Source: an optimization exercise on an open RTL-to-GDS flow (aim: small area). Production flows keep margins and buffers that such runs may drop. RTL that was checked went through simulation tests only; none was proved equivalent to the original. Not every run is shown, and edits may drop behaviour that the tests do not exercise. For runs 2 to 5 and 14, only the layout was checked, not whether the RTL still works.

### Pin placement, run 1

The bar under the picture is 200 um long. Pins as bars across the die edge, other pins in gray.
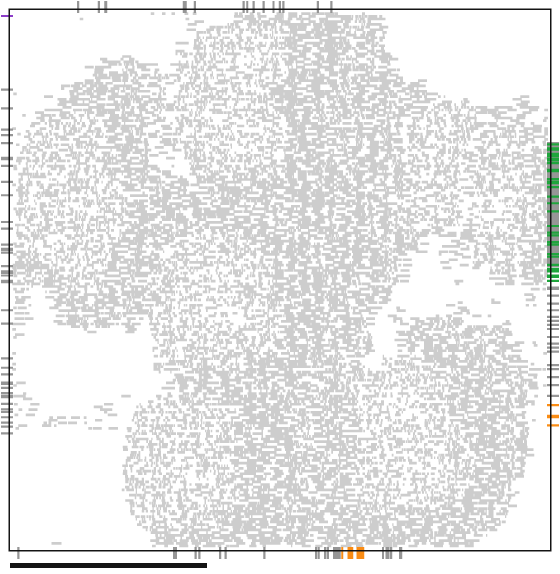
### Met3 routing, run 1

Cells faint in the background.
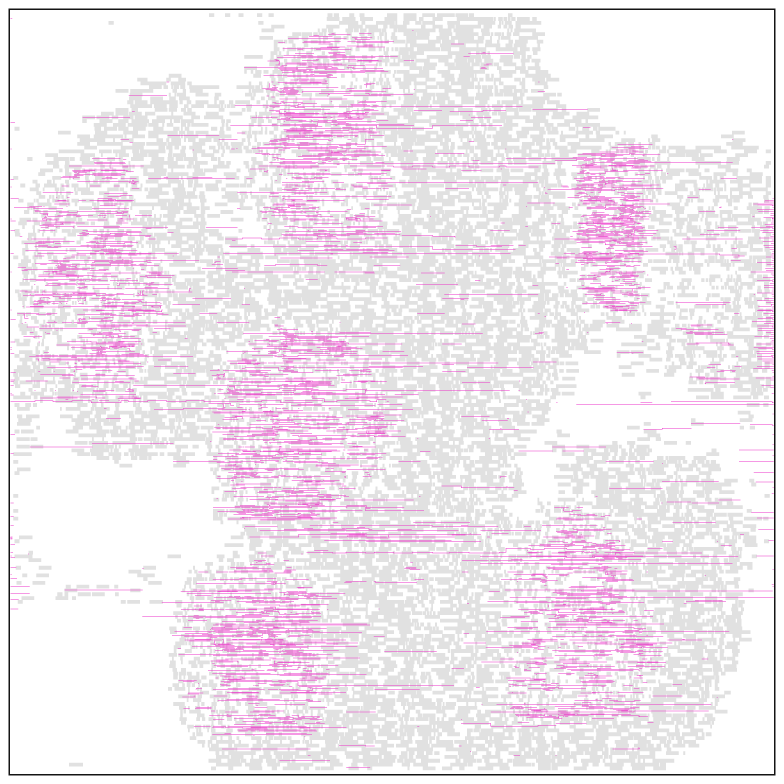
### Path with the least slack, run 1

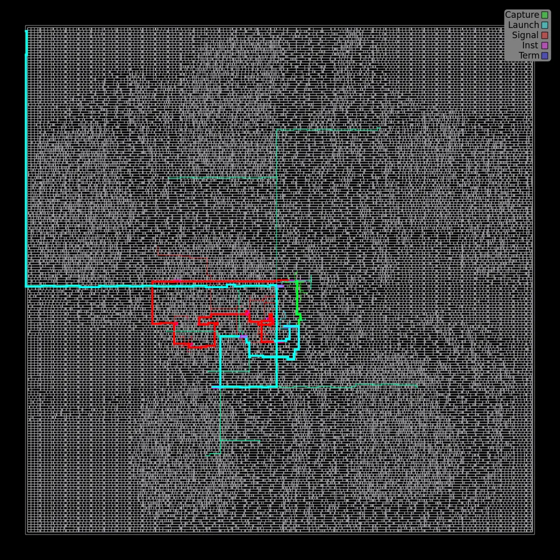
### Cell classes on the final placement, run 1

Fill, decap, tap and diode cells in gray.
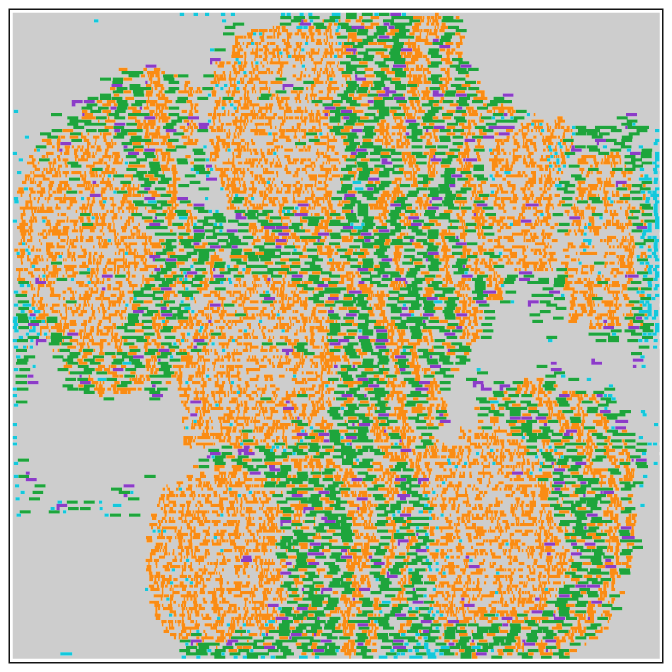
--- flow/design.v: outline only ---
// module half_adder: 9 lines
// module full_adder: 10 lines
// module full_adder5to3: 15 lines
// module pipelineto: 33 lines
// module add2to2_encoder: 30 lines
// module add3to2_encoder: 32 lines
// module add4to2_encoder: 39 lines
// module Amplitude_Limit: 48 lines
// module Full_Ahead_2Adder: 105 lines
// module full_adder1: 12 lines
// module carray_ahead_encoder2: 13 lines
// module carray_ahead_encoder4: 15 lines
// module carray_ahead_encoder8: 19 lines
// module carray_ahead_encoder16: 27 lines
// module carray_ahead_encoder32: 43 lines
// module carray_ahead_encoder64: 75 lines
// module Full_Ahead_3Adder: 43 lines
// module Booth_Multiplier16: 172 lines
// module booth_r4_encoder16: 39 lines
// module Shift_Connecter: 28 lines
// module FOL_Filter16: 58 lines
// module PID_16: 136 lines
// module DgLk_LockChannel: 38 lines
module DgLk_LockChannel (
    input  wire        i_clkp,
    input  wire        i_rstn,
    input  wire [15:0] i_a0,      
    input  wire [15:0] i_adc,     
    input  wire [15:0] i_rt,      
    input  wire [15:0] i_k0,      
    input  wire [15:0] i_k1,      
    input  wire [15:0] i_k2,      
    input  wire [4:0]  i_shift,   
    input  wire [31:0] i_min,     
    input  wire [31:0] i_max,     
    output wire [15:0] o_filt,    
    output wire [31:0] o_ut       
);
  // ...
==> flow/run.sh <==
#!/bin/bash
# synth_recipe.tcl (not shown) runs the flow's synth.tcl, then flattens the netlist and writes it again
# the make line also repeats each setting of config.mk as NAME=value (left out here)
make -C /OpenROAD-flow-scripts/flow DESIGN_CONFIG=/design/flow/config.mk WORK_HOME=/design/flow/orfs CLKGATE_MAP_FILE= SYNTH_SCRIPT=/design/flow/synth_recipe.tcl finish
==> flow/config.mk <==
export PLATFORM = sky130hd
export DESIGN_NAME = DgLk_LockChannel
export DESIGN_NICKNAME = DgLk_LockChannel
export VERILOG_FILES = /design/flow/design.v
export SDC_FILE = /design/flow/constraint.sdc
export NUM_CORES = 4
export LEC_CHECK = 0
export CAP_MARGIN = 20
export CORE_MARGIN = 2
export CORE_UTILIZATION = 40
export SLEW_MARGIN = 20
==> flow/constraint.sdc <==
create_clock -name core_clock -period 5.5 [get_ports {i_clkp}]
set_input_delay 1.1000 -clock core_clock [delete_from_list [all_inputs] [get_ports {i_clkp}]]
set_output_delay 1.1000 -clock core_clock [all_outputs]
set_load 0.01 [all_outputs]
==> reports/metrics.csv, run 1 <==
metric,value,unit
"Warnings, synthesis",19,
ANT cells,8,
asr flop ratio synth,1.000,
max-slew violations,0,
CTS Buf Count,220,
Die ar.,301500,um2
# resized after CTS,0,
largest family of logic cells by synthesized area,compound AO/OA/AOI/OAI gates,
"count leader, synth",dfrtp_1,
status,timing/DRC/antenna clean,
CTS max path bufs,4,
Starting DRT DRC Count,12538,
critical path class,flop to flop,
M1 WL,165500,um
Commonest cells post-synth,"dfrtp_1 (1,963), a21oi_1 (1,115), nand2_1 (1,115)",
starting density of the core,0.4011,
Area growth syn-to-layout,11.58,%
IO Count,215,
antenna-violating nets left,0,
Synth Cell Area,118900,um2
Signal buffers,531,
CTS hold repair buffers,0,
synthesized netlist cell count,12479,
busiest grt layer,met2,
leading area contributor after synthesis,dfrtp_1,
Slew Limit Headroom,0.1573,
grt ovf,0,
met2 wire len,162100,um
top layer used by detailed routing,met5,
worst setup margin,735.6,ps
GPL Wtd Cong,1.011,
Seq cells,1963,
simple-gate share of the synthesized area,0.1115,
Layout Nets,13554,
Filler cells,28152,
skew final,72.91,ps
CP endpoint kind,flop,
Yosys reg bits,1963,
area occupied by multi-input gates,63150,um2
comb_multi_in,8735,
Register Area,49180,um2
clock sinks,1963,
R2R depth,12,
Worst-path clk slew,60,ps
drt first pass iters,10,
"Req. time, crit path",6260,ps
top-area cell type share of the netlist area,0.4133,
GR Layer Usage met2,0.3686,
largest net degree at the start of global routing,148,
DR WL/cell,23.46,um
crit start category,flop,
RSZ-0062 raised after global routing,false,
Synthesized Nets,13726,
slew of the pin with the lowest slew margin,1262,ps
Peak Freq,209.9,MHz
Well Taps,3939,
multi-input gate share of total cell area,0.4761,
critical-path maximum fanout,16,
most frequent cells in the layout,"dfrtp_1 (1,917), nand2_1 (1,115), a21oi_1 (1,115), nor2_1 (1,005), inv_1 (831)",
CTS tree,done,
postcts setup bufs,0,
clkbuf count,307,
Synth Area per Inst,9.524,um2
Setup-failing EPs final,0,
ys flop type,dfrtp_1,
final setup TNS,0,ps
H-tree depth,4,
Clock Tree Root,clkbuf_16,
ClkCell Share,0.05583,
Area-dominant class,multi-input gates,
Final period util,0.8663,
post-synthesis sequential area ratio,0.4133,
Via density,5.815,
total track usage,0.2508,
Data buffer area share,0.03566,
initial antenna violation count,29,
count of cell types in the netlist,95,
crit path DAT,5530,ps
R2R setup slack,740,ps
vias in the first global route,90324,
final wirelength,385500,um
Die Span X,549.1,um
mux cell area share after synthesis,0.02936,
"most common cell after layout, fill and taps aside",dfrtp_1,
DP Area,125100,um2
"Hold Vio Cnt, Final",0,
Notes on 'Pin placement' above:
legend:
  i_clkp:
    color: purple
    pins: 1
    direction: input
    edge: west
  o_ut:
    color: green
    pins: 32
    direction: output
    edge: east
  i_a0:
    color: orange
    pins: 16
    direction: input
    edge: 12 south, 4 east
all pins by edge: 121 east, 41 west, 36 south, 17 north
Die Y: 549.1 um
I/O Buffers: 214

Notes on 'Met3 routing' above:
wire length on this layer: 41.6 mm
share of all routed wire: 11%
GR Util met3: 0.05884
via count: 95,534

Notes on 'Path with the least slack' above:
final core occ: 0.4476
post-route minimum period: 4764 ps

Notes on 'Cell classes on the final placement' above:
legend:
  flops:
    color: green
    cells: 1,963
    share_of_their_area: 39%
  other buffers and delay cells:
    color: cyan
    cells: 531
    share_of_their_area: 3.7%
  all other logic:
    color: orange
    cells: 9,591
    share_of_their_area: 52%
  clock drivers and dummy loads:
    color: purple
    cells: 398
    share_of_their_area: 5.8%
fin area: 132,600 um2
Rows: 200
fraction of area in registers: 0.3708
core region area: 296,300 um2

## run 1: worst max-delay path: stages (launching register included)
cell and delay [ps]:
dfrtp_1 870, clkinv_1 460, ha_1 320, buf_4 190, nor3b_2 170, buf_4 180, nand2_1 310, nor3_1 190
xnor2_1 600, o21ai_0 150, a211oi_1 610, fa_1 480, inv_1 90
## run 1: stage by stage
stage / hold slack [ps] / std cells / util
after detailed placement: 334.7 / 16023 / 0.4224
final: 193.4 / 16430 / 0.4476
after global routing: 208.5 / 16424 / 0.4476
after floorplan: 331.2 / 12479 / -
after CTS: 162.3 / 16421 / 0.4474
after global placement: 331.7 / 16022 / 0.4223
## run 1: kinds of logic after synthesis
family	Yosys count
AOI/OAI and AO/OA	3571
xor gates and xnor gates	767
adders and majority gates	1097
buffers and inverters	1781
DFF	1963
muxes	315
and+or+nand+nor	2985
==> run 2: too many edits to list; what changed since run 1 <==
flow/design.v: 1047 -> 5053 lines; modules unchanged: 0
  dglk_filt_core: new, 1936 lines
  dglk_fa: new, 4 lines
  dglk_ha: new, 4 lines
  dglk_pid_core: new, 3037 lines
  DgLk_LockChannel: edited, 38 -> 69 lines
  removed: half_adder, full_adder, full_adder5to3, pipelineto, add2to2_encoder, add3to2_encoder, add4to2_encoder, Amplitude_Limit, Full_Ahead_2Adder, full_adder1, carray_ahead_encoder2, carray_ahead_encoder4, carray_ahead_encoder8, carray_ahead_encoder16, carray_ahead_encoder32, carray_ahead_encoder64, Full_Ahead_3Adder, Booth_Multiplier16, booth_r4_encoder16, Shift_Connecter, FOL_Filter16, PID_16
==> module DgLk_LockChannel as of run 2 <==
module DgLk_LockChannel (
    input  wire        i_clkp,
    input  wire        i_rstn,
    input  wire [15:0] i_a0,      
    input  wire [15:0] i_adc,     
    input  wire [15:0] i_rt,      
    input  wire [15:0] i_k0,      
    input  wire [15:0] i_k1,      
    input  wire [15:0] i_k2,      
    input  wire [4:0]  i_shift,   
    input  wire [31:0] i_min,     
    input  wire [31:0] i_max,     
    output wire [15:0] o_filt,    
    output wire [31:0] o_ut       
);
reg [2:0] cnt;
always @(posedge i_clkp or negedge i_rstn)
  if (!i_rstn)          cnt <= 3'd0;
  else if (cnt != 3'd7) cnt <= cnt + 3'd1;
reg  [15:0] a0_r, adc_r;             
reg  [15:0] y1, y2, y3, y4, y5;      
reg  [15:0] y0;                      
wire [15:0] ynew;                    
dglk_filt_core u_filt (.a0(a0_r), .adc(adc_r), .y(y0), .ynew(ynew));
always @(posedge i_clkp) begin
  a0_r <= i_a0;  adc_r <= i_adc;
  y5 <= ynew; y4 <= y5; y3 <= y4; y2 <= y3; y1 <= y2;
end
always @(posedge i_clkp or negedge i_rstn)
  if (!i_rstn) y0 <= 16'd0;
  else         y0 <= (cnt[2] & cnt[1]) ? y1 : 16'd0;
assign o_filt = y0;
reg  [15:0] k0_r, k1_r, k2_r;        
reg  [4:0]  shift_r;                 
reg  [15:0] e1, e2, e3, e4;          
reg  [31:0] f;                       
reg  [31:0] d1, d2, d3, d4, d5, d6, d7;    
reg  [31:0] r1, r2;                  
wire [31:0] fnext;
dglk_pid_core u_pid (.e0(e2), .e1(e3), .e2(e4), .k0(k0_r), .k1(k1_r), .k2(k2_r),
                     .f(f), .fnext(fnext));
wire [63:0] f_ext = {{32{f[31]}}, f};
wire [63:0] f_sh  = f_ext >> shift_r;
wire [31:0] sv = (cnt == 3'd7) ? d7 : 32'd0;
wire signed [31:0] s_sv = sv, s_min = i_min, s_max = i_max;
reg  [31:0] lim;
always @* begin
  if (s_min > s_max)                        lim = 32'd0;
  else if (i_min == 32'd0 && i_max == 32'd0) lim = sv;
  else if (s_sv < s_min)                    lim = i_min;
  else if (s_sv > s_max)                    lim = i_max;
  else                                      lim = sv;
end
always @(posedge i_clkp) begin
  k0_r <= i_k0; k1_r <= i_k1; k2_r <= i_k2; shift_r <= i_shift;
  d1 <= f_sh[31:0]; d2 <= d1; d3 <= d2; d4 <= d3; d5 <= d4; d6 <= d5; d7 <= d6;
end
always @(posedge i_clkp or negedge i_rstn)
  if (!i_rstn) begin
    e1 <= 16'd0; e2 <= 16'd0; e3 <= 16'd0; e4 <= 16'd0;
    f  <= 32'd0;
    r1 <= 32'd0; r2 <= 32'd0;
  end else begin
    e1 <= i_rt - y0; e2 <= e1; e3 <= e2; e4 <= e3;
    f  <= fnext;
    r1 <= lim; r2 <= r1;
  end
assign o_ut = r2;
endmodule
==> module dglk_ha as of run 2 <==
module dglk_ha (input wire a, input wire b, output wire s, output wire co);
assign s  = a ^ b;
assign co = a & b;
endmodule
==> module dglk_fa as of run 2 <==
module dglk_fa (input wire a, input wire b, input wire c, output wire s, output wire co);
assign s  = a ^ b ^ c;
assign co = (a & b) | (c & (a ^ b));
endmodule
--- a/flow/config.mk
+++ b/flow/config.mk
@@ -6,6 +6,9 @@
 export NUM_CORES = 4
 export LEC_CHECK = 0
+export ABC_AREA = 1
 export CAP_MARGIN = 20
 export CORE_MARGIN = 2
 export CORE_UTILIZATION = 40
 export SLEW_MARGIN = 20
+export SYNTH_HIERARCHICAL = 1
+export SYNTH_MINIMUM_KEEP_SIZE = 0
### Cell area per tile, run 2

The bar under the picture is 100 um long. 36 x 36 tiles, from black (low) to pale yellow (high), 0 to 100% covered.
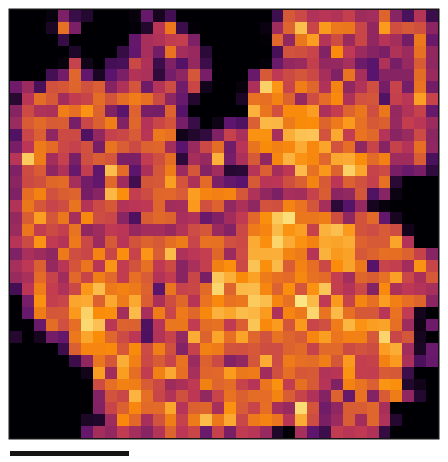
mean over tiles: 47%
fullest tile: 95%
tiles over 75% full: 11%
nearly empty tiles: 13%
final core occ: 0.5012
core region area: 125,400 um2
starting density of the core: 0.4027

### Met3 routing, run 2

Cells faint in the background.
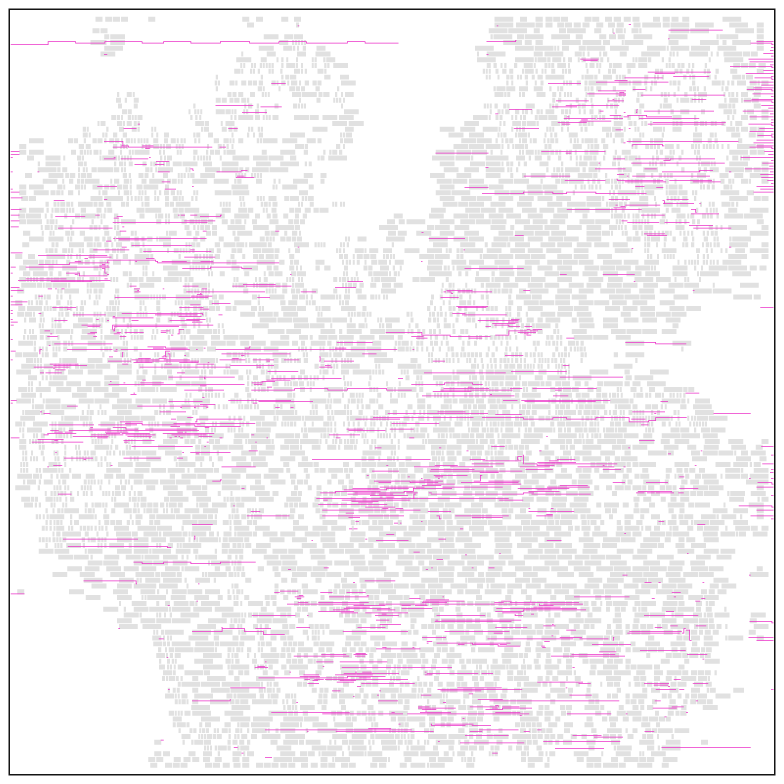
wire length on this layer: 10,400 um
main direction: horizontal
longest straight run: 90.2 um
GR Util met3: 0.03326
final wirelength: 171,000 um
via count: 42,898

==> run 2 against run 1 <==
The layout now fails its checks (setup timing). Hold slack better by 100 ps. Cell area down 53%. Global-route usage up 1.2 points. Cell count down 50%. Highest routed layer is now met4.
==> reports/metrics.csv, run 2 <==
metric,value,unit
status,finished with violations,
violated layout checks,setup timing,
dpl cells,7987,
Hold Path Depth,0,
Layout Nets,7449,
Starting DRT DRC Count,3533,
post-route minimum period,6906,ps
"Hold Vio Cnt, Final",0,
Worst path depth,30,
top layer used by detailed routing,met4,
Buf/Inv on CP,3,
M1 WL,70960,um
postcts setup bufs,19,
Synth Cell Area,50500,um2
CTS tree,done,
# resized after CTS,312,
GR Layer Usage met2,0.4387,
largest net degree at the start of global routing,106,
GPL Wtd Cong,0.9644,
Synth Area per Inst,8.569,um2
"delay-heaviest family, CP",adder cells,
DR WL/cell,21.01,um
dpl ws,-1673,ps
Area growth syn-to-layout,24.46,%
clock sinks,568,
"most common cell after layout, fill and taps aside",nand2_1,
R2R setup slack,-1410,ps
Die ar.,129100,um2
"Req. time, crit path",6040,ps
Worst-path clk slew,60,ps
critical path class,flop to flop,
Slowest Stage Delay on Critical Path,550,ps
H-tree depth,3,
non-filler instance count after layout,8136,
Crit-path slowest cell,fa_2,
most frequent cells in the layout,"nand2_1 (1,355), inv_1 (641), buf_4 (527), fa_1 (471), xor2_1 (432)",
vias in the first global route,43414,
worst setup margin,-1406,ps
Rows,130,
I/O Buffers,214,
Commonest cells post-synth,"nand2_1 (1,489), inv_1 (678), fa_1 (601)",
initial antenna violation count,1,
drt first pass iters,6,
Via density,5.273,
busiest grt layer,met2,
met2 wire len,81180,um
Clock Tree Root,clkbuf_16,
Setup-failing EPs final,36,
post-synthesis sequential area ratio,0.2429,
antenna-violating nets left,0,
Slew Limit Headroom,0.3646,
RSZ-0062 raised after global routing,true,
Die Span X,359.3,um
leading area contributor after synthesis,fa_1,
max-slew violations,0,
skew final,80.58,ps
crit start category,flop,
count of cell types in the netlist,58,
CTS hold repair buffers,0,
asr flop ratio synth,0.3151,
Peak Freq,144.8,MHz
R2R depth,30,
"count leader, synth",nand2_1,
total track usage,0.2626,
Post-synth EDFFs,0,
grt ovf,0,
synthesized netlist cell count,5894,
top-area cell type share of the netlist area,0.2382,
"Warnings, synthesis",7,
CP endpoint kind,flop,
ANT cells,0,
Die Y,359.3,um
IO Count,215,
Synthesized Nets,6910,
Final period util,1.256,
critical-path maximum fanout,4,
CTS max path bufs,3,
crit path DAT,7450,ps
most frequent CP cell,nand2_1,
slew of the pin with the lowest slew margin,951.8,ps
run 2: cell types whose count changed in the layout (fill, tap and decap cells not counted), sizes merged, moves of 385 or more:
cell	change
dfrtp	-1784
o22ai	+385
nand2	+426
o21ai	-612
dfxtp	+389
xnor2	-515
ha	-426
a21oi	-987
nor2	-844
run 2: area by class of cell:
class	instances	area, um2
clock buffers	79	1760
clock inverters	42	529.3
fillers	11625	62550
inverters	736	2791
multi-input cells	4256	36200
flip-flops and latches	568	12300
well taps	1650	2064
repair buffers	805	7213
run 2: cells by family after synthesis:
logic type / after synthesis / synth area share
buffers and inverters: 1073 / 0.08988
and+or+nand+nor: 1981 / 0.1621
adders and majority gates: 849 / 0.2997
xor gates and xnor gates: 461 / 0.07995
DFF: 568 / 0.2429
AOI/OAI and AO/OA: 950 / 0.1231
muxes: 12 / 0.002428
run 2: stage by stage:
step	utilization	instance area, um2	hold WS [ps]	TNS (ps)
floorplan	-	51260	309.6	-14420
global placement	0.4650	58310	310.4	-31990
detailed placement	0.4650	58310	312.1	-33260
CTS	0.4936	61900	292.1	-25250
global route	0.5012	62860	315.2	-34250
finish	0.5012	62860	295.1	-26480
--- run 3: outline of the changes from run 2 ---
flow/design.v: 5053 -> 4010 lines; modules unchanged: 2
  dglk_filt_core: edited, 1936 -> 1612 lines
  dglk_ppb: new, 3 lines
  dglk_pid_core: edited, 3037 -> 2314 lines
  DgLk_LockChannel: edited, 69 -> 70 lines
==> module DgLk_LockChannel as of run 3 <==
module DgLk_LockChannel (
    input  wire        i_clkp,
    input  wire        i_rstn,
    input  wire [15:0] i_a0,      
    input  wire [15:0] i_adc,     
    input  wire [15:0] i_rt,      
    input  wire [15:0] i_k0,      
    input  wire [15:0] i_k1,      
    input  wire [15:0] i_k2,      
    input  wire [4:0]  i_shift,   
    input  wire [31:0] i_min,     
    input  wire [31:0] i_max,     
    output wire [15:0] o_filt,    
    output wire [31:0] o_ut       
);
reg [2:0] cnt;
always @(posedge i_clkp or negedge i_rstn)
  if (!i_rstn)          cnt <= 3'd0;
  else if (cnt != 3'd7) cnt <= cnt + 3'd1;
reg  [15:0] a0_r, adc_r;             
reg  [15:0] y1, y2, y3, y4, y5;      
reg  [15:0] y0;                      
wire [15:0] ynew;                    
dglk_filt_core u_filt (.a0(a0_r), .adc(adc_r), .y(y0), .ynew(ynew));
always @(posedge i_clkp) begin
  a0_r <= i_a0;  adc_r <= i_adc;
  y5 <= ynew; y4 <= y5; y3 <= y4; y2 <= y3; y1 <= y2;
end
always @(posedge i_clkp or negedge i_rstn)
  if (!i_rstn) y0 <= 16'd0;
  else         y0 <= (cnt[2] & cnt[1]) ? y1 : 16'd0;
assign o_filt = y0;
reg  [15:0] k0_r, k1_r, k2_r;        
reg  [4:0]  shift_r;                 
reg  [15:0] e1, e2, e3, e4;          
reg  [31:0] fs, fc;                  
reg  [31:0] d1, d2, d3, d4, d5, d6, d7;    
reg  [31:0] r1, r2;                  
wire [31:0] fs_n, fc_n;
dglk_pid_core u_pid (.e0(e2), .e1(e3), .e2(e4), .k0(k0_r), .k1(k1_r), .k2(k2_r),
                     .fs(fs), .fc(fc), .fs_n(fs_n), .fc_n(fc_n));
wire [31:0] f     = fs + {fc[30:0], 1'b0};
wire [63:0] f_ext = {{32{f[31]}}, f};
wire [63:0] f_sh  = f_ext >> shift_r;
wire [31:0] sv = (cnt == 3'd7) ? d7 : 32'd0;
wire signed [31:0] s_sv = sv, s_min = i_min, s_max = i_max;
reg  [31:0] lim;
always @* begin
  if (s_min > s_max)                        lim = 32'd0;
  else if (i_min == 32'd0 && i_max == 32'd0) lim = sv;
  else if (s_sv < s_min)                    lim = i_min;
  else if (s_sv > s_max)                    lim = i_max;
  else                                      lim = sv;
end
always @(posedge i_clkp) begin
  k0_r <= i_k0; k1_r <= i_k1; k2_r <= i_k2; shift_r <= i_shift;
  d1 <= f_sh[31:0]; d2 <= d1; d3 <= d2; d4 <= d3; d5 <= d4; d6 <= d5; d7 <= d6;
end
always @(posedge i_clkp or negedge i_rstn)
  if (!i_rstn) begin
    e1 <= 16'd0; e2 <= 16'd0; e3 <= 16'd0; e4 <= 16'd0;
    fs <= 32'd0; fc <= 32'd0;
    r1 <= 32'd0; r2 <= 32'd0;
  end else begin
    e1 <= i_rt - y0; e2 <= e1; e3 <= e2; e4 <= e3;
    fs <= fs_n; fc <= fc_n;
    r1 <= lim; r2 <= r1;
  end
assign o_ut = r2;
endmodule
==> module dglk_ppb as of run 3 <==
module dglk_ppb (input wire one, input wire two, input wire neg, input wire m0, input wire m1, output wire p);
assign p = ((one & m0) | (two & m1)) ^ neg;
endmodule
--- a/flow/config.mk
+++ b/flow/config.mk
@@ -6,5 +6,4 @@
 export NUM_CORES = 4
 export LEC_CHECK = 0
-export ABC_AREA = 1
 export CAP_MARGIN = 20
 export CORE_MARGIN = 2
### Cell classes on the final placement, run 3

Fill, decap, tap and diode cells in gray.
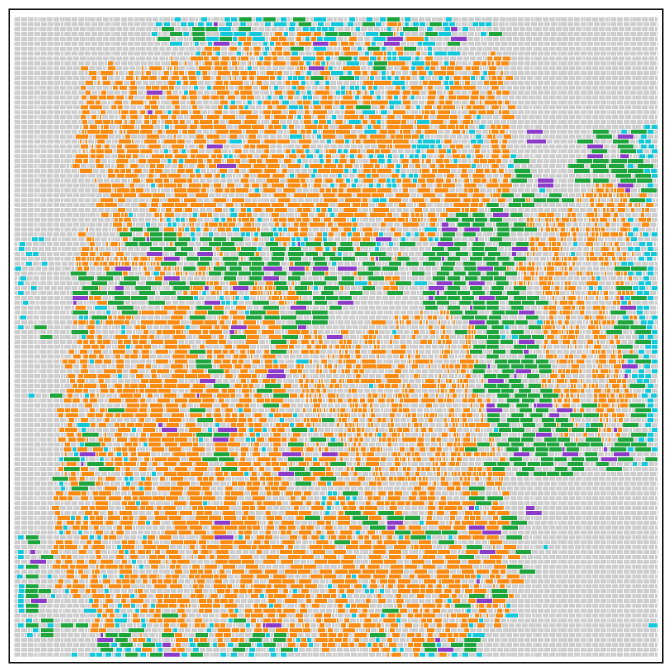
legend:
  other buffers and delay cells:
    color: cyan
    cells: 666
    share_of_their_area: 10%
  clock drivers and dummy loads:
    color: purple
    cells: 127
    share_of_their_area: 4.1%
  flops:
    color: green
    cells: 599
    share_of_their_area: 22%
  all other logic:
    color: orange
    cells: 3,513
    share_of_their_area: 64%
fin area: 62,270 um2
final core occ: 0.4877
core region area: 127,700 um2

### Pin placement, run 3

The bar under the picture is 100 um long. Pins as bars across the die edge, other pins in gray.
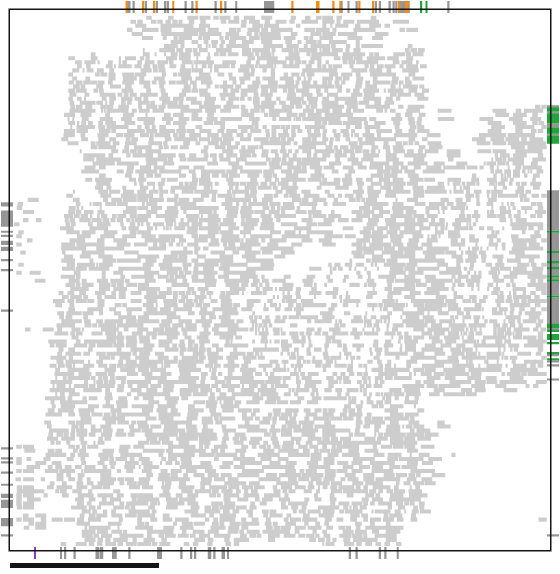
legend:
  i_clkp:
    color: purple
    pins: 1
    direction: input
    edge: south
  i_a0:
    color: orange
    pins: 16
    direction: input
    edge: north
  o_ut:
    color: green
    pins: 32
    direction: output
    edge: 30 east, 2 north
all pins by edge: 100 east, 51 north, 35 west, 29 south
Die Span X: 362.9 um
Die Y: 362.9 um

==> run 3 against run 2 <==
Still fails the layout checks on setup timing. Clock skew down 42 ps. Largest cell class unchanged. Critical path type unchanged. Core utilization is 1.4 points lower. Synthesized cell count decreased by 28%.
==> reports/metrics.csv, run 3 <==
metric,value,unit
status,finished with violations,
violated layout checks,setup timing,
Buf/Inv on CP,3,
crit path DAT,6740,ps
Clock Tree Root,clkbuf_16,
Fin Hold WS,298.5,ps
DR WL/cell,23.90,um
Worst Hold Class,flop to flop,
drt first pass iters,5,
dpl ws,-677.7,ps
critical-path maximum fanout,4,
initial antenna violation count,3,
IO Count,215,
"Req. time, crit path",6070,ps
Starting DRT DRC Count,2691,
Rows,131,
met2 wire len,71570,um
vias in the first global route,38860,
Synth Cell Area,51520,um2
final wirelength,157000,um
DR DRC count,0,
Die ar.,131700,um2
CP endpoint kind,flop,
largest net degree at the start of global routing,101,
starting density of the core,0.4035,
Via density,5.570,
"Hold Vio Cnt, Final",0,
Max Cap Viol,0,
crit start category,flop,
Area growth syn-to-layout,20.87,%
Worst-path clk slew,70,ps
Peak Freq,162.2,MHz
critical path class,flop to flop,
clock sinks,599,
skew final,38.73,ps
Layout Nets,5877,
Synth Area per Inst,12.07,um2
share of layout cells above drive strength 1,0.2938,
"delay-heaviest family, CP",adder cells,
Post-DP HPWL,127400,um
Final period util,1.121,
max-slew violations,0,
via count,36579,
"most common cell after layout, fill and taps aside",xnor2_1,
post-route minimum period,6165,ps
Worst-Skew Late Latency,680,ps
R2R depth,27,
dpl cells,6424,
H-tree depth,3,
met3 routed WL,11440,um
Worst path depth,27,
first-pass GRT wire length,241900,um
CTS Buf Count,70,
Setup-failing EPs final,13,
CTS tree,done,
GPL Wtd Cong,0.9653,
DP Area,59270,um2
"Warnings, synthesis",7,
slew of the pin with the lowest slew margin,1026,ps
most frequent cells in the layout,"xnor2_1 (705), a22oi_2 (640), fa_1 (607), buf_4 (395), dfxtp_1 (380)",
worst setup margin,-664.9,ps
RSZ-0062 raised after global routing,true,
M1 WL,69940,um
Crit-path slowest cell,fa_1,
CTS max path bufs,3,
non-filler instance count after layout,6567,
synthesized netlist cell count,4269,
Hold Path Depth,0,
CTS hold repair buffers,0,
total track usage,0.2409,
final setup TNS,-6469,ps
grt ovf,0,
ANT cells,0,
Slew Limit Headroom,0.3145,
R2R setup slack,-660,ps
Synthesized Nets,5296,
top layer used by detailed routing,met5,
Slowest Stage Delay on Critical Path,540,ps
most frequent CP cell,ha_4,
I/O Buffers,214,
antenna-violating nets left,0,
-- run 3: per-layer routing --
layer	up-vias	track usage
met3	229	0.04749
met4	8	0.06444
li1	16321	-
met5	-	0.002960
met1	18730	0.3382
met2	1291	0.3783
-- run 3: layout make-up --
class | instances | area, um2
clock buffer | 91 | 2007
clock inverter | 36 | 476.7
fill | 11398 | 65410
inverter | 213 | 818.3
multi-input combinational | 3300 | 37670
sequential | 599 | 13080
tap | 1662 | 2079
timing repair buffer | 666 | 6135
-- run 3: what timing repair did --
action,in CTS,in global routing
pin swaps,17,22
gates resized for setup,41,28
setup endpoints to repair,14,14
buffers inserted,7,9
==> run 4: too many edits to list; what changed since run 3 <==
flow/design.v: 4010 -> 4302 lines; modules unchanged: 5
  dglk_filt_core: edited, 1612 -> 1904 lines
### Cell classes on the final placement, run 4

Fill, decap, tap and diode cells in gray.
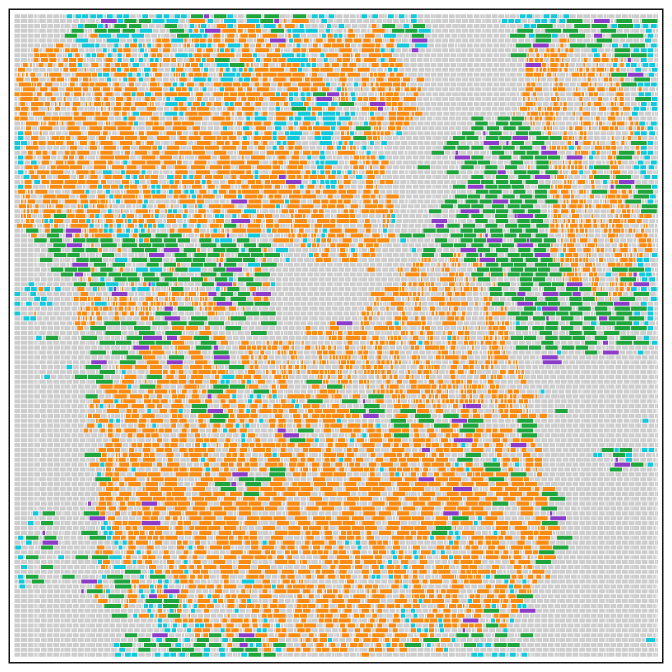
legend:
  clock drivers and dummy loads:
    color: purple
    cells: 131
    share_of_their_area: 4.0%
  flops:
    color: green
    cells: 599
    share_of_their_area: 21%
  all other logic:
    color: orange
    cells: 3,582
    share_of_their_area: 64%
  other buffers and delay cells:
    color: cyan
    cells: 712
    share_of_their_area: 11%
core region area: 129,000 um2
final core occ: 0.4919
Rows: 132

### Pin placement, run 4

The bar under the picture is 100 um long. Pins as bars across the die edge, other pins in gray.
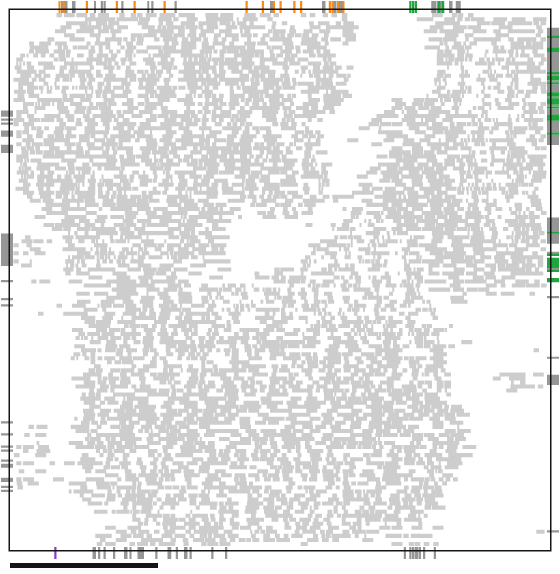
legend:
  o_ut:
    color: green
    pins: 32
    direction: output
    edge: 27 east, 5 north
  i_clkp:
    color: purple
    pins: 1
    direction: input
    edge: south
  i_a0:
    color: orange
    pins: 16
    direction: input
    edge: north
all pins by edge: 90 east, 53 north, 42 west, 30 south
Die Span X: 363.9 um
Die Y: 363.9 um

==> run 4 against run 3 <==
The layout still fails its checks (setup timing). First-iteration DRC count shrank 0.67%. Routed wire length grew 0.99%. Register-to-register slack gained 280 ps. Synthesized area grew 0.54%. Critical endpoint unchanged.
==> reports/metrics.csv, run 4 <==
metric,value,unit
Worst-Skew Late Latency,700,ps
"most common cell after layout, fill and taps aside",xnor2_1,
Clock Tree Root,clkbuf_16,
Area growth syn-to-layout,22.50,%
Slowest Stage Delay on Critical Path,530,ps
"Hold Vio Cnt, Final",0,
synthesized netlist cell count,4337,
max-slew violations,0,
R2R depth,21,
Max Cap Viol,0,
"Req. time, crit path",6050,ps
Setup-failing EPs final,12,
fin area,63450,um2
most frequent CP cell,fa_2,
busiest grt layer,met2,
Die ar.,132400,um2
Layout Nets,5977,
via count,37431,
initial antenna violation count,1,
Synth Area per Inst,11.94,um2
Worst Hold Class,flop to flop,
H-tree depth,3,
RSZ-0062 raised after global routing,true,
GPL Wtd Cong,0.8921,
DR WL/cell,23.42,um
CTS tree,done,
critical path class,flop to flop,
status,finished with violations,
drt first pass iters,5,
crit start category,flop,
CTS max path bufs,3,
dpl ws,-574.3,ps
Worst-path clk slew,70,ps
slew of the pin with the lowest slew margin,1138,ps
Peak Freq,170.0,MHz
skew final,72.31,ps
IO Count,215,
critical-path maximum fanout,8,
CP endpoint kind,flop,
CTS hold repair buffers,0,
"Warnings, synthesis",7,
Slew Limit Headroom,0.2371,
total track usage,0.2430,
Synth Cell Area,51800,um2
I/O Buffers,214,
most frequent cells in the layout,"xnor2_1 (692), a22oi_2 (640), fa_1 (583), buf_4 (415), dfxtp_1 (375)",
grt ovf,0,
antenna-violating nets left,0,
worst setup margin,-383.0,ps
Hold Path Depth,0,
post-route minimum period,5883,ps
Final period util,1.070,
Post-DP HPWL,126200,um
Via density,5.531,
GR Layer Usage met2,0.3894,
met1 GRT Util,0.3349,
crit path DAT,6440,ps
first-pass GRT wire length,244500,um
DP Area,59990,um2
violated layout checks,setup timing,
share of layout cells above drive strength 1,0.3061,
GR Util met3,0.03692,
final wirelength,158500,um
"Critical Path, Cell by Cell",buf_12 -> xor2_4 -> buf_12 -> a22oi_2 -> xnor2_2 -> fa_2 -> fa_2 -> fa_2 -> fa_2 -> fa_1 -> fa_2 -> fa_1 -> inv_2 -> ha_4 -> nor3_4 -> o21ai_4 -> a21oi_2 -> nor2_2 -> o21ba_1 -> fa_1 -> xnor2_1,
Fin Hold WS,286.7,ps
non-filler instance count after layout,6767,
Starting DRT DRC Count,2673,
CTS Buf Count,71,
R2R setup slack,-380,ps
clock sinks,599,
Synthesized Nets,5348,
dpl cells,6593,
largest net degree at the start of global routing,89,
DR DRC count,0,
vias in the first global route,39740,
final setup TNS,-2966,ps
starting density of the core,0.4016,
Crit-path slowest cell,fa_1,
-- run 4: timing repair --
action                                  in CTS  in global routing
gates cloned                                 1                  0
gates resized for setup                     91                 46
hold endpoints to repair                     0                  0
endpoints found under the setup margin      12                 13
pin swaps                                   48                 37
setup buffers                               36                  8
-- run 4: metal layers --
metal | up-vias | wire length, um
li1 | 16617 | -
met5 | - | 0
met3 | 264 | 9866
met1 | 19201 | 69080
met4 | 0 | 5461
met2 | 1349 | 74110
-- run 4: cell type report --
type                            count  area, um2
Multi-Input combinational cell   3329      37990
Fill cell                       11557      65530
Antenna cell                        1      2.502
Sequential cell                   599      13100
Clock buffer                       98       2029
Timing Repair Buffer              712       6769
Tap cell                         1742       2180
Clock inverter                     33      419.2
Inverter                          253      968.4
-- run 4: worst max-delay path, delay by kind of cell, from the launching register on --
kind / cells / cell delay [ps]
simple gates: 2 / 270
buf+inv: 3 / 360
compound gates: 4 / 630
fa+ha+maj: 9 / 3620
flops: 1 / 370
xor+xnor: 3 / 470
==> run 5: changes to the inputs <==
--- a/flow/config.mk
+++ b/flow/config.mk
@@ -7,7 +7,8 @@
 export LEC_CHECK = 0
 export CAP_MARGIN = 20
 export CORE_MARGIN = 2
-export CORE_UTILIZATION = 40
+export CORE_UTILIZATION = 60
+export PLACE_DENSITY = 0.7
 export SLEW_MARGIN = 20
 export SYNTH_HIERARCHICAL = 1
 export SYNTH_MINIMUM_KEEP_SIZE = 0
### Cell classes on the final placement, run 5

Fill, decap, tap and diode cells in gray.
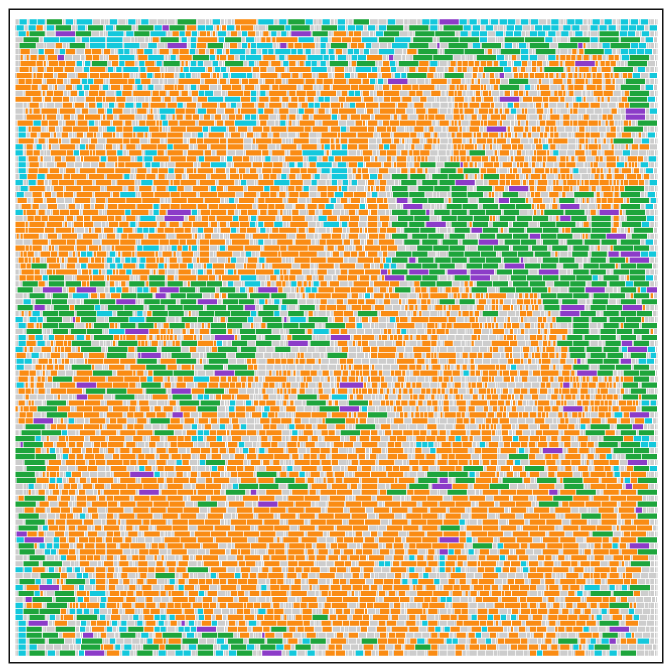
legend:
  flops:
    color: green
    cells: 599
    share_of_their_area: 22%
  other buffers and delay cells:
    color: cyan
    cells: 692
    share_of_their_area: 11%
  clock drivers and dummy loads:
    color: purple
    cells: 114
    share_of_their_area: 3.6%
  all other logic:
    color: orange
    cells: 3,582
    share_of_their_area: 64%
fin area: 62,080 um2
fraction of area in registers: 0.2109
core region area: 85,410 um2
final core occ: 0.7269

### Cell area per tile, run 5

The bar under the picture is 100 um long. 30 x 30 tiles, from black (low) to pale yellow (high), 0 to 100% covered.
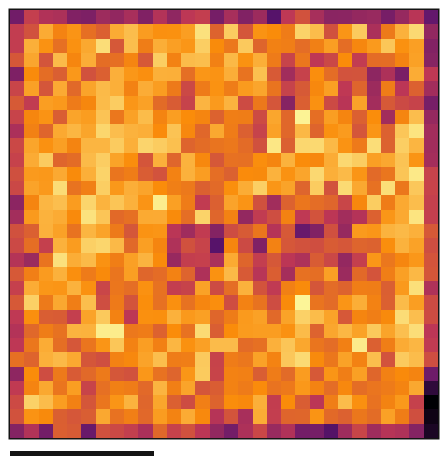
nearly empty tiles: 0.10%
tiles over 75% full: 39%
mean over tiles: 68%
starting density of the core: 0.6065

==> run 5 against run 4 <==
Still fails the layout checks on setup timing. Core utilization increased by 23 points. Non-clock buffer count fell by 20. Global-route usage up 10 points. First-iteration DRC count increased by 33%. Largest cell class unchanged.
==> reports/metrics.csv, run 5 <==
metric,value,unit
status,finished with violations,
violated layout checks,setup timing,
CP endpoint kind,flop,
CTS Buf Count,60,
Via density,6.190,
Crit-path slowest cell,fa_1,
dpl cells,5981,
Area growth syn-to-layout,19.85,%
non-filler instance count after layout,6131,
skew final,29.38,ps
critical path class,flop to flop,
total track usage,0.3428,
first-pass GRT wire length,234100,um
Starting DRT DRC Count,3556,
max-slew violations,0,
Post-DP HPWL,120700,um
Die Y,297.8,um
Clock Tree Root,clkbuf_16,
most frequent cells in the layout,"xnor2_1 (698), a22oi_2 (641), fa_1 (588), buf_4 (399), dfxtp_1 (375)",
DP Area,59070,um2
CTS tree,done,
Synth Area per Inst,11.94,um2
Worst Hold Class,flop to flop,
vias in the first global route,39459,
crit path DAT,6470,ps
DR WL/cell,24.66,um
Peak Freq,169.2,MHz
post-route minimum period,5910,ps
"Critical Path, Cell by Cell",buf_4 -> nor3_2 -> buf_4 -> a41o_1 -> buf_12 -> fa_1 -> fa_2 -> fa_1 -> fa_2 -> fa_1 -> ha_1 -> inv_2 -> fa_2 -> inv_2 -> fa_2 -> nor2b_4 -> o21ai_4 -> a21oi_2 -> nor2_1 -> o21ba_1 -> fa_2 -> inv_1,
critical-path maximum fanout,7,
GPL Wtd Cong,0.9505,
I/O Buffers,214,
synthesized netlist cell count,4337,
"Hold Vio Cnt, Final",0,
slew of the pin with the lowest slew margin,921.5,ps
R2R depth,22,
antenna-violating nets left,0,
Worst path depth,22,
"Req. time, crit path",6060,ps
Buf/Inv on CP,6,
final setup TNS,-2605,ps
crit start category,flop,
drt first pass iters,5,
dpl ws,-477.5,ps
Worst-Skew Late Latency,690,ps
largest net degree at the start of global routing,87,
clock sinks,599,
worst setup margin,-410.1,ps
Slowest Stage Delay on Critical Path,600,ps
Synth Cell Area,51800,um2
grt ovf,0,
Die ar.,88700,um2
Worst-path clk slew,70,ps
Fin Hold WS,315.9,ps
R2R setup slack,-410,ps
IO Count,215,
DR DRC count,0,
Die Span X,297.8,um
Slew Limit Headroom,0.3850,
RSZ-0062 raised after global routing,true,
most frequent CP cell,fa_2,
ANT cells,0,
share of layout cells above drive strength 1,0.2986,
via count,37952,
Filler cells,6181,
Rows,107,
"delay-heaviest family, CP",adder cells,
H-tree depth,2,
Layout Nets,5946,
"most common cell after layout, fill and taps aside",xnor2_1,
CTS max path bufs,3,
"Warnings, synthesis",7,
Synthesized Nets,5348,
Max Cap Viol,0,
Final period util,1.075,
Setup-failing EPs final,12,
initial antenna violation count,0,
Hold Path Depth,0,
final wirelength,151200,um
-- run 5: routing by layer --
| metal | vias to the layer above | global-route usage | routed length (um) |
|---|---|---|---|
| li1 | 16542 | - | - |
| met1 | 19339 | 0.4895 | 64170 |
| met2 | 1820 | 0.5321 | 69420 |
| met3 | 251 | 0.06913 | 13310 |
| met4 | 0 | 0.09787 | 4304 |
| met5 | - | 0 | 0 |
-- run 5: final cells by class --
class / count / area [um2] / share of cell area
Clock buffer: 88 / 1841 / 0.02965
Clock inverter: 26 / 342.8 / 0.005522
Inverter: 253 / 968.4 / 0.01560
Multi-Input combinational cell: 3329 / 37850 / 0.6097
Sequential cell: 599 / 13100 / 0.2109
Tap cell: 1144 / 1431 / 0.02306
Timing Repair Buffer: 692 / 6554 / 0.1056
-- run 5: what timing repair did --
action	in CTS	in global routing
buffers inserted	17	17
hold buffers	0	0
cloned	2	0
setup endpoints to repair	12	14
pin swaps	12	21
gates resized for setup	61	52
==> run 6: changes to the inputs <==
--- a/flow/design.v
+++ b/flow/design.v
@@ -3,7 +3,9 @@
     input  wire [15:0] a0,
     input  wire [15:0] adc,
     input  wire [15:0] y,
-    output wire [15:0] ynew
+    output wire [15:0] ra,
+    output wire [15:0] rb,
+    output wire rc
 );
 wire n1;
 wire n2;
@@ -955,120 +957,6 @@
 wire c948;
 wire s949;
 wire c950;
-wire n951;
-wire n952;
-wire n953;
-wire n954;
-wire n955;
-wire n956;
-wire n957;
-wire n958;
-wire n959;
-wire n960;
-wire n961;
-wire n962;
-wire n963;
-wire n964;
-wire n965;
-wire n966;
-wire n967;
-wire n968;
-wire n969;
-wire n970;
-wire n971;
-wire n972;
-wire n973;
-wire n974;
-wire n975;
-wire n976;
-wire n977;
-wire n978;
-wire n979;
-wire n980;
-wire n981;
-wire n982;
-wire n983;
-wire n984;
-wire n985;
-wire n986;
-wire n987;
-wire n988;
-wire n989;
-wire n990;
-wire n991;
-wire n992;
-wire n993;
-wire n994;
-wire n995;
-wire n996;
-wire n997;
-wire n998;
-wire n999;
-wire n1000;
-wire n1001;
-wire n1002;
-wire n1003;
-wire n1004;
-wire n1005;
-wire n1006;
-wire n1007;
-wire n1008;
-wire n1009;
-wire n1010;
-wire n1011;
-wire n1012;
-wire n1013;
-wire n1014;
-wire n1015;
-wire n1016;
-wire n1017;
-wire n1018;
-wire n1019;
-wire n1020;
-wire n1021;
-wire n1022;
-wire n1023;
-wire n1024;
-wire n1025;
-wire n1026;
-wire n1027;
-wire n1028;
-wire n1029;
-wire n1030;
-wire n1031;
-wire n1032;
-wire n1033;
-wire n1034;
-wire n1035;
-wire n1036;
-wire n1037;
-wire n1038;
-wire n1039;
-wire n1040;
-wire n1041;
-wire n1042;
-wire n1043;
-wire n1044;
-wire n1045;
-wire n1046;
-wire n1047;
-wire n1048;
-wire n1049;
-wire n1050;
-wire n1051;
-wire n1052;
-wire n1053;
-wire n1054;
-wire n1055;
-wire n1056;
-wire n1057;
-wire n1058;
-wire n1059;
-wire n1060;
-wire n1061;
-wire n1062;
-wire n1063;
-wire n1064;
 assign n1 = a0[1] & ~a0[0];
 assign n2 = a0[2] ^ a0[1];
 assign n3 = (a0[3] & ~a0[2] & ~a0[1]) | (~a0[3] & a0[2] & a0[1]);
@@ -1787,121 +1675,245 @@
 assign s947 = ~(n178 ^ n330);
 assign c948 = n178 | n330;
 dglk_ha ha35 (.a(s947), .b(c944), .s(s949), .co(c950));
-assign n951 = s695 & n665;
-assign n952 = s695 | n665;
-assign n953 = s695 ^ n665;
-assign n954 = s723 & s725;
-assign n955 = s723 | s725;
-assign n956 = s723 ^ s725;
-assign n957 = c726 & s753;
-assign n958 = c726 | s753;
-assign n959 = c726 ^ s753;
-assign n960 = c754 & s781;
-assign n961 = c754 | s781;
-assign n962 = c754 ^ s781;
-assign n963 = c782 & s805;
-assign n964 = c782 | s805;
-assign n965 = c782 ^ s805;
-assign n966 = c806 & s829;
-assign n967 = c806 | s829;
-assign n968 = c806 ^ s829;
-assign n969 = c830 & s849;
-assign n970 = c830 | s849;
-assign n971 = c830 ^ s849;
-assign n972 = c850 & s869;
-assign n973 = c850 | s869;
-assign n974 = c850 ^ s869;
-assign n975 = c870 & s885;
-assign n976 = c870 | s885;
-assign n977 = c870 ^ s885;
-assign n978 = c886 & s901;
-assign n979 = c886 | s901;
-assign n980 = c886 ^ s901;
-assign n981 = c902 & s913;
-assign n982 = c902 | s913;
-assign n983 = c902 ^ s913;
-assign n984 = c914 & s925;
-assign n985 = c914 | s925;
-assign n986 = c914 ^ s925;
-assign n987 = c926 & s933;
-assign n988 = c926 | s933;
-assign n989 = c926 ^ s933;
-assign n990 = c934 & s941;
-assign n991 = c934 | s941;
-assign n992 = c934 ^ s941;
-assign n993 = c942 & s945;
-assign n994 = c942 | s945;
-assign n995 = c942 ^ s945;
-assign n996 = c946 & s949;
-assign n997 = c946 | s949;
-assign n998 = c946 ^ s949;
-assign n999 = n951 | (n952 & n497);
-assign n1000 = n954 | (n955 & n999);
-assign n1001 = n960 | (n961 & n957);
-assign n1002 = n961 & n958;
-assign n1003 = n966 | (n967 & n963);
-assign n1004 = n967 & n964;
-assign n1005 = n972 | (n973 & n969);
-assign n1006 = n973 & n970;
-assign n1007 = n978 | (n979 & n975);
-assign n1008 = n979 & n976;
-assign n1009 = n984 | (n985 & n981);
-assign n1010 = n985 & n982;
-assign n1011 = n990 | (n991 & n987);
-assign n1012 = n991 & n988;
-assign n1013 = n996 | (n997 & n993);
-assign n1014 = n997 & n994;
-assign n1015 = n957 | (n958 & n1000);
-assign n1016 = n1001 | (n1002 & n1000);
-assign n1017 = n969 | (n970 & n1003);
-assign n1018 = n970 & n1004;
-assign n1019 = n1005 | (n1006 & n1003);
-assign n1020 = n1006 & n1004;
-assign n1021 = n981 | (n982 & n1007);
-assign n1022 = n982 & n1008;
-assign n1023 = n1009 | (n1010 & n1007);
-assign n1024 = n1010 & n1008;
-assign n1025 = n993 | (n994 & n1011);
-assign n1026 = n994 & n1012;
-assign n1027 = n1013 | (n1014 & n1011);
-assign n1028 = n1014 & n1012;
-assign n1029 = n963 | (n964 & n1016);
-assign n1030 = n1003 | (n1004 & n1016);
-assign n1031 = n1017 | (n1018 & n1016);
-assign n1032 = n1019 | (n1020 & n1016);
-assign n1033 = n987 | (n988 & n1023);
-assign n1034 = n988 & n1024;
-assign n1035 = n1011 | (n1012 & n1023);
-assign n1036 = n1012 & n1024;
-assign n1037 = n1025 | (n1026 & n1023);
-assign n1038 = n1026 & n1024;
-assign n1039 = n1027 | (n1028 & n1023);
-assign n1040 = n1028 & n1024;
-assign n1041 = n975 | (n976 & n1032);
-assign n1042 = n1007 | (n1008 & n1032);
-assign n1043 = n1021 | (n1022 & n1032);
-assign n1044 = n1023 | (n1024 & n1032);
-assign n1045 = n1033 | (n1034 & n1032);
-assign n1046 = n1035 | (n1036 & n1032);
-assign n1047 = n1037 | (n1038 & n1032);
-assign n1048 = n1039 | (n1040 & n1032);
-assign n1049 = n953 ^ n497;
-assign n1050 = n956 ^ n999;
-assign n1051 = n959 ^ n1000;
-assign n1052 = n962 ^ n1015;
-assign n1053 = n965 ^ n1016;
-assign n1054 = n968 ^ n1029;
-assign n1055 = n971 ^ n1030;
-assign n1056 = n974 ^ n1031;
-assign n1057 = n977 ^ n1032;
-assign n1058 = n980 ^ n1041;
-assign n1059 = n983 ^ n1042;
-assign n1060 = n986 ^ n1043;
-assign n1061 = n989 ^ n1044;
-assign n1062 = n992 ^ n1045;
-assign n1063 = n995 ^ n1046;
-assign n1064 = n998 ^ n1047;
-assign ynew = {n1064, n1063, n1062, n1061, n1060, n1059, n1058, n1057, n1056, n1055, n1054, n1053, n1052, n1051, n1050, n1049};
+assign ra = {c946, c942, c934, c926, c914, c902, c886, c870, c850, c830, c806, c782, c754, c726, s723, s695};
+assign rb = {s949, s945, s941, s933, s925, s913, s901, s885, s869, s849, s829, s805, s781, s753, s725, n665};
+assign rc = n497;
+endmodule
+module dglk_filt_add (
+    input  wire [15:0] ra,
+    input  wire [15:0] rb,
+    input  wire rc,
+    output wire [15:0] ynew
+);
+wire n1;
+wire n2;
+wire n3;
+wire n4;
+wire n5;
+wire n6;
+wire n7;
+wire n8;
+wire n9;
+wire n10;
+wire n11;
+wire n12;
+wire n13;
+wire n14;
+wire n15;
+wire n16;
+wire n17;
+wire n18;
+wire n19;
+wire n20;
+wire n21;
+wire n22;
+wire n23;
+wire n24;
+wire n25;
+wire n26;
+wire n27;
+wire n28;
+wire n29;
+wire n30;
+wire n31;
+wire n32;
+wire n33;
+wire n34;
+wire n35;
+wire n36;
+wire n37;
+wire n38;
+wire n39;
+wire n40;
+wire n41;
+wire n42;
+wire n43;
+wire n44;
+wire n45;
+wire n46;
+wire n47;
+wire n48;
+wire n49;
+wire n50;
+wire n51;
+wire n52;
+wire n53;
+wire n54;
+wire n55;
+wire n56;
+wire n57;
+wire n58;
+wire n59;
+wire n60;
+wire n61;
+wire n62;
+wire n63;
+wire n64;
+wire n65;
+wire n66;
+wire n67;
+wire n68;
+wire n69;
+wire n70;
+wire n71;
+wire n72;
+wire n73;
+wire n74;
+wire n75;
+wire n76;
+wire n77;
+wire n78;
+wire n79;
+wire n80;
+wire n81;
+wire n82;
+wire n83;
+wire n84;
+wire n85;
+wire n86;
+wire n87;
+wire n88;
+wire n89;
+wire n90;
+wire n91;
+wire n92;
+wire n93;
+wire n94;
+wire n95;
+wire n96;
+wire n97;
+wire n98;
+wire n99;
+wire n100;
+wire n101;
+wire n102;
+wire n103;
+wire n104;
+wire n105;
+wire n106;
+wire n107;
+wire n108;
+wire n109;
+wire n110;
+wire n111;
+wire n112;
+wire n113;
+wire n114;
+assign n1 = ra[0] & rb[0];
+assign n2 = ra[0] | rb[0];
+assign n3 = ra[0] ^ rb[0];
+assign n4 = ra[1] & rb[1];
+assign n5 = ra[1] | rb[1];
+assign n6 = ra[1] ^ rb[1];
+assign n7 = ra[2] & rb[2];
+assign n8 = ra[2] | rb[2];
+assign n9 = ra[2] ^ rb[2];
+assign n10 = ra[3] & rb[3];
+assign n11 = ra[3] | rb[3];
+assign n12 = ra[3] ^ rb[3];
+assign n13 = ra[4] & rb[4];
+assign n14 = ra[4] | rb[4];
+assign n15 = ra[4] ^ rb[4];
+assign n16 = ra[5] & rb[5];
+assign n17 = ra[5] | rb[5];
+assign n18 = ra[5] ^ rb[5];
+assign n19 = ra[6] & rb[6];
+assign n20 = ra[6] | rb[6];
+assign n21 = ra[6] ^ rb[6];
+assign n22 = ra[7] & rb[7];
+assign n23 = ra[7] | rb[7];
+assign n24 = ra[7] ^ rb[7];
+assign n25 = ra[8] & rb[8];
+assign n26 = ra[8] | rb[8];
+assign n27 = ra[8] ^ rb[8];
+assign n28 = ra[9] & rb[9];
+assign n29 = ra[9] | rb[9];
+assign n30 = ra[9] ^ rb[9];
+assign n31 = ra[10] & rb[10];
+assign n32 = ra[10] | rb[10];
+assign n33 = ra[10] ^ rb[10];
+assign n34 = ra[11] & rb[11];
+assign n35 = ra[11] | rb[11];
+assign n36 = ra[11] ^ rb[11];
+assign n37 = ra[12] & rb[12];
+assign n38 = ra[12] | rb[12];
+assign n39 = ra[12] ^ rb[12];
+assign n40 = ra[13] & rb[13];
+assign n41 = ra[13] | rb[13];
+assign n42 = ra[13] ^ rb[13];
+assign n43 = ra[14] & rb[14];
+assign n44 = ra[14] | rb[14];
+assign n45 = ra[14] ^ rb[14];
+assign n46 = ra[15] & rb[15];
+assign n47 = ra[15] | rb[15];
+assign n48 = ra[15] ^ rb[15];
+assign n49 = n1 | (n2 & rc);
+assign n50 = n4 | (n5 & n49);
+assign n51 = n10 | (n11 & n7);
+assign n52 = n11 & n8;
+assign n53 = n16 | (n17 & n13);
+assign n54 = n17 & n14;
+assign n55 = n22 | (n23 & n19);
+assign n56 = n23 & n20;
+assign n57 = n28 | (n29 & n25);
+assign n58 = n29 & n26;
+assign n59 = n34 | (n35 & n31);
+assign n60 = n35 & n32;
+assign n61 = n40 | (n41 & n37);
+assign n62 = n41 & n38;
+assign n63 = n46 | (n47 & n43);
+assign n64 = n47 & n44;
+assign n65 = n7 | (n8 & n50);
+assign n66 = n51 | (n52 & n50);
+assign n67 = n19 | (n20 & n53);
+assign n68 = n20 & n54;
+assign n69 = n55 | (n56 & n53);
+assign n70 = n56 & n54;
+assign n71 = n31 | (n32 & n57);
+assign n72 = n32 & n58;
+assign n73 = n59 | (n60 & n57);
+assign n74 = n60 & n58;
+assign n75 = n43 | (n44 & n61);
+assign n76 = n44 & n62;
+assign n77 = n63 | (n64 & n61);
+assign n78 = n64 & n62;
+assign n79 = n13 | (n14 & n66);
+assign n80 = n53 | (n54 & n66);
+assign n81 = n67 | (n68 & n66);
+assign n82 = n69 | (n70 & n66);
+assign n83 = n37 | (n38 & n73);
+assign n84 = n38 & n74;
+assign n85 = n61 | (n62 & n73);
+assign n86 = n62 & n74;
+assign n87 = n75 | (n76 & n73);
+assign n88 = n76 & n74;
+assign n89 = n77 | (n78 & n73);
+assign n90 = n78 & n74;
+assign n91 = n25 | (n26 & n82);
+assign n92 = n57 | (n58 & n82);
+assign n93 = n71 | (n72 & n82);
+assign n94 = n73 | (n74 & n82);
+assign n95 = n83 | (n84 & n82);
+assign n96 = n85 | (n86 & n82);
+assign n97 = n87 | (n88 & n82);
+assign n98 = n89 | (n90 & n82);
+assign n99 = n3 ^ rc;
+assign n100 = n6 ^ n49;
+assign n101 = n9 ^ n50;
+assign n102 = n12 ^ n65;
+assign n103 = n15 ^ n66;
+assign n104 = n18 ^ n79;
+assign n105 = n21 ^ n80;
+assign n106 = n24 ^ n81;
+assign n107 = n27 ^ n82;
+assign n108 = n30 ^ n91;
+assign n109 = n33 ^ n92;
+assign n110 = n36 ^ n93;
+assign n111 = n39 ^ n94;
+assign n112 = n42 ^ n95;
+assign n113 = n45 ^ n96;
+assign n114 = n48 ^ n97;
+assign ynew = {n114, n113, n112, n111, n110, n109, n108, n107, n106, n105, n104, n103, n102, n101, n100, n99};
 endmodule
 module dglk_fa (input wire a, input wire b, input wire c, output wire s, output wire co);
 assign s  = a ^ b ^ c;
@@ -4250,13 +4262,18 @@
   if (!i_rstn)          cnt <= 3'd0;
   else if (cnt != 3'd7) cnt <= cnt + 3'd1;
 reg  [15:0] a0_r, adc_r;             
-reg  [15:0] y1, y2, y3, y4, y5;      
+reg  [15:0] y1, y2, y3, y4;          
 reg  [15:0] y0;                      
-wire [15:0] ynew;                    
-dglk_filt_core u_filt (.a0(a0_r), .adc(adc_r), .y(y0), .ynew(ynew));
+reg  [15:0] ra, rb;                  
+reg         rc;
+wire [15:0] ra_n, rb_n, ynew;
+wire        rc_n;
+dglk_filt_core u_filt (.a0(a0_r), .adc(adc_r), .y(y0), .ra(ra_n), .rb(rb_n), .rc(rc_n));
+dglk_filt_add  u_fadd (.ra(ra), .rb(rb), .rc(rc), .ynew(ynew));
 always @(posedge i_clkp) begin
   a0_r <= i_a0;  adc_r <= i_adc;
-  y5 <= ynew; y4 <= y5; y3 <= y4; y2 <= y3; y1 <= y2;
+  ra <= ra_n; rb <= rb_n; rc <= rc_n;
+  y4 <= ynew; y3 <= y4; y2 <= y3; y1 <= y2;
 end
 always @(posedge i_clkp or negedge i_rstn)
   if (!i_rstn) y0 <= 16'd0;
### Path with the least slack, run 6

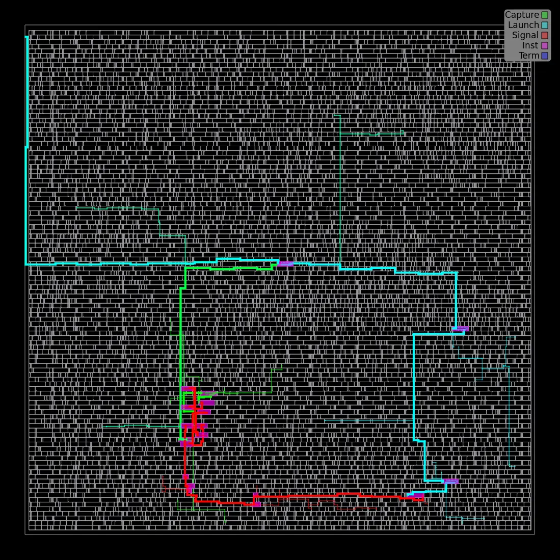
final setup TNS: 0 ps
worst setup margin: 117.5 ps

### Cell area per tile, run 6

The bar under the picture is 100 um long. 30 x 30 tiles, from black (low) to pale yellow (high), 0 to 100% covered.
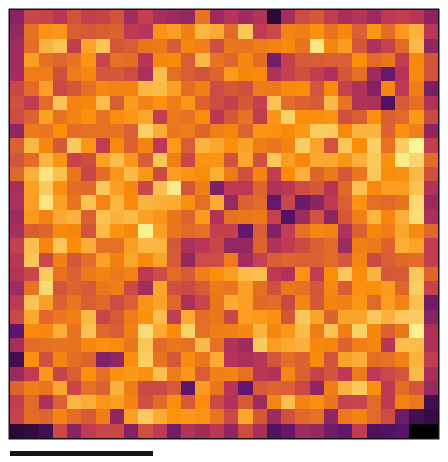
mean over tiles: 65%
tiles over 75% full: 28%
fullest tile: 98%
nearly empty tiles: 0.20%
final core occ: 0.6909
starting density of the core: 0.6045
core region area: 86,750 um2

==> run 6 against run 5 <==
Register-to-register slack better by 530 ps. Cell area fell by 3.5%. Synthesized cell count rose by 1.3%. Highest routed layer unchanged. Critical path type unchanged. Sequential cell count rose by 17. Fmax grew 9.8%. Synthesized area increased by 1.2%. The run now finishes clean. Non-clock buffer count is 238 lower.
==> reports/metrics.csv, run 6 <==
metric,value,unit
Clock Tree Root,clkbuf_16,
skew final,29.33,ps
dpl cells,5816,
Crit-path slowest cell,o22ai_2,
Setup-failing EPs final,0,
"Req. time, crit path",6000,ps
Synth Area per Inst,11.93,um2
R2R depth,12,
Buf/Inv on CP,1,
"delay-heaviest family, CP",adder cells,
Rows,108,
Worst-Skew Late Latency,650,ps
share of layout cells above drive strength 1,0.2464,
CP endpoint kind,flop,
largest net degree at the start of global routing,103,
H-tree depth,3,
RSZ-0062 raised after global routing,false,
via count,37233,
R2R setup slack,120,ps
synthesized netlist cell count,4395,
crit start category,flop,
Hold Path Depth,0,
"Critical Path, Cell by Cell",or2b_1 -> o22ai_2 -> buf_4 -> a22oi_2 -> xnor2_1 -> fa_1 -> fa_1 -> fa_1 -> fa_1 -> fa_1 -> fa_1 -> fa_1,
Slew Limit Headroom,0.2179,
status,timing/DRC/antenna clean,
GPL Wtd Cong,0.9484,
CTS hold repair buffers,0,
most frequent cells in the layout,"xnor2_1 (712), a22oi_2 (640), fa_1 (615), dfxtp_1 (399), inv_1 (248)",
top layer used by detailed routing,met4,
Layout Nets,5743,
Synth Cell Area,52450,um2
Worst Hold Class,flop to flop,
vias in the first global route,39058,
most frequent CP cell,fa_1,
# resized after CTS,0,
M1 WL,63320,um
first-pass GRT wire length,234400,um
post-route minimum period,5383,ps
Starting DRT DRC Count,3416,
I/O Buffers,214,
critical-path maximum fanout,9,
Worst path depth,12,
Die ar.,89790,um2
critical path class,flop to flop,
Peak Freq,185.8,MHz
met3 routed WL,13440,um
crit path DAT,5880,ps
CTS tree,done,
total track usage,0.3436,
Via density,6.265,
Area growth syn-to-layout,14.28,%
Die Y,299.7,um
DR DRC count,0,
ANT cells,0,
max-slew violations,0,
Synthesized Nets,5406,
antenna-violating nets left,0,
"most common cell after layout, fill and taps aside",xnor2_1,
Post-DP HPWL,117900,um
Final period util,0.9786,
IO Count,215,
drt first pass iters,5,
met2 wire len,68190,um
"Warnings, synthesis",7,
grt ovf,0,
postcts setup bufs,0,
Die Span X,299.7,um
Fin Hold WS,306.2,ps
non-filler instance count after layout,5943,
CTS Buf Count,69,
Worst-path clk slew,60,ps
Slowest Stage Delay on Critical Path,590,ps
CTS max path bufs,3,
clock sinks,616,
"Hold Vio Cnt, Final",0,
initial antenna violation count,1,
final wirelength,151100,um
Max Cap Viol,0,
slew of the pin with the lowest slew margin,1169,ps
DR WL/cell,25.43,um
[run 6: worst reg2reg max path: stages (launching register included)]
cell     delay, ps
dfrtp_2        500
or2b_1         270
o22ai_2        590
buf_4          280
a22oi_2         70
xnor2_1        310
fa_1           500
fa_1           460
fa_1           410
fa_1           480
fa_1           420
fa_1           520
fa_1           420
[run 6: metal layers]
layer | vias up | GRT usage
met5 | - | 0
met3 | 321 | 0.08052
li1 | 16195 | -
met1 | 19004 | 0.4787
met4 | 0 | 0.1358
met2 | 1713 | 0.5213
[run 6: area by class of cell]
class	instances	area [um2]
repair buffers	454	4074
inverters	254	968.4
clock buffers	88	2017
fillers	6565	26820
clock inverters	39	510.5
well taps	1155	1445
multi-input cells	3337	37500
flip-flops and latches	616	13420
[run 6: per-stage QoR]
stage	setup TNS, ps	worst slack, ps	cell area (um2)
finish	0	117.5	59940
global route	0	27.83	59940
CTS	0	165.4	59940
detailed placement	0	252.1	57410
global placement	0	366.2	57410
floorplan	-191.0	-144.2	53010
==> run 7: changes to the inputs <==
--- a/flow/config.mk
+++ b/flow/config.mk
@@ -5,10 +5,11 @@
 export SDC_FILE = /design/flow/constraint.sdc
 export NUM_CORES = 4
 export LEC_CHECK = 0
-export CAP_MARGIN = 20
+export CAP_MARGIN = 5
 export CORE_MARGIN = 2
 export CORE_UTILIZATION = 60
+export CTS_BUF_LIST = sky130_fd_sc_hd__clkbuf_8
 export PLACE_DENSITY = 0.7
-export SLEW_MARGIN = 20
+export SLEW_MARGIN = 5
 export SYNTH_HIERARCHICAL = 1
 export SYNTH_MINIMUM_KEEP_SIZE = 0
### Cell area per tile, run 7

The bar under the picture is 100 um long. 30 x 30 tiles, from black (low) to pale yellow (high), 0 to 100% covered.
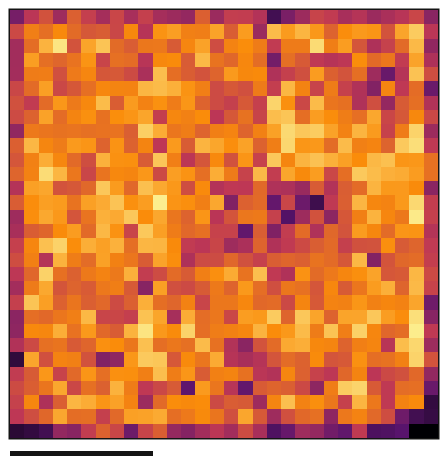
tiles over 75% full: 28%
nearly empty tiles: 0.20%
fullest tile: 96%
final core occ: 0.6888

### Met3 routing, run 7

Cells faint in the background.
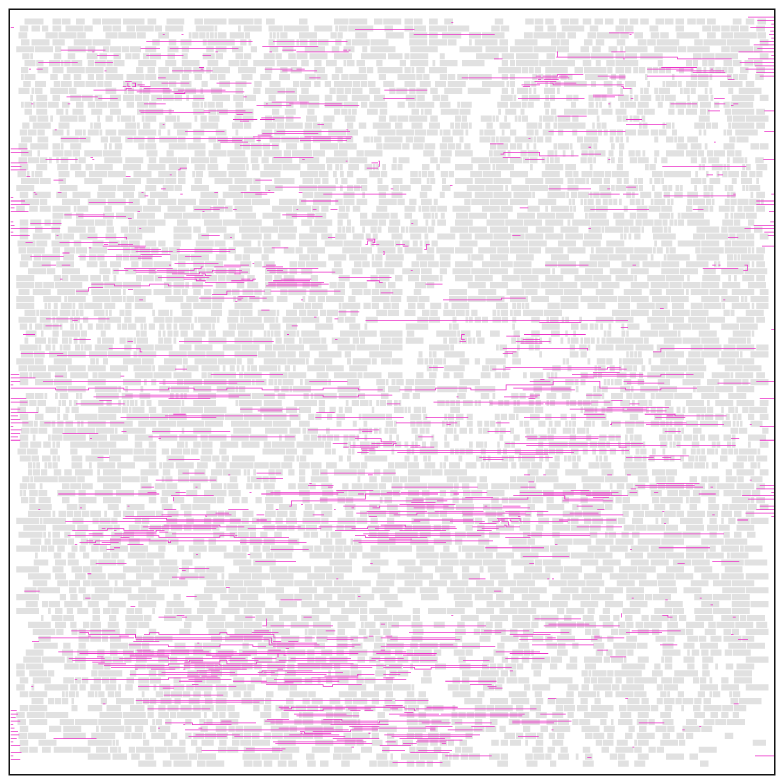
main direction: horizontal
share of all routed wire: 8.4%
longest straight run: 141 um
wire length on this layer: 12,700 um
nets with wire on the layer: 552
final wirelength: 151,300 um
GR Util met3: 0.07712
via count: 37,347

==> run 7 against run 6 <==
Largest cell class unchanged. Clock-buffer cell count is 39 higher. Non-clock buffer count stayed put. Worst setup slack worse by 7.8 ps. Critical path depth stayed put. Still clean on timing, DRC and antenna. Synthesized area stayed put.
==> reports/metrics.csv, run 7 <==
metric,value,unit
CTS max path bufs,3,
dpl cells,5816,
"Critical Path, Cell by Cell",or2b_1 -> o22ai_2 -> buf_4 -> a22oi_2 -> xnor2_1 -> fa_1 -> fa_1 -> fa_1 -> fa_1 -> fa_1 -> fa_1 -> fa_1,
drt first pass iters,5,
Slew Limit Headroom,0.2138,
"most common cell after layout, fill and taps aside",xnor2_1,
first-pass GRT wire length,234300,um
synthesized netlist cell count,4395,
CP endpoint kind,flop,
Post-DP HPWL,117900,um
CTS Buf Count,99,
"Req. time, crit path",6140,ps
Die ar.,89790,um2
Via density,6.222,
area occupied by multi-input gates,37500,um2
slew of the pin with the lowest slew margin,1175,ps
CTS tree,done,
RSZ-0062 raised after global routing,false,
R2R setup slack,110,ps
most frequent cells in the layout,"xnor2_1 (712), a22oi_2 (640), fa_1 (615), dfxtp_1 (399), inv_1 (271)",
fin area,59760,um2
grt ovf,0,
total track usage,0.3433,
Area growth syn-to-layout,13.94,%
Synth Cell Area,52450,um2
final setup TNS,0,ps
Filler cells,6611,
Synthesized Nets,5406,
worst setup margin,109.7,ps
Setup-failing EPs final,0,
DP Area,57410,um2
most frequent CP cell,fa_1,
Worst Hold Class,flop to flop,
Die Span X,299.7,um
share of layout cells above drive strength 1,0.2518,
H-tree depth,3,
antenna-violating nets left,0,
initial antenna violation count,2,
clock sinks,616,
IO Count,215,
"Warnings, synthesis",7,
core region area,86750,um2
Worst-path clk slew,70,ps
Fin Hold WS,251.2,ps
status,timing/DRC/antenna clean,
Clock Tree Root,clkbuf_8,
Die Y,299.7,um
Hold Path Depth,0,
Final period util,0.9800,
I/O Buffers,214,
dpl ws,252.1,ps
# resized after CTS,0,
skew final,76.03,ps
critical path class,flop to flop,
Worst path depth,12,
-- run 7: layout make-up --
type                            count  area share
Sequential cell                   616      0.2246
Clock inverter                     58     0.01003
Multi-Input combinational cell   3337      0.6275
Clock buffer                      127     0.02925
Antenna cell                        1  0.00004188
Inverter                          254     0.01621
Tap cell                         1155     0.02418
Timing Repair Buffer              454     0.06817
-- run 7: metal layers --
layer | GRT usage | vias to the layer above | part of all wire
li1 | - | 16265 | -
met1 | 0.4813 | 19116 | 0.42
met2 | 0.5212 | 1657 | 0.45
met3 | 0.07712 | 309 | 0.084
met4 | 0.1326 | 0 | 0.039
met5 | 0.002116 | - | 0
==> run 8: changes to the inputs <==
==> flow/flow/run.sh (new file) <==
#!/bin/bash
# Layout with the standard flow (standard.sh, unchanged synthesis), plus:
#  - ports buffered with the smallest buffer instead of the default delay cell,
#  - power recovery after global routing, which sizes down gates off the critical paths.
# Each tool's output is in orfs/logs/; make's own output goes to flow_make.log here.
set -euo pipefail
bash standard.sh \
  "BUFFER_PORTS_ARGS=-buffer_cell sky130_fd_sc_hd__buf_1" \
  RECOVER_POWER=100 \
  finish > flow_make.log 2>&1
==> flow/standard.sh (new file) <==
#!/bin/bash
# synth_recipe.tcl (not shown) runs the flow's synth.tcl, then flattens the netlist and writes it again
# the make line also repeats each setting of config.mk as NAME=value (left out here)
make -C /OpenROAD-flow-scripts/flow DESIGN_CONFIG=/design/flow/config.mk WORK_HOME=/design/flow/orfs CLKGATE_MAP_FILE= SYNTH_SCRIPT=/design/flow/synth_recipe.tcl "${@:-finish}"
removed: flow/run.sh
### Path with the least slack, run 8

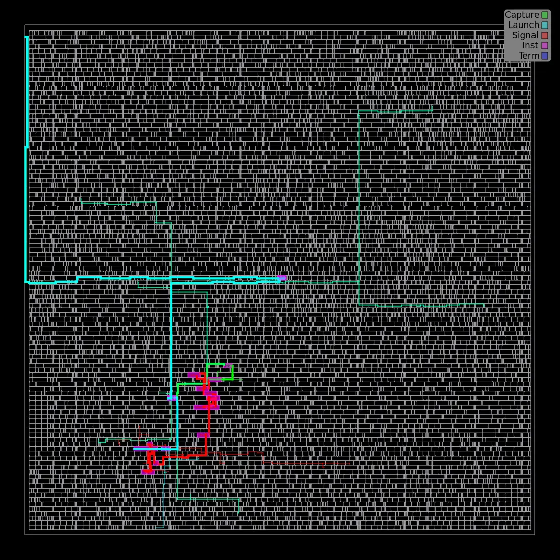
final core occ: 0.6717
worst setup margin: 154.8 ps
non-filler instance count after layout: 6,034
post-route minimum period: 5345 ps

### Met3 routing, run 8

Cells faint in the background.
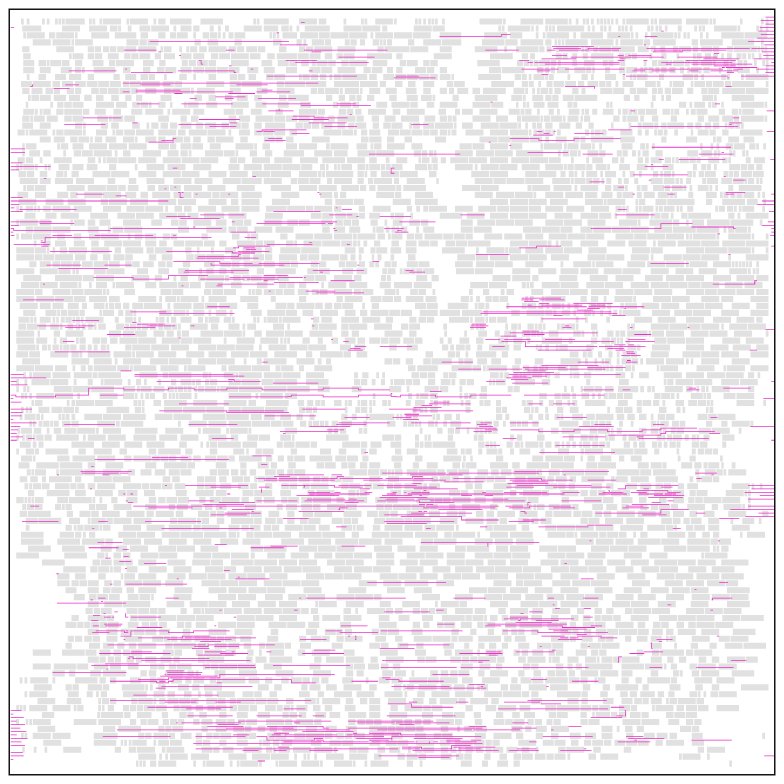
main direction: horizontal
nets with wire on the layer: 568
share of all routed wire: 7.5%
longest straight run: 114 um
via count: 37,362
GR Util met3: 0.06132
final wirelength: 149,000 um

==> run 8 against run 7 <==
The layout now fails its checks (capacitance limit, slew limit). Die area stayed put. Clock-buffer cell count is 10 lower. Critical path depth stayed put. Synthesized cell count stayed put. Core utilization is 1.7 points lower. Hold slack better by 57 ps. Register-to-register slack better by 50 ps.
==> reports/metrics.csv, run 8 <==
metric,value,unit
GPL Wtd Cong,0.9600,
max-slew violations,175,
# resized after CTS,0,
RSZ-0062 raised after global routing,false,
initial antenna violation count,1,
Peak Freq,187.1,MHz
Worst-Skew Late Latency,810,ps
Rows,108,
Worst-path clk slew,70,ps
Layout Nets,5805,
IO Count,215,
Slew Limit Headroom,-0.4278,
Die ar.,89790,um2
clock sinks,616,
Synth Cell Area,52450,um2
Final period util,0.9719,
final setup TNS,0,ps
antenna-violating nets left,0,
Clock Tree Root,clkbuf_8,
critical-path maximum fanout,9,
Setup-failing EPs final,0,
Synth Area per Inst,11.93,um2
starting density of the core,0.6045,
Max Cap Viol,3,
core region area,86750,um2
Starting DRT DRC Count,3522,
Filler cells,6729,
status,finished with violations,
Slowest Stage Delay on Critical Path,530,ps
Synthesized Nets,5406,
slew of the pin with the lowest slew margin,2142,ps
Die Y,299.7,um
Buf/Inv on CP,1,
violated layout checks,"capacitance limit, slew limit",
CTS hold repair buffers,0,
Worst Hold Class,flop to flop,
R2R depth,12,
CTS max path bufs,3,
R2R setup slack,150,ps
largest net degree at the start of global routing,79,
-- run 8: layout make-up --
type | count | share of cell area
diodes | 1 | 0.00004294
inverters | 254 | 0.01662
well taps | 1155 | 0.02480
clock buffers | 117 | 0.02763
repair buffers | 486 | 0.04788
multi-input cells | 3337 | 0.6417
flip-flops and latches | 616 | 0.2302
clock inverters | 68 | 0.01121
-- run 8: through the flow --
stage	instance area (um2)	instances	hold slack (ps)	setup WS [ps]
2_1_floorplan	53010	4395	309.6	-144.2
3_3_place_gp	56230	5848	309.8	330.4
3_5_place_dp	56230	5848	312.1	321.7
4_1_cts	58500	6033	229.1	253.5
5_1_grt	58270	6034	326.2	38.92
6_report	58270	6034	308.7	154.8
-- run 8: metal layers --
metal	global-route usage	routed length, um	vias to the layer above
li1	-	-	16311
met1	0.4752	63480	19139
met2	0.5326	69490	1640
met3	0.06132	11150	272
met4	0.1121	4902	0
met5	0	0	-
==> run 9: changes to the inputs <==
==> flow/flow/run.sh (replaced) <==
#!/bin/bash
# Layout with the standard flow (standard.sh) and its unchanged synthesis, with one step
# added between synthesis and floorplan: downsize.py sets every combinational cell of the
# synthesized netlist to the smallest drive strength of its family (ABC's speed script sizes
# cells up before placement); the flow's own repair steps size up what timing needs.
# make's output is in flow_*.log here; each tool's log is in orfs/logs/.
set -euo pipefail
PORTS=()
if [[ -f flow/ports_buf1 ]]; then PORTS=("BUFFER_PORTS_ARGS=-buffer_cell sky130_fd_sc_hd__buf_1"); fi
bash standard.sh synth > flow_synth.log 2>&1
R=orfs/results/${FLOW_PLATFORM}/DgLk_LockChannel/base
python3 flow/downsize.py "$FLOW_HOME/platforms/${FLOW_PLATFORM}/lib/sky130_fd_sc_hd__tt_025C_1v80.lib" \
  "$R/1_2_yosys.v" > flow_downsize.log 2>&1
bash standard.sh "${PORTS[@]}" finish > flow_finish.log 2>&1
==> flow/flow/downsize.py (new file) <==
#!/usr/bin/env python3
"""Rewrites a synthesized netlist so that each combinational cell uses the
smallest-area drive strength of its family (same function, same pins).
Flip-flops, buffers and clock cells are left alone; the flow's timing repair
sizes up whatever needs it.  usage: downsize.py LIB NETLIST"""
import re, sys

lib, net = sys.argv[1], sys.argv[2]
text = open(lib).read()
area = {}
for m in re.finditer(r'cell \("(sky130_fd_sc_hd__\w+)"\)\s*\{', text):
    a = re.search(r'area\s*:\s*([\d.]+)', text[m.end():m.end() + 3000])
    if a:
        area[m.group(1)] = float(a.group(1))
dont = {'probe', 'lpflow'}
fam = {}
for c, a in area.items():
    m = re.match(r'(sky130_fd_sc_hd__[a-z0-9]+)_(\d+)$', c)
    if not m or any(d in c for d in dont):
        continue
    fam.setdefault(m.group(1), []).append((a, c))
keep = re.compile(r'sky130_fd_sc_hd__(df|sdf|edf|dl|buf|clk|conb|tap|fill|decap|bufbuf|bufinv|dly)')
s = open(net).read()
count = {}
def repl(m):
    c = m.group(0)
    f = re.match(r'(sky130_fd_sc_hd__[a-z0-9]+)_(\d+)$', c)
    if not f or keep.match(c) or f.group(1) not in fam:
        return c
    best = min(fam[f.group(1)])[1]
    if area.get(best, 1e9) < area.get(c, 0):
        count[(c, best)] = count.get((c, best), 0) + 1
        return best
    return c
s = re.sub(r'\bsky130_fd_sc_hd__[a-z0-9]+_\d+\b', repl, s)
open(net, 'w').write(s)
for (a, b), n in sorted(count.items()):
    print('%5d %s -> %s' % (n, a, b))
==> flow/flow/ports_buf1 (new file) <==
1
### Cell area per tile, run 9

The bar under the picture is 100 um long. 29 x 29 tiles, from black (low) to pale yellow (high), 0 to 100% covered.
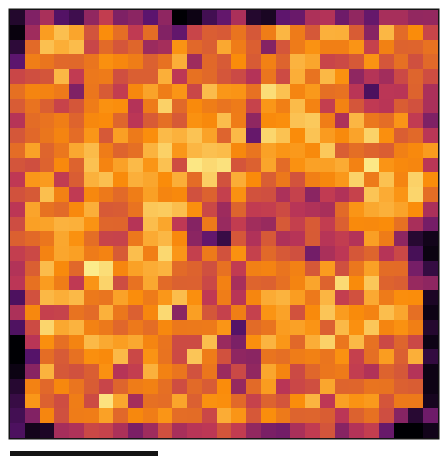
nearly empty tiles: 0.60%
tiles over 75% full: 28%
fullest tile: 96%
mean over tiles: 63%
core region area: 80,810 um2
starting density of the core: 0.6077

### Pin placement, run 9

The bar under the picture is 100 um long. Pins as bars across the die edge, other pins in gray.
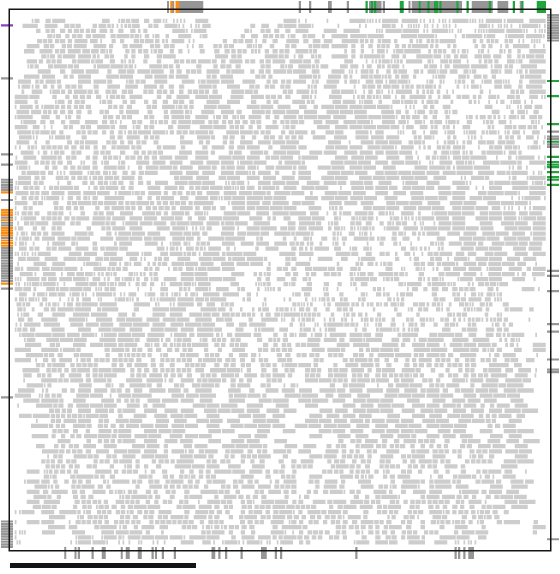
legend:
  i_a0:
    color: orange
    pins: 16
    direction: input
    edge: 13 west, 3 north
  i_clkp:
    color: purple
    pins: 1
    direction: input
    edge: west
  o_ut:
    color: green
    pins: 32
    direction: output
    edge: 20 north, 12 east
all pins by edge: 92 north, 54 west, 37 east, 32 south
Die Span X: 290.1 um
Die Y: 290.1 um

==> run 9 against run 8 <==
The run now finishes clean. Register-to-register slack improved by 240 ps. Critical path depth stayed put. Core utilization about the same. Routed wire length down 1.7%. Die area fell by 6.3%. Global-route usage grew 1.3 points. Worst setup slack improved by 240 ps. First-iteration DRC count increased by 34%. Synthesized cell count is the same. Critical path type unchanged. Largest cell class unchanged.
==> reports/metrics.csv, run 9 <==
metric,value,unit
status,timing/DRC/antenna clean,
CP endpoint kind,flop,
Post-DP HPWL,114800,um
Slew Limit Headroom,0.3376,
skew final,56.49,ps
Signal buffers,444,
Setup-failing EPs final,0,
Worst-Skew Late Latency,790,ps
Hold Path Depth,0,
crit path DAT,5750,ps
invs w/o clock,254,
Rows,104,
slew of the pin with the lowest slew margin,993.5,ps
Area-dominant class,multi-input gates,
met3 routed WL,15530,um
Filler cells,6303,
Worst Hold Class,flop to flop,
Peak Freq,196.0,MHz
Synth Area per Inst,11.17,um2
Layout Nets,5765,
# resized after CTS,0,
Final period util,0.9274,
CTS Buf Count,101,
Max Cap Viol,0,
crit start category,flop,
final setup TNS,0,ps
GR Layer Usage met2,0.5303,
Area growth syn-to-layout,10.53,%
multi-input gate share of total cell area,0.6211,
share of layout cells above drive strength 1,0.09938,
Starting DRT DRC Count,4704,
CTS hold repair buffers,0,
ANT cells,2,
GR Util met3,0.08433,
Register Area,13420,um2
grt ovf,0,
"Req. time, crit path",6150,ps
comb_multi_in,3337,
I/O Buffers,214,
initial antenna violation count,3,
RSZ-0062 raised after global routing,false,
R2R setup slack,400,ps
fraction of area in registers,0.2473,
"Warnings, synthesis",7,
R2R depth,12,
area occupied by multi-input gates,33710,um2
Clock Tree Root,clkbuf_8,
first-pass GRT wire length,227200,um
Seq cells,616,
top layer used by detailed routing,met5,
CTS max path bufs,3,
clkbuf count,124,
critical-path maximum fanout,13,
antenna-violating nets left,0,
H-tree depth,3,
ClkCell Share,0.04113,
DR WL/cell,24.81,um
postcts setup bufs,0,
Data buffer area share,0.04807,
critical path class,flop to flop,
busiest grt layer,met2,
Worst-path clk slew,70,ps
Synth Cell Area,49100,um2
final core occ,0.6716,
max-slew violations,0,
clock sinks,616,
synthesized netlist cell count,4395,
M1 WL,59410,um
DR DRC count,0,
-- run 9: through the flow --
stage | setup slack [ps] | cells | instance area [um2] | hold WS, ps
after floorplan | -17.58 | 4395 | 49260 | 309.6
final | 399.1 | 5902 | 54270 | 286.1
after global routing | 217.3 | 5901 | 54270 | 306.1
after global placement | 517.9 | 5711 | 52030 | 310.0
after detailed placement | 467.5 | 5711 | 52030 | 312.1
after CTS | 457.5 | 5900 | 54270 | 286.8
-- run 9: critical path: stages, from the launching register on --
cell and delay (ps):
dfrtp_2 530, or2b_1 270, o22ai_1 290, buf_4 290, a22oi_1 110, xnor2_1 280
fa_1 490, fa_1 460, fa_1 410, fa_1 510, fa_1 390, fa_1 520
fa_1 420
## Run 10: large edit since run 9, in outline
flow/design.v: 4319 -> 4497 lines; modules unchanged: 3
  dglk_filt_core: edited, 1680 -> 1648 lines
  dglk_filt_add: edited, 236 -> 8 lines
  dglk_ppbn: new, 3 lines
  dglk_pid_sum: new, 479 lines
  dglk_pid_core: edited, 2314 -> 2266 lines
  DgLk_LockChannel: edited, 75 -> 79 lines
==> module dglk_ppbn as of run 10 <==
module dglk_ppbn (input wire one, input wire two, input wire neg, input wire m0, input wire m1, output wire pn);
assign pn = ~(((one & m0) | (two & m1)) ^ neg);
endmodule
==> module dglk_filt_add as of run 10 <==
module dglk_filt_add (
    input  wire [15:0] ra,
    input  wire [15:0] rb,
    input  wire rc,
    output wire [15:0] ynew
);
assign ynew = ra + rb + {15'd0, rc};
endmodule
==> module DgLk_LockChannel as of run 10 <==
module DgLk_LockChannel (
    input  wire        i_clkp,
    input  wire        i_rstn,
    input  wire [15:0] i_a0,      
    input  wire [15:0] i_adc,     
    input  wire [15:0] i_rt,      
    input  wire [15:0] i_k0,      
    input  wire [15:0] i_k1,      
    input  wire [15:0] i_k2,      
    input  wire [4:0]  i_shift,   
    input  wire [31:0] i_min,     
    input  wire [31:0] i_max,     
    output wire [15:0] o_filt,    
    output wire [31:0] o_ut       
);
reg [2:0] cnt;
always @(posedge i_clkp or negedge i_rstn)
  if (!i_rstn)          cnt <= 3'd0;
  else if (cnt != 3'd7) cnt <= cnt + 3'd1;
reg  [15:0] a0_r, adc_r;             
reg  [15:0] y1, y2, y3, y4;          
reg  [15:0] y0;                      
reg  [15:0] ra, rb;                  
reg         rc;
wire [15:0] ra_n, rb_n, ynew;
wire        rc_n;
dglk_filt_core u_filt (.a0(a0_r), .adc(adc_r), .y(y0), .ra(ra_n), .rb(rb_n), .rc(rc_n));
dglk_filt_add  u_fadd (.ra(ra), .rb(rb), .rc(rc), .ynew(ynew));
always @(posedge i_clkp) begin
  a0_r <= i_a0;  adc_r <= i_adc;
  ra <= ra_n; rb <= rb_n; rc <= rc_n;
  y4 <= ynew; y3 <= y4; y2 <= y3; y1 <= y2;
end
always @(posedge i_clkp or negedge i_rstn)
  if (!i_rstn) y0 <= 16'd0;
  else         y0 <= (cnt[2] & cnt[1]) ? y1 : 16'd0;
assign o_filt = y0;
reg  [15:0] k0_r, k1_r, k2_r;        
reg  [4:0]  shift_r;                 
reg  [15:0] e1, e2, e3, e4;          
reg  [31:0] fs, fc;                  
reg  [31:0] d1, d2, d3, d4, d5, d6, d7;    
reg  [31:0] r1, r2;                  
wire [31:0] fs_n, fc_n;
dglk_pid_core u_pid (.e0(e2), .e1(e3), .e2(e4), .k0(k0_r), .k1(k1_r), .k2(k2_r),
                     .fs(fs), .fc(fc), .fs_n(fs_n), .fc_n(fc_n));
wire [31:0] f;
dglk_pid_sum u_psum (.fs(fs), .fc(fc), .f(f));
wire [31:0] sh0 = shift_r[0] ? {{ 1{f[31]}},   f[31:1]}  : f;
wire [31:0] sh1 = shift_r[1] ? {{ 2{sh0[31]}}, sh0[31:2]}  : sh0;
wire [31:0] sh2 = shift_r[2] ? {{ 4{sh1[31]}}, sh1[31:4]}  : sh1;
wire [31:0] sh3 = shift_r[3] ? {{ 8{sh2[31]}}, sh2[31:8]}  : sh2;
wire [31:0] sh4 = shift_r[4] ? {{16{sh3[31]}}, sh3[31:16]} : sh3;
wire [31:0] sv = (cnt == 3'd7) ? d7 : 32'd0;
wire signed [31:0] s_sv = sv, s_min = i_min, s_max = i_max;
wire lt_min  = s_sv < s_min;                     
wire gt_max  = s_max < s_sv;                     
wire bad     = s_max < s_min;                    
wire nolim   = ~|{i_min, i_max};                 
wire sel_min = ~bad & ~nolim & lt_min;
wire sel_max = ~bad & ~nolim & ~lt_min & gt_max;
wire sel_sv  = ~bad & (nolim | (~lt_min & ~gt_max));
wire [31:0] lim = ({32{sel_min}} & i_min) | ({32{sel_max}} & i_max) | ({32{sel_sv}} & sv);
always @(posedge i_clkp) begin
  k0_r <= i_k0; k1_r <= i_k1; k2_r <= i_k2; shift_r <= i_shift;
  d1 <= sh4; d2 <= d1; d3 <= d2; d4 <= d3; d5 <= d4; d6 <= d5; d7 <= d6;
end
always @(posedge i_clkp or negedge i_rstn)
  if (!i_rstn) begin
    e1 <= 16'd0; e2 <= 16'd0; e3 <= 16'd0; e4 <= 16'd0;
    fs <= 32'd0; fc <= 32'd0;
    r1 <= 32'd0; r2 <= 32'd0;
  end else begin
    e1 <= i_rt - y0; e2 <= e1; e3 <= e2; e4 <= e3;
    fs <= fs_n; fc <= fc_n;
    r1 <= lim; r2 <= r1;
  end
assign o_ut = r2;
endmodule
--- a/flow/flow/downsize.py
+++ b/flow/flow/downsize.py
@@ -10,5 +10,6 @@
 area = {}
 for m in re.finditer(r'cell \("(sky130_fd_sc_hd__\w+)"\)\s*\{', text):
-    a = re.search(r'area\s*:\s*([\d.]+)', text[m.end():m.end() + 3000])
+    nxt = text.find('cell (', m.end())
+    a = re.search(r'area\s*:\s*([\d.]+)', text[m.end():nxt if nxt > 0 else len(text)])
     if a:
         area[m.group(1)] = float(a.group(1))
--- a/flow/config.mk
+++ b/flow/config.mk
@@ -10,4 +10,6 @@
 export CORE_UTILIZATION = 60
 export CTS_BUF_LIST = sky130_fd_sc_hd__clkbuf_8
+export CTS_CLUSTER_DIAMETER = 60
+export CTS_CLUSTER_SIZE = 16
 export PLACE_DENSITY = 0.7
 export SLEW_MARGIN = 5
### Pin placement, run 10

The bar under the picture is 100 um long. Pins as bars across the die edge, other pins in gray.
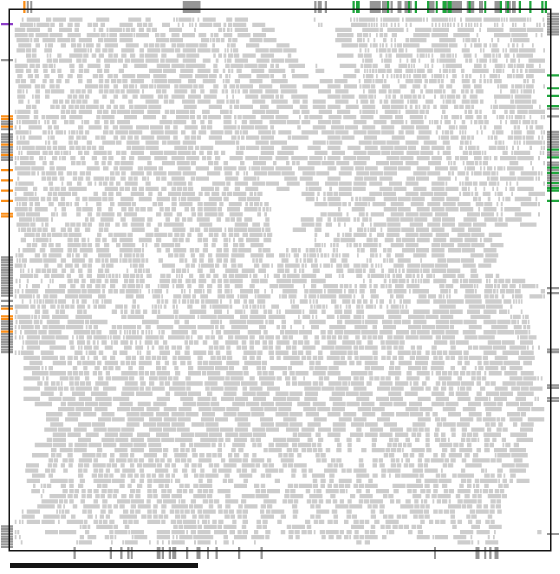
legend:
  i_clkp:
    color: purple
    pins: 1
    direction: input
    edge: west
  o_ut:
    color: green
    pins: 32
    direction: output
    edge: 20 north, 12 east
  i_a0:
    color: orange
    pins: 16
    direction: input
    edge: 15 west, 1 north
all pins by edge: 74 north, 68 west, 48 east, 25 south
Die Span X: 286.7 um
Die Y: 286.7 um

### Cell area per tile, run 10

The bar under the picture is 100 um long. 29 x 29 tiles, from black (low) to pale yellow (high), 0 to 100% covered.
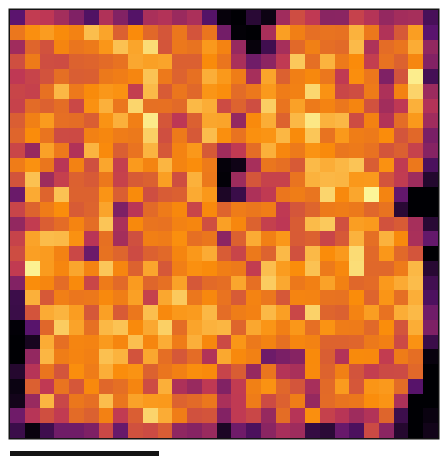
nearly empty tiles: 2.5%
tiles over 75% full: 25%
mean over tiles: 62%
fullest tile: 98%
core region area: 79,000 um2
final core occ: 0.6602
starting density of the core: 0.6069

==> run 10 against run 9 <==
Synthesized area is 2.4% lower. Clock skew fell by 9.6 ps. Largest cell class unchanged. Fmax rose by 0.70%. Sequential cell count unchanged. Non-clock buffer count decreased by 7. Core utilization down 1.1 points. Clock-buffer cell count is 64 lower. Cell area decreased by 3.9%. Hold slack improved by 31 ps. Routed wire length down 9.5%.
==> reports/metrics.csv, run 10 <==
metric,value,unit
post-route minimum period,5066,ps
worst setup margin,434.3,ps
total track usage,0.3267,
RSZ-0062 raised after global routing,false,
non-filler instance count after layout,5590,
I/O Buffers,214,
final wirelength,132500,um
synthesized netlist cell count,4172,
Worst-path clk slew,100,ps
dpl cells,5484,
# resized after CTS,0,
Max Cap Viol,0,
slew of the pin with the lowest slew margin,933.3,ps
vias in the first global route,35602,
final setup TNS,0,ps
fin area,52160,um2
crit start category,flop,
dpl ws,520.7,ps
CP endpoint kind,flop,
R2R depth,11,
Slew Limit Headroom,0.3777,
Hold Path Depth,0,
"Req. time, crit path",6120,ps
drt first pass iters,6,
Worst Hold Class,flop to flop,
area occupied by multi-input gates,32580,um2
first-pass GRT wire length,206300,um
Register Area,13420,um2
crit path DAT,5690,ps
Setup-failing EPs final,0,
share of layout cells above drive strength 1,0.09101,
"Warnings, synthesis",7,
initial antenna violation count,1,
R2R setup slack,430,ps
Synth Cell Area,47940,um2
critical path class,flop to flop,
CTS max path bufs,3,
Worst-Skew Late Latency,760,ps
H-tree depth,2,
skew final,46.86,ps
Final period util,0.9210,
Layout Nets,5534,
Peak Freq,197.4,MHz
Fin Hold WS,317.0,ps
GPL Wtd Cong,0.9626,
Filler cells,6250,
DR WL/cell,23.70,um
"most common cell after layout, fill and taps aside",xnor2_1,
Synth Area per Inst,11.49,um2
IO Count,215,
via count,34769,
CTS Buf Count,60,
most frequent cells in the layout,"xnor2_1 (670), fa_1 (645), a22oi_1 (644), dfxtp_1 (399), inv_1 (249)",
DR DRC count,0,
Rows,103,
"Hold Vio Cnt, Final",0,
status,timing/DRC/antenna clean,
Die ar.,82180,um2
DP Area,50770,um2
==> run 10: final cells by class <==
type                            count  share of cell area
Multi-Input combinational cell   3132              0.6246
Sequential cell                   616              0.2574
Timing Repair Buffer              437             0.04805
Tap cell                         1050             0.02519
Inverter                          249             0.01821
Clock buffer                       60             0.01583
Clock inverter                     44             0.01068
Antenna cell                        2          0.00009596
==> run 10: worst max-delay path, cell delays in order (launching register included) <==
cell      delay (ps)
dfrtp_1          420
nand2b_1         160
o21ai_1          600
a22oi_1          190
xnor2_1          250
fa_1             490
fa_1             490
fa_1             470
fa_1             510
fa_1             510
fa_1             400
fa_1             450
==> run 10: routing by layer <==
layer	wire length (um)	vias up
li1	-	15145
met1	53700	17331
met2	60080	2014
met3	13750	279
met4	4957	0
met5	0	-
==> run 11: changes to the inputs <==
--- a/flow/config.mk
+++ b/flow/config.mk
@@ -7,11 +7,11 @@
 export LEC_CHECK = 0
 export CAP_MARGIN = 5
 export CORE_MARGIN = 2
-export CORE_UTILIZATION = 60
+export CORE_UTILIZATION = 70
 export CTS_BUF_LIST = sky130_fd_sc_hd__clkbuf_8
 export CTS_CLUSTER_DIAMETER = 60
 export CTS_CLUSTER_SIZE = 16
-export PLACE_DENSITY = 0.7
+export PLACE_DENSITY = 0.8
 export SLEW_MARGIN = 5
 export SYNTH_HIERARCHICAL = 1
 export SYNTH_MINIMUM_KEEP_SIZE = 0
### Cell area per tile, run 11

The bar under the picture is 100 um long. 27 x 27 tiles, from black (low) to pale yellow (high), 0 to 100% covered.
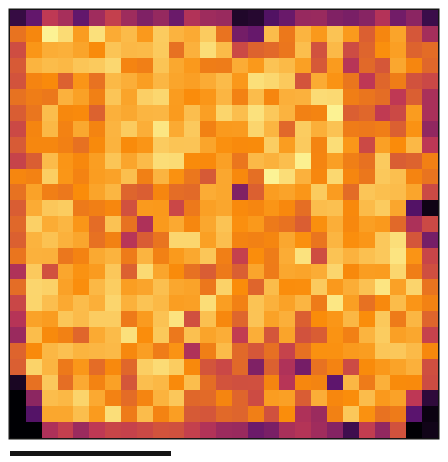
tiles over 75% full: 51%
nearly empty tiles: 0.70%
mean over tiles: 72%
fullest tile: 97%
final core occ: 0.7643
core region area: 67,510 um2
starting density of the core: 0.7101

### Pin placement, run 11

The bar under the picture is 100 um long. Pins as bars across the die edge, other pins in gray.
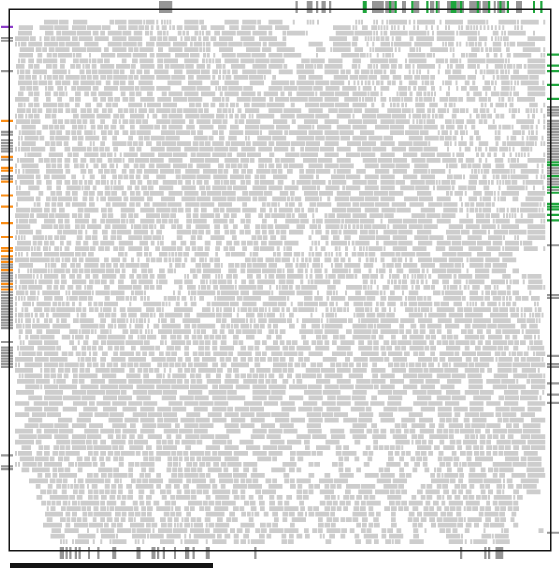
legend:
  o_ut:
    color: green
    pins: 32
    direction: output
    edge: 17 north, 15 east
  i_a0:
    color: orange
    pins: 16
    direction: input
    edge: west
  i_clkp:
    color: purple
    pins: 1
    direction: input
    edge: west
all pins by edge: 70 north, 64 west, 51 east, 30 south
Die Y: 265.7 um
Die Span X: 265.7 um

==> run 11 against run 10 <==
Global-route usage increased by 5.3 points. Still clean. Cell count decreased by 3.6%. Hold slack got worse by 54 ps. Sequential share of layout area increased by 0.28 points. Via count increased by 1.9%. Die area decreased by 14%. Critical path depth increased by 1. Highest routed layer is now met5. Non-clock buffer count decreased by 10. Cell area decreased by 1.1%. Worst setup slack got worse by 140 ps. First-iteration DRC count increased by 11%. Clock-buffer cell count decreased by 4.
==> reports/metrics.csv, run 11 <==
metric,value,unit
status,timing/DRC/antenna clean,
Slowest Stage Delay on Critical Path,620,ps
CTS tree,done,
fin area,51600,um2
Layout Nets,5518,
I/O Buffers,214,
met2 wire len,59480,um
skew final,47.77,ps
slew of the pin with the lowest slew margin,1026,ps
Max Cap Viol,0,
R2R setup slack,300,ps
vias in the first global route,36646,
Post-DP HPWL,102700,um
M1 WL,50230,um
"most common cell after layout, fill and taps aside",xnor2_1,
"Req. time, crit path",6100,ps
critical path class,flop to flop,
total track usage,0.3796,
Synth Area per Inst,11.49,um2
Crit-path slowest cell,dfrtp_2,
Setup-failing EPs final,0,
met3 routed WL,16100,um
Worst path depth,12,
# resized after CTS,0,
GR Layer Usage met2,0.5853,
via count,35444,
RSZ-0062 raised after global routing,false,
final setup TNS,0,ps
"Warnings, synthesis",7,
clock sinks,616,
Worst Hold Class,input pin to asynchronous set/reset pin,
Synth Cell Area,47940,um2
antenna-violating nets left,0,
Slew Limit Headroom,0.3151,
H-tree depth,2,
Area growth syn-to-layout,7.626,%
CTS max path bufs,3,
DR WL/cell,24.38,um
R2R depth,12,
IO Count,215,
largest net degree at the start of global routing,114,
Peak Freq,192.2,MHz
postcts setup bufs,0,
most frequent cells in the layout,"xnor2_1 (670), fa_1 (645), a22oi_1 (644), dfxtp_1 (399), inv_1 (253)",
"Critical Path, Cell by Cell",or2b_1 -> o22ai_1 -> buf_4 -> a22oi_1 -> xnor2_1 -> fa_1 -> fa_1 -> fa_1 -> fa_1 -> fa_1 -> fa_1 -> fa_1,
crit start category,flop,
post-route minimum period,5202,ps
Rows,95,
Via density,6.576,
crit path DAT,5810,ps
drt first pass iters,12,
critical-path maximum fanout,13,
final wirelength,131400,um
GPL Wtd Cong,0.9861,
Synthesized Nets,5210,
grt ovf,0,
DP Area,50500,um2
CTS Buf Count,54,
CP endpoint kind,flop,
DR DRC count,0,
Buf/Inv on CP,1,
GR Util met3,0.1056,
first-pass GRT wire length,206600,um
most frequent CP cell,fa_1,
Starting DRT DRC Count,4564,
"Hold Vio Cnt, Final",0,
busiest grt layer,met2,
"delay-heaviest family, CP",adder cells,
initial antenna violation count,2,
top layer used by detailed routing,met5,
share of layout cells above drive strength 1,0.08570,
Final period util,0.9458,
Worst-path clk slew,90,ps
Clock Tree Root,clkbuf_8,
CTS hold repair buffers,0,
max-slew violations,0,
met1 GRT Util,0.5171,
Worst-Skew Late Latency,730,ps
Die ar.,70600,um2
synthesized netlist cell count,4172,
Filler cells,4655,
==> run 11: through the flow <==
stage               hold slack (ps)  setup slack, ps  instances
floorplan                     309.6            2.117       4172
global placement              309.6            503.2       5297
detailed placement            312.1            409.6       5297
CTS                           241.3            377.0       5389
global route                  254.2            107.9       5390
finish                        262.8            297.9       5390
==> run 11: area by class of cell <==
| cell class | instances | area [um2] | share of cell area |
|---|---|---|---|
| multi-input combinational | 3132 | 32580 | 0.6313 |
| sequential | 616 | 13420 | 0.2601 |
| timing repair buffer | 427 | 2456 | 0.04760 |
| tap | 873 | 1092 | 0.02117 |
| inverter | 249 | 949.7 | 0.01840 |
| clock buffer | 56 | 770.7 | 0.01494 |
| clock inverter | 36 | 330.3 | 0.006402 |
| antenna | 1 | 2.502 | 0.00004850 |
==> run 12: changes to the inputs <==
--- a/flow/config.mk
+++ b/flow/config.mk
@@ -5,13 +5,13 @@
 export SDC_FILE = /design/flow/constraint.sdc
 export NUM_CORES = 4
 export LEC_CHECK = 0
-export CAP_MARGIN = 5
+export CAP_MARGIN = 0
 export CORE_MARGIN = 2
 export CORE_UTILIZATION = 70
 export CTS_BUF_LIST = sky130_fd_sc_hd__clkbuf_8
 export CTS_CLUSTER_DIAMETER = 60
 export CTS_CLUSTER_SIZE = 16
 export PLACE_DENSITY = 0.8
-export SLEW_MARGIN = 5
+export SLEW_MARGIN = 0
 export SYNTH_HIERARCHICAL = 1
 export SYNTH_MINIMUM_KEEP_SIZE = 0
### Cell classes on the final placement, run 12

Fill, decap, tap and diode cells in gray.
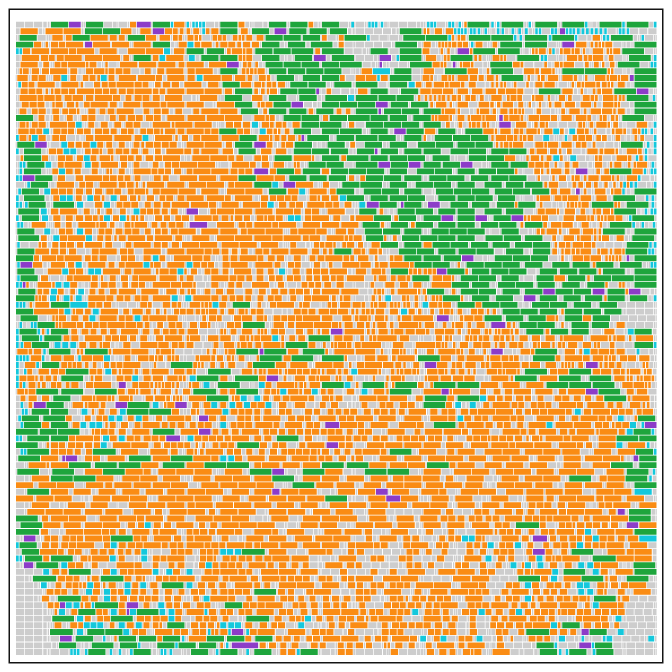
legend:
  clock drivers and dummy loads:
    color: purple
    cells: 92
    share_of_their_area: 2.2%
  other buffers and delay cells:
    color: cyan
    cells: 427
    share_of_their_area: 4.9%
  flops:
    color: green
    cells: 616
    share_of_their_area: 27%
  all other logic:
    color: orange
    cells: 3,381
    share_of_their_area: 66%
fraction of area in registers: 0.2601
Rows: 95
fin area: 51,600 um2

### Path with the least slack, run 12

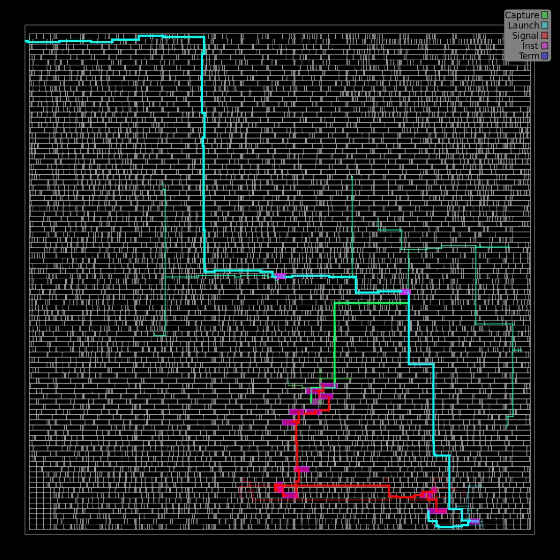
post-route minimum period: 5202 ps
non-filler instance count after layout: 5,390

==> run 12 against run 11 <==
Sequential share of layout area unchanged. Die area unchanged. Non-clock buffer count unchanged. Core utilization unchanged. Synthesized area unchanged. Synthesized cell count unchanged. Fmax unchanged. Critical path type unchanged.
==> reports/metrics.csv, run 12 <==
metric,value,unit
Synth Area per Inst,11.49,um2
drt first pass iters,12,
via count,35444,
Layout Nets,5518,
largest net degree at the start of global routing,114,
synthesized netlist cell count,4172,
R2R depth,12,
most frequent cells in the layout,"xnor2_1 (670), fa_1 (645), a22oi_1 (644), dfxtp_1 (399), inv_1 (253)",
grt ovf,0,
Setup-failing EPs final,0,
# resized after CTS,0,
most frequent CP cell,fa_1,
Die Span X,265.7,um
Via density,6.576,
critical-path maximum fanout,13,
Synthesized Nets,5210,
Slowest Stage Delay on Critical Path,620,ps
R2R setup slack,300,ps
"Req. time, crit path",6100,ps
core region area,67510,um2
Fin Hold WS,262.8,ps
"most common cell after layout, fill and taps aside",xnor2_1,
final wirelength,131400,um
share of layout cells above drive strength 1,0.08570,
final setup TNS,0,ps
"Critical Path, Cell by Cell",or2b_1 -> o22ai_1 -> buf_4 -> a22oi_1 -> xnor2_1 -> fa_1 -> fa_1 -> fa_1 -> fa_1 -> fa_1 -> fa_1 -> fa_1,
Peak Freq,192.2,MHz
Die Y,265.7,um
total track usage,0.3796,
Max Cap Viol,0,
"Hold Vio Cnt, Final",0,
Slew Limit Headroom,0.3151,
critical path class,flop to flop,
CTS Buf Count,54,
Crit-path slowest cell,dfrtp_2,
postcts setup bufs,0,
status,timing/DRC/antenna clean,
Synth Cell Area,47940,um2
Die ar.,70600,um2
Final period util,0.9458,
Worst Hold Class,input pin to asynchronous set/reset pin,
vias in the first global route,36646,
Worst-Skew Late Latency,730,ps
"Warnings, synthesis",7,
crit start category,flop,
CTS tree,done,
Filler cells,4655,
RSZ-0062 raised after global routing,false,
CTS hold repair buffers,0,
CP endpoint kind,flop,
DR WL/cell,24.38,um
clock sinks,616,
skew final,47.77,ps
Worst-path clk slew,90,ps
Starting DRT DRC Count,4564,
initial antenna violation count,2,
H-tree depth,2,
CTS max path bufs,3,
slew of the pin with the lowest slew margin,1026,ps
starting density of the core,0.7101,
first-pass GRT wire length,206600,um
Post-DP HPWL,102700,um
max-slew violations,0,
antenna-violating nets left,0,
I/O Buffers,214,
GPL Wtd Cong,0.9861,
Clock Tree Root,clkbuf_8,
DR DRC count,0,
IO Count,215,
crit path DAT,5810,ps
Area growth syn-to-layout,7.626,%
==> run 12: metal layers <==
metal,GRT usage,routed length [um]
met5,0,12
met4,0.1423,5611
met3,0.1056,16100
met2,0.5853,59480
met1,0.5171,50230
==> run 12: stage by stage <==
stage	utilization	cells	area, um2	setup slack [ps]
after global placement	0.7479	5297	50500	503.2
after CTS	0.7642	5389	51600	377.0
after global routing	0.7643	5390	51600	107.9
after detailed placement	0.7479	5297	50500	409.6
after floorplan	-	4172	48110	2.117
final	0.7643	5390	51600	297.9
==> run 12: area by class of cell <==
type,count,area [um2],share of cell area
Clock inverter,36,330.3,0.006402
Sequential cell,616,13420,0.2601
Inverter,249,949.7,0.01840
Timing Repair Buffer,427,2456,0.04760
Multi-Input combinational cell,3132,32580,0.6313
Antenna cell,1,2.502,0.00004850
Tap cell,873,1092,0.02117
Clock buffer,56,770.7,0.01494
==> run 12: worst max-delay path: cells and delay by family, from the launching register on <==
| family | cells | cell delay [ps] |
|---|---|---|
| simple gates | 1 | 260 |
| fa+ha+maj | 7 | 3300 |
| buf+inv | 1 | 290 |
| xor+xnor | 1 | 200 |
| flops | 1 | 620 |
| compound gates | 2 | 420 |
==> run 13: changes to the inputs <==
==> flow/config.mk (replaced) <==
export PLATFORM = sky130hd
export DESIGN_NAME = DgLk_LockChannel
export DESIGN_NICKNAME = DgLk_LockChannel
export VERILOG_FILES = /design/flow/design.v
export SDC_FILE = /design/flow/constraint.sdc
export NUM_CORES = 4
export LEC_CHECK = 0
export CAP_MARGIN = 5
export CORE_MARGIN = 2
export CORE_UTILIZATION = 70
export CTS_BUF_LIST = sky130_fd_sc_hd__clkbuf_4
export CTS_CLUSTER_DIAMETER = 50
export CTS_CLUSTER_SIZE = 10
export PLACE_DENSITY = 0.8
export SLEW_MARGIN = 5
export SYNTH_HIERARCHICAL = 1
export SYNTH_MINIMUM_KEEP_SIZE = 0
### Path with the least slack, run 13

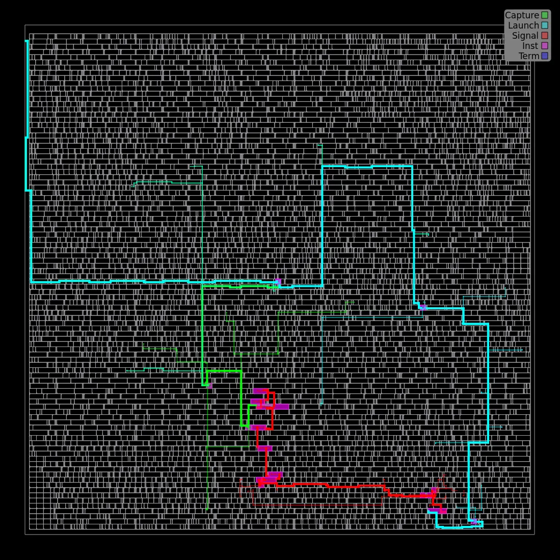
post-route minimum period: 5208 ps
non-filler instance count after layout: 5,442
worst setup margin: 291.8 ps

### Pin placement, run 13

The bar under the picture is 100 um long. Pins as bars across the die edge, other pins in gray.
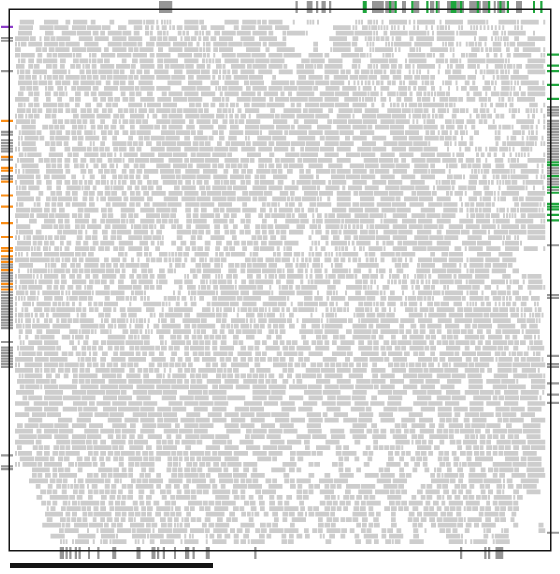
legend:
  i_clkp:
    color: purple
    pins: 1
    direction: input
    edge: west
  i_a0:
    color: orange
    pins: 16
    direction: input
    edge: west
  o_ut:
    color: green
    pins: 32
    direction: output
    edge: 17 north, 15 east

==> run 13 against run 12 <==
Still clean. Clock-buffer cell count is 55 higher. First-iteration DRC count increased by 0.66%. Non-clock buffer count increased by 1. Worst setup slack got worse by 6.0 ps. Register-to-register slack barely moved. Routed wire length up 0.17%. Cell area grew 0.11%. Sequential share of layout area hardly changed. Critical endpoint is now fc[18]. Largest cell class unchanged.
==> reports/metrics.csv, run 13 <==
metric,value,unit
"Critical Path, Cell by Cell",or2b_1 -> o22ai_1 -> buf_4 -> a22oi_1 -> xnor2_1 -> fa_1 -> fa_1 -> fa_1 -> fa_1 -> fa_1 -> fa_1 -> fa_1,
first-pass GRT wire length,207200,um
drt first pass iters,7,
Synthesized Nets,5210,
Final period util,0.9469,
Die ar.,70600,um2
"Req. time, crit path",6300,ps
final setup TNS,0,ps
grt ovf,0,
Slowest Stage Delay on Critical Path,630,ps
DR DRC count,0,
fin area,51650,um2
"delay-heaviest family, CP",adder cells,
crit path DAT,6010,ps
RSZ-0062 raised after global routing,false,
GPL Wtd Cong,0.9861,
Via density,6.541,
critical path class,flop to flop,
Synth Area per Inst,11.49,um2
CTS tree,done,
initial antenna violation count,2,
max-slew violations,0,
Peak Freq,192.0,MHz
antenna-violating nets left,0,
synthesized netlist cell count,4172,
slew of the pin with the lowest slew margin,1034,ps
Setup-failing EPs final,0,
Slew Limit Headroom,0.3099,
"Warnings, synthesis",7,
CTS Buf Count,83,
Worst Hold Class,input pin to flop,
Filler cells,4658,
Crit-path slowest cell,dfrtp_2,
Worst path depth,12,
Area growth syn-to-layout,7.740,%
skew final,124.1,ps
Starting DRT DRC Count,4594,
status,timing/DRC/antenna clean,
starting density of the core,0.7101,
CTS max path bufs,3,
crit start category,flop,
largest net degree at the start of global routing,114,
Clock Tree Root,clkbuf_4,
total track usage,0.3816,
Worst-Skew Late Latency,960,ps
"Hold Vio Cnt, Final",0,
vias in the first global route,36887,
most frequent cells in the layout,"xnor2_1 (670), fa_1 (645), a22oi_1 (644), dfxtp_1 (399), inv_1 (242)",
DP Area,50500,um2
Max Cap Viol,0,
most frequent CP cell,fa_1,
I/O Buffers,214,
H-tree depth,3,
CP endpoint kind,flop,
Layout Nets,5548,
postcts setup bufs,0,
"most common cell after layout, fill and taps aside",xnor2_1,
Die Y,265.7,um
IO Count,215,
Synth Cell Area,47940,um2
R2R setup slack,290,ps
Hold Path Depth,1,
critical-path maximum fanout,13,
Post-DP HPWL,102700,um
Rows,95,
Die Span X,265.7,um
DR WL/cell,24.19,um
clock sinks,616,
Buf/Inv on CP,1,
R2R depth,12,
final wirelength,131700,um
core region area,67510,um2
Worst-path clk slew,110,ps
via count,35596,
-- run 13: layout make-up --
cell class | instances | area, um2 | share of cell area
multi-input cells | 3132 | 32580 | 0.6306
clock buffers | 111 | 833.3 | 0.01613
inverters | 249 | 949.7 | 0.01838
clock inverters | 28 | 302.8 | 0.005862
repair buffers | 428 | 2466 | 0.04774
diodes | 5 | 12.51 | 0.0002422
flip-flops and latches | 616 | 13420 | 0.2599
well taps | 873 | 1092 | 0.02115
-- run 13: what timing repair did --
action	4_1_cts	5_1_grt
hold buffers	1	0
setup endpoints to repair	0	0
endpoints found under the hold margin	13	0
gates resized for setup	0	0
-- run 13: metrics by stage --
stage | utilization | setup WS [ps] | hold WS [ps]
final | 0.7651 | 291.8 | 233.5
after global placement | 0.7479 | 503.2 | 309.6
after CTS | 0.7649 | 359.5 | 154.6
after global routing | 0.7651 | 45.98 | 199.0
after floorplan | - | 2.117 | 309.6
after detailed placement | 0.7479 | 409.6 | 312.1
-- run 13: routing by layer --
layer	wire, um	track usage	part of all wire	vias to the layer above
li1	-	-	-	15204
met1	50530	0.5187	0.38	17625
met2	59530	0.5854	0.45	2354
met3	15700	0.1046	0.12	413
met4	5895	0.1549	0.045	0
met5	0	0	0	-
==> run 14: changes to the inputs <==
--- a/flow/design.v
+++ b/flow/design.v
@@ -4470,10 +4470,9 @@
 wire [31:0] sh3 = shift_r[3] ? {{ 8{sh2[31]}}, sh2[31:8]}  : sh2;
 wire [31:0] sh4 = shift_r[4] ? {{16{sh3[31]}}, sh3[31:16]} : sh3;
 wire [31:0] sv = (cnt == 3'd7) ? d7 : 32'd0;
-wire signed [31:0] s_sv = sv, s_min = i_min, s_max = i_max;
-wire lt_min  = s_sv < s_min;                     
-wire gt_max  = s_max < s_sv;                     
-wire bad     = s_max < s_min;                    
+wire lt_min  = $signed(sv) < $signed(i_min);     
+wire gt_max  = $signed(i_max) < $signed(sv);     
+wire bad     = $signed(i_max) < $signed(i_min);  
 wire nolim   = ~|{i_min, i_max};                 
 wire sel_min = ~bad & ~nolim & lt_min;
 wire sel_max = ~bad & ~nolim & ~lt_min & gt_max;
--- a/flow/config.mk
+++ b/flow/config.mk
@@ -8,9 +8,9 @@
 export CAP_MARGIN = 5
 export CORE_MARGIN = 2
 export CORE_UTILIZATION = 70
-export CTS_BUF_LIST = sky130_fd_sc_hd__clkbuf_4
-export CTS_CLUSTER_DIAMETER = 50
-export CTS_CLUSTER_SIZE = 10
+export CTS_BUF_LIST = sky130_fd_sc_hd__clkbuf_8
+export CTS_CLUSTER_DIAMETER = 60
+export CTS_CLUSTER_SIZE = 16
 export PLACE_DENSITY = 0.8
 export SLEW_MARGIN = 5
 export SYNTH_HIERARCHICAL = 1
### Met3 routing, run 14

Cells faint in the background.
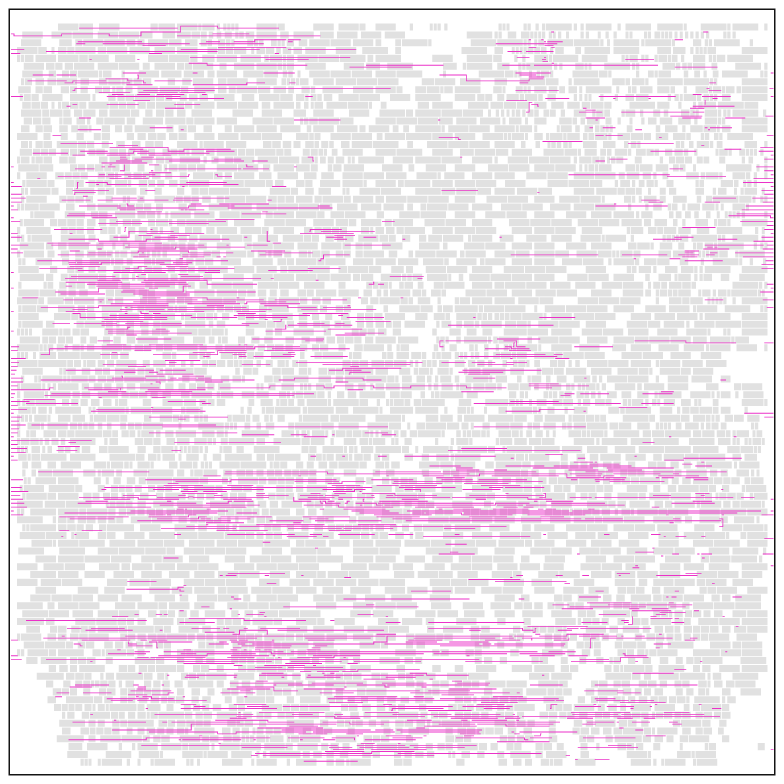
main direction: horizontal
longest straight run: 150 um
via count: 35,444
GR Util met3: 0.1056
final wirelength: 131,400 um

==> run 14 against run 13 <==
Still clean. Via count shrank 0.43%. Critical path depth unchanged. Worst setup slack improved by 6.0 ps. Hold slack improved by 29 ps. Die area stayed put.
==> reports/metrics.csv, run 14 <==
metric,value,unit
status,timing/DRC/antenna clean,
Layout Nets,5518,
most frequent CP cell,fa_1,
critical-path maximum fanout,13,
Slowest Stage Delay on Critical Path,620,ps
synthesized netlist cell count,4172,
total track usage,0.3796,
CTS tree,done,
H-tree depth,2,
Worst-Skew Late Latency,730,ps
starting density of the core,0.7101,
R2R setup slack,300,ps
"delay-heaviest family, CP",adder cells,
Die ar.,70600,um2
Peak Freq,192.2,MHz
most frequent cells in the layout,"xnor2_1 (670), fa_1 (645), a22oi_1 (644), dfxtp_1 (399), inv_1 (253)",
R2R depth,12,
skew final,47.77,ps
"Hold Vio Cnt, Final",0,
Max Cap Viol,0,
CTS Buf Count,54,
max-slew violations,0,
largest net degree at the start of global routing,114,
crit path DAT,5810,ps
Worst-path clk slew,90,ps
postcts setup bufs,0,
clock sinks,616,
critical path class,flop to flop,
DR WL/cell,24.38,um
Clock Tree Root,clkbuf_8,
Post-DP HPWL,102700,um
Synth Cell Area,47940,um2
grt ovf,0,
Die Y,265.7,um
Slew Limit Headroom,0.3151,
DR DRC count,0,
share of layout cells above drive strength 1,0.08570,
Starting DRT DRC Count,4564,
Synth Area per Inst,11.49,um2
CTS hold repair buffers,0,
RSZ-0062 raised after global routing,false,
slew of the pin with the lowest slew margin,1026,ps
drt first pass iters,12,
Final period util,0.9458,
I/O Buffers,214,
IO Count,215,
Crit-path slowest cell,dfrtp_2,
Setup-failing EPs final,0,
Die Span X,265.7,um
"most common cell after layout, fill and taps aside",xnor2_1,
Synthesized Nets,5210,
Via density,6.576,
final setup TNS,0,ps
core region area,67510,um2
antenna-violating nets left,0,
first-pass GRT wire length,206600,um
# resized after CTS,0,
"Warnings, synthesis",7,
CP endpoint kind,flop,
Worst path depth,12,
initial antenna violation count,2,
"Critical Path, Cell by Cell",or2b_1 -> o22ai_1 -> buf_4 -> a22oi_1 -> xnor2_1 -> fa_1 -> fa_1 -> fa_1 -> fa_1 -> fa_1 -> fa_1 -> fa_1,
Worst Hold Class,input pin to asynchronous set/reset pin,
GPL Wtd Cong,0.9861,
Filler cells,4655,
CTS max path bufs,3,
Fin Hold WS,262.8,ps
crit start category,flop,
Area growth syn-to-layout,7.626,%
post-route minimum period,5202,ps
Buf/Inv on CP,1,
vias in the first global route,36646,
Rows,95,
"Req. time, crit path",6100,ps
## run 14: final cells by class
class                   count  area, um2  share of cell area
diodes                      1      2.502          0.00004850
well taps                 873       1092             0.02117
repair buffers            427       2456             0.04760
inverters                 249      949.7             0.01840
clock buffers              56      770.7             0.01494
clock inverters            36      330.3            0.006402
multi-input cells        3132      32580              0.6313
flip-flops and latches    616      13420              0.2601
## run 14: routing by layer
metal | vias up | track usage | wire [um]
met5 | - | 0 | 12
met4 | 2 | 0.1423 | 5611
met3 | 405 | 0.1056 | 16100
met2 | 2381 | 0.5853 | 59480
met1 | 17545 | 0.5171 | 50230
li1 | 15111 | - | -
## run 14: per-stage QoR
step | cell area (um2) | utilization | cells | setup WS [ps]
floorplan | 48110 | - | 4172 | 2.117
global placement | 50500 | 0.7479 | 5297 | 503.2
detailed placement | 50500 | 0.7479 | 5297 | 409.6
CTS | 51600 | 0.7642 | 5389 | 377.0
global route | 51600 | 0.7643 | 5390 | 107.9
finish | 51600 | 0.7643 | 5390 | 297.9

==> what the ideal ports hide <==
The flow's constraints put no driver on any port. The routed layouts listed below were extracted and timed again, unchanged, in two steps.
Step 1 assumes that a clkbuf_16 drives the clock port and a buf_2 every other input.
Step 2 adds t to the input delays and takes it off the output delays; t is the mean of the earliest and latest rising clock arrival at the registers after step 1. Input paths then give back, and output paths get back, about the clock's delay inside the block.
a / b / c = ideal ports / drivers / drivers and shift; a / b = the first two.
run | t (ns) | setup slack, ns | hold slack, ns | latest minus earliest clock arrival (ns) | worst register clock-pin slew, ns
run 1 | 0.977 | 0.736 / 0.736 / 0.632 | 0.193 / 0.188 / 0.316 | 0.077 / 0.076 | 0.07 / 0.07
run 2 | 0.734 | -1.406 / -1.406 / -1.406 | 0.295 / 0.295 / 0.295 | 0.081 / 0.080 | 0.08 / 0.08
run 3 | 0.734 | -0.665 / -0.665 / -0.665 | 0.299 / 0.299 / 0.299 | 0.042 / 0.042 | 0.07 / 0.07
run 4 | 0.734 | -0.383 / -0.383 / -0.383 | 0.287 / 0.287 / 0.287 | 0.077 / 0.077 | 0.07 / 0.07
run 5 | 0.746 | -0.410 / -0.410 / -0.410 | 0.316 / 0.316 / 0.316 | 0.035 / 0.035 | 0.07 / 0.07
run 6 | 0.703 | 0.117 / 0.117 / 0.117 | 0.306 / 0.306 / 0.306 | 0.032 / 0.032 | 0.07 / 0.07
run 7 | 0.843 | 0.110 / 0.110 / 0.110 | 0.251 / 0.251 / 0.251 | 0.081 / 0.081 | 0.07 / 0.07
run 8 | 0.847 | 0.155 / 0.155 / 0.155 | 0.309 / 0.309 / 0.309 | 0.079 / 0.078 | 0.08 / 0.08
run 9 | 0.837 | 0.399 / 0.399 / 0.399 | 0.286 / 0.273 / 0.286 | 0.077 / 0.077 | 0.08 / 0.08
run 10 | 0.801 | 0.434 / 0.434 / 0.434 | 0.317 / 0.307 / 0.317 | 0.048 / 0.047 | 0.11 / 0.11
run 11 | 0.774 | 0.298 / 0.298 / 0.298 | 0.263 / 0.224 / 0.310 | 0.057 / 0.057 | 0.11 / 0.11
run 12 | 0.774 | 0.298 / 0.298 / 0.298 | 0.263 / 0.224 / 0.310 | 0.057 / 0.057 | 0.11 / 0.11
run 13 | 0.964 | 0.292 / 0.292 / 0.292 | 0.234 / 0.196 / 0.241 | 0.125 / 0.125 | 0.12 / 0.12
run 14 | 0.774 | 0.298 / 0.298 / 0.298 | 0.263 / 0.224 / 0.310 | 0.057 / 0.057 | 0.11 / 0.11
The setup slack of run 1, which loses most, moves by 0.000 ns with the drivers and by -0.104 ns with both steps.
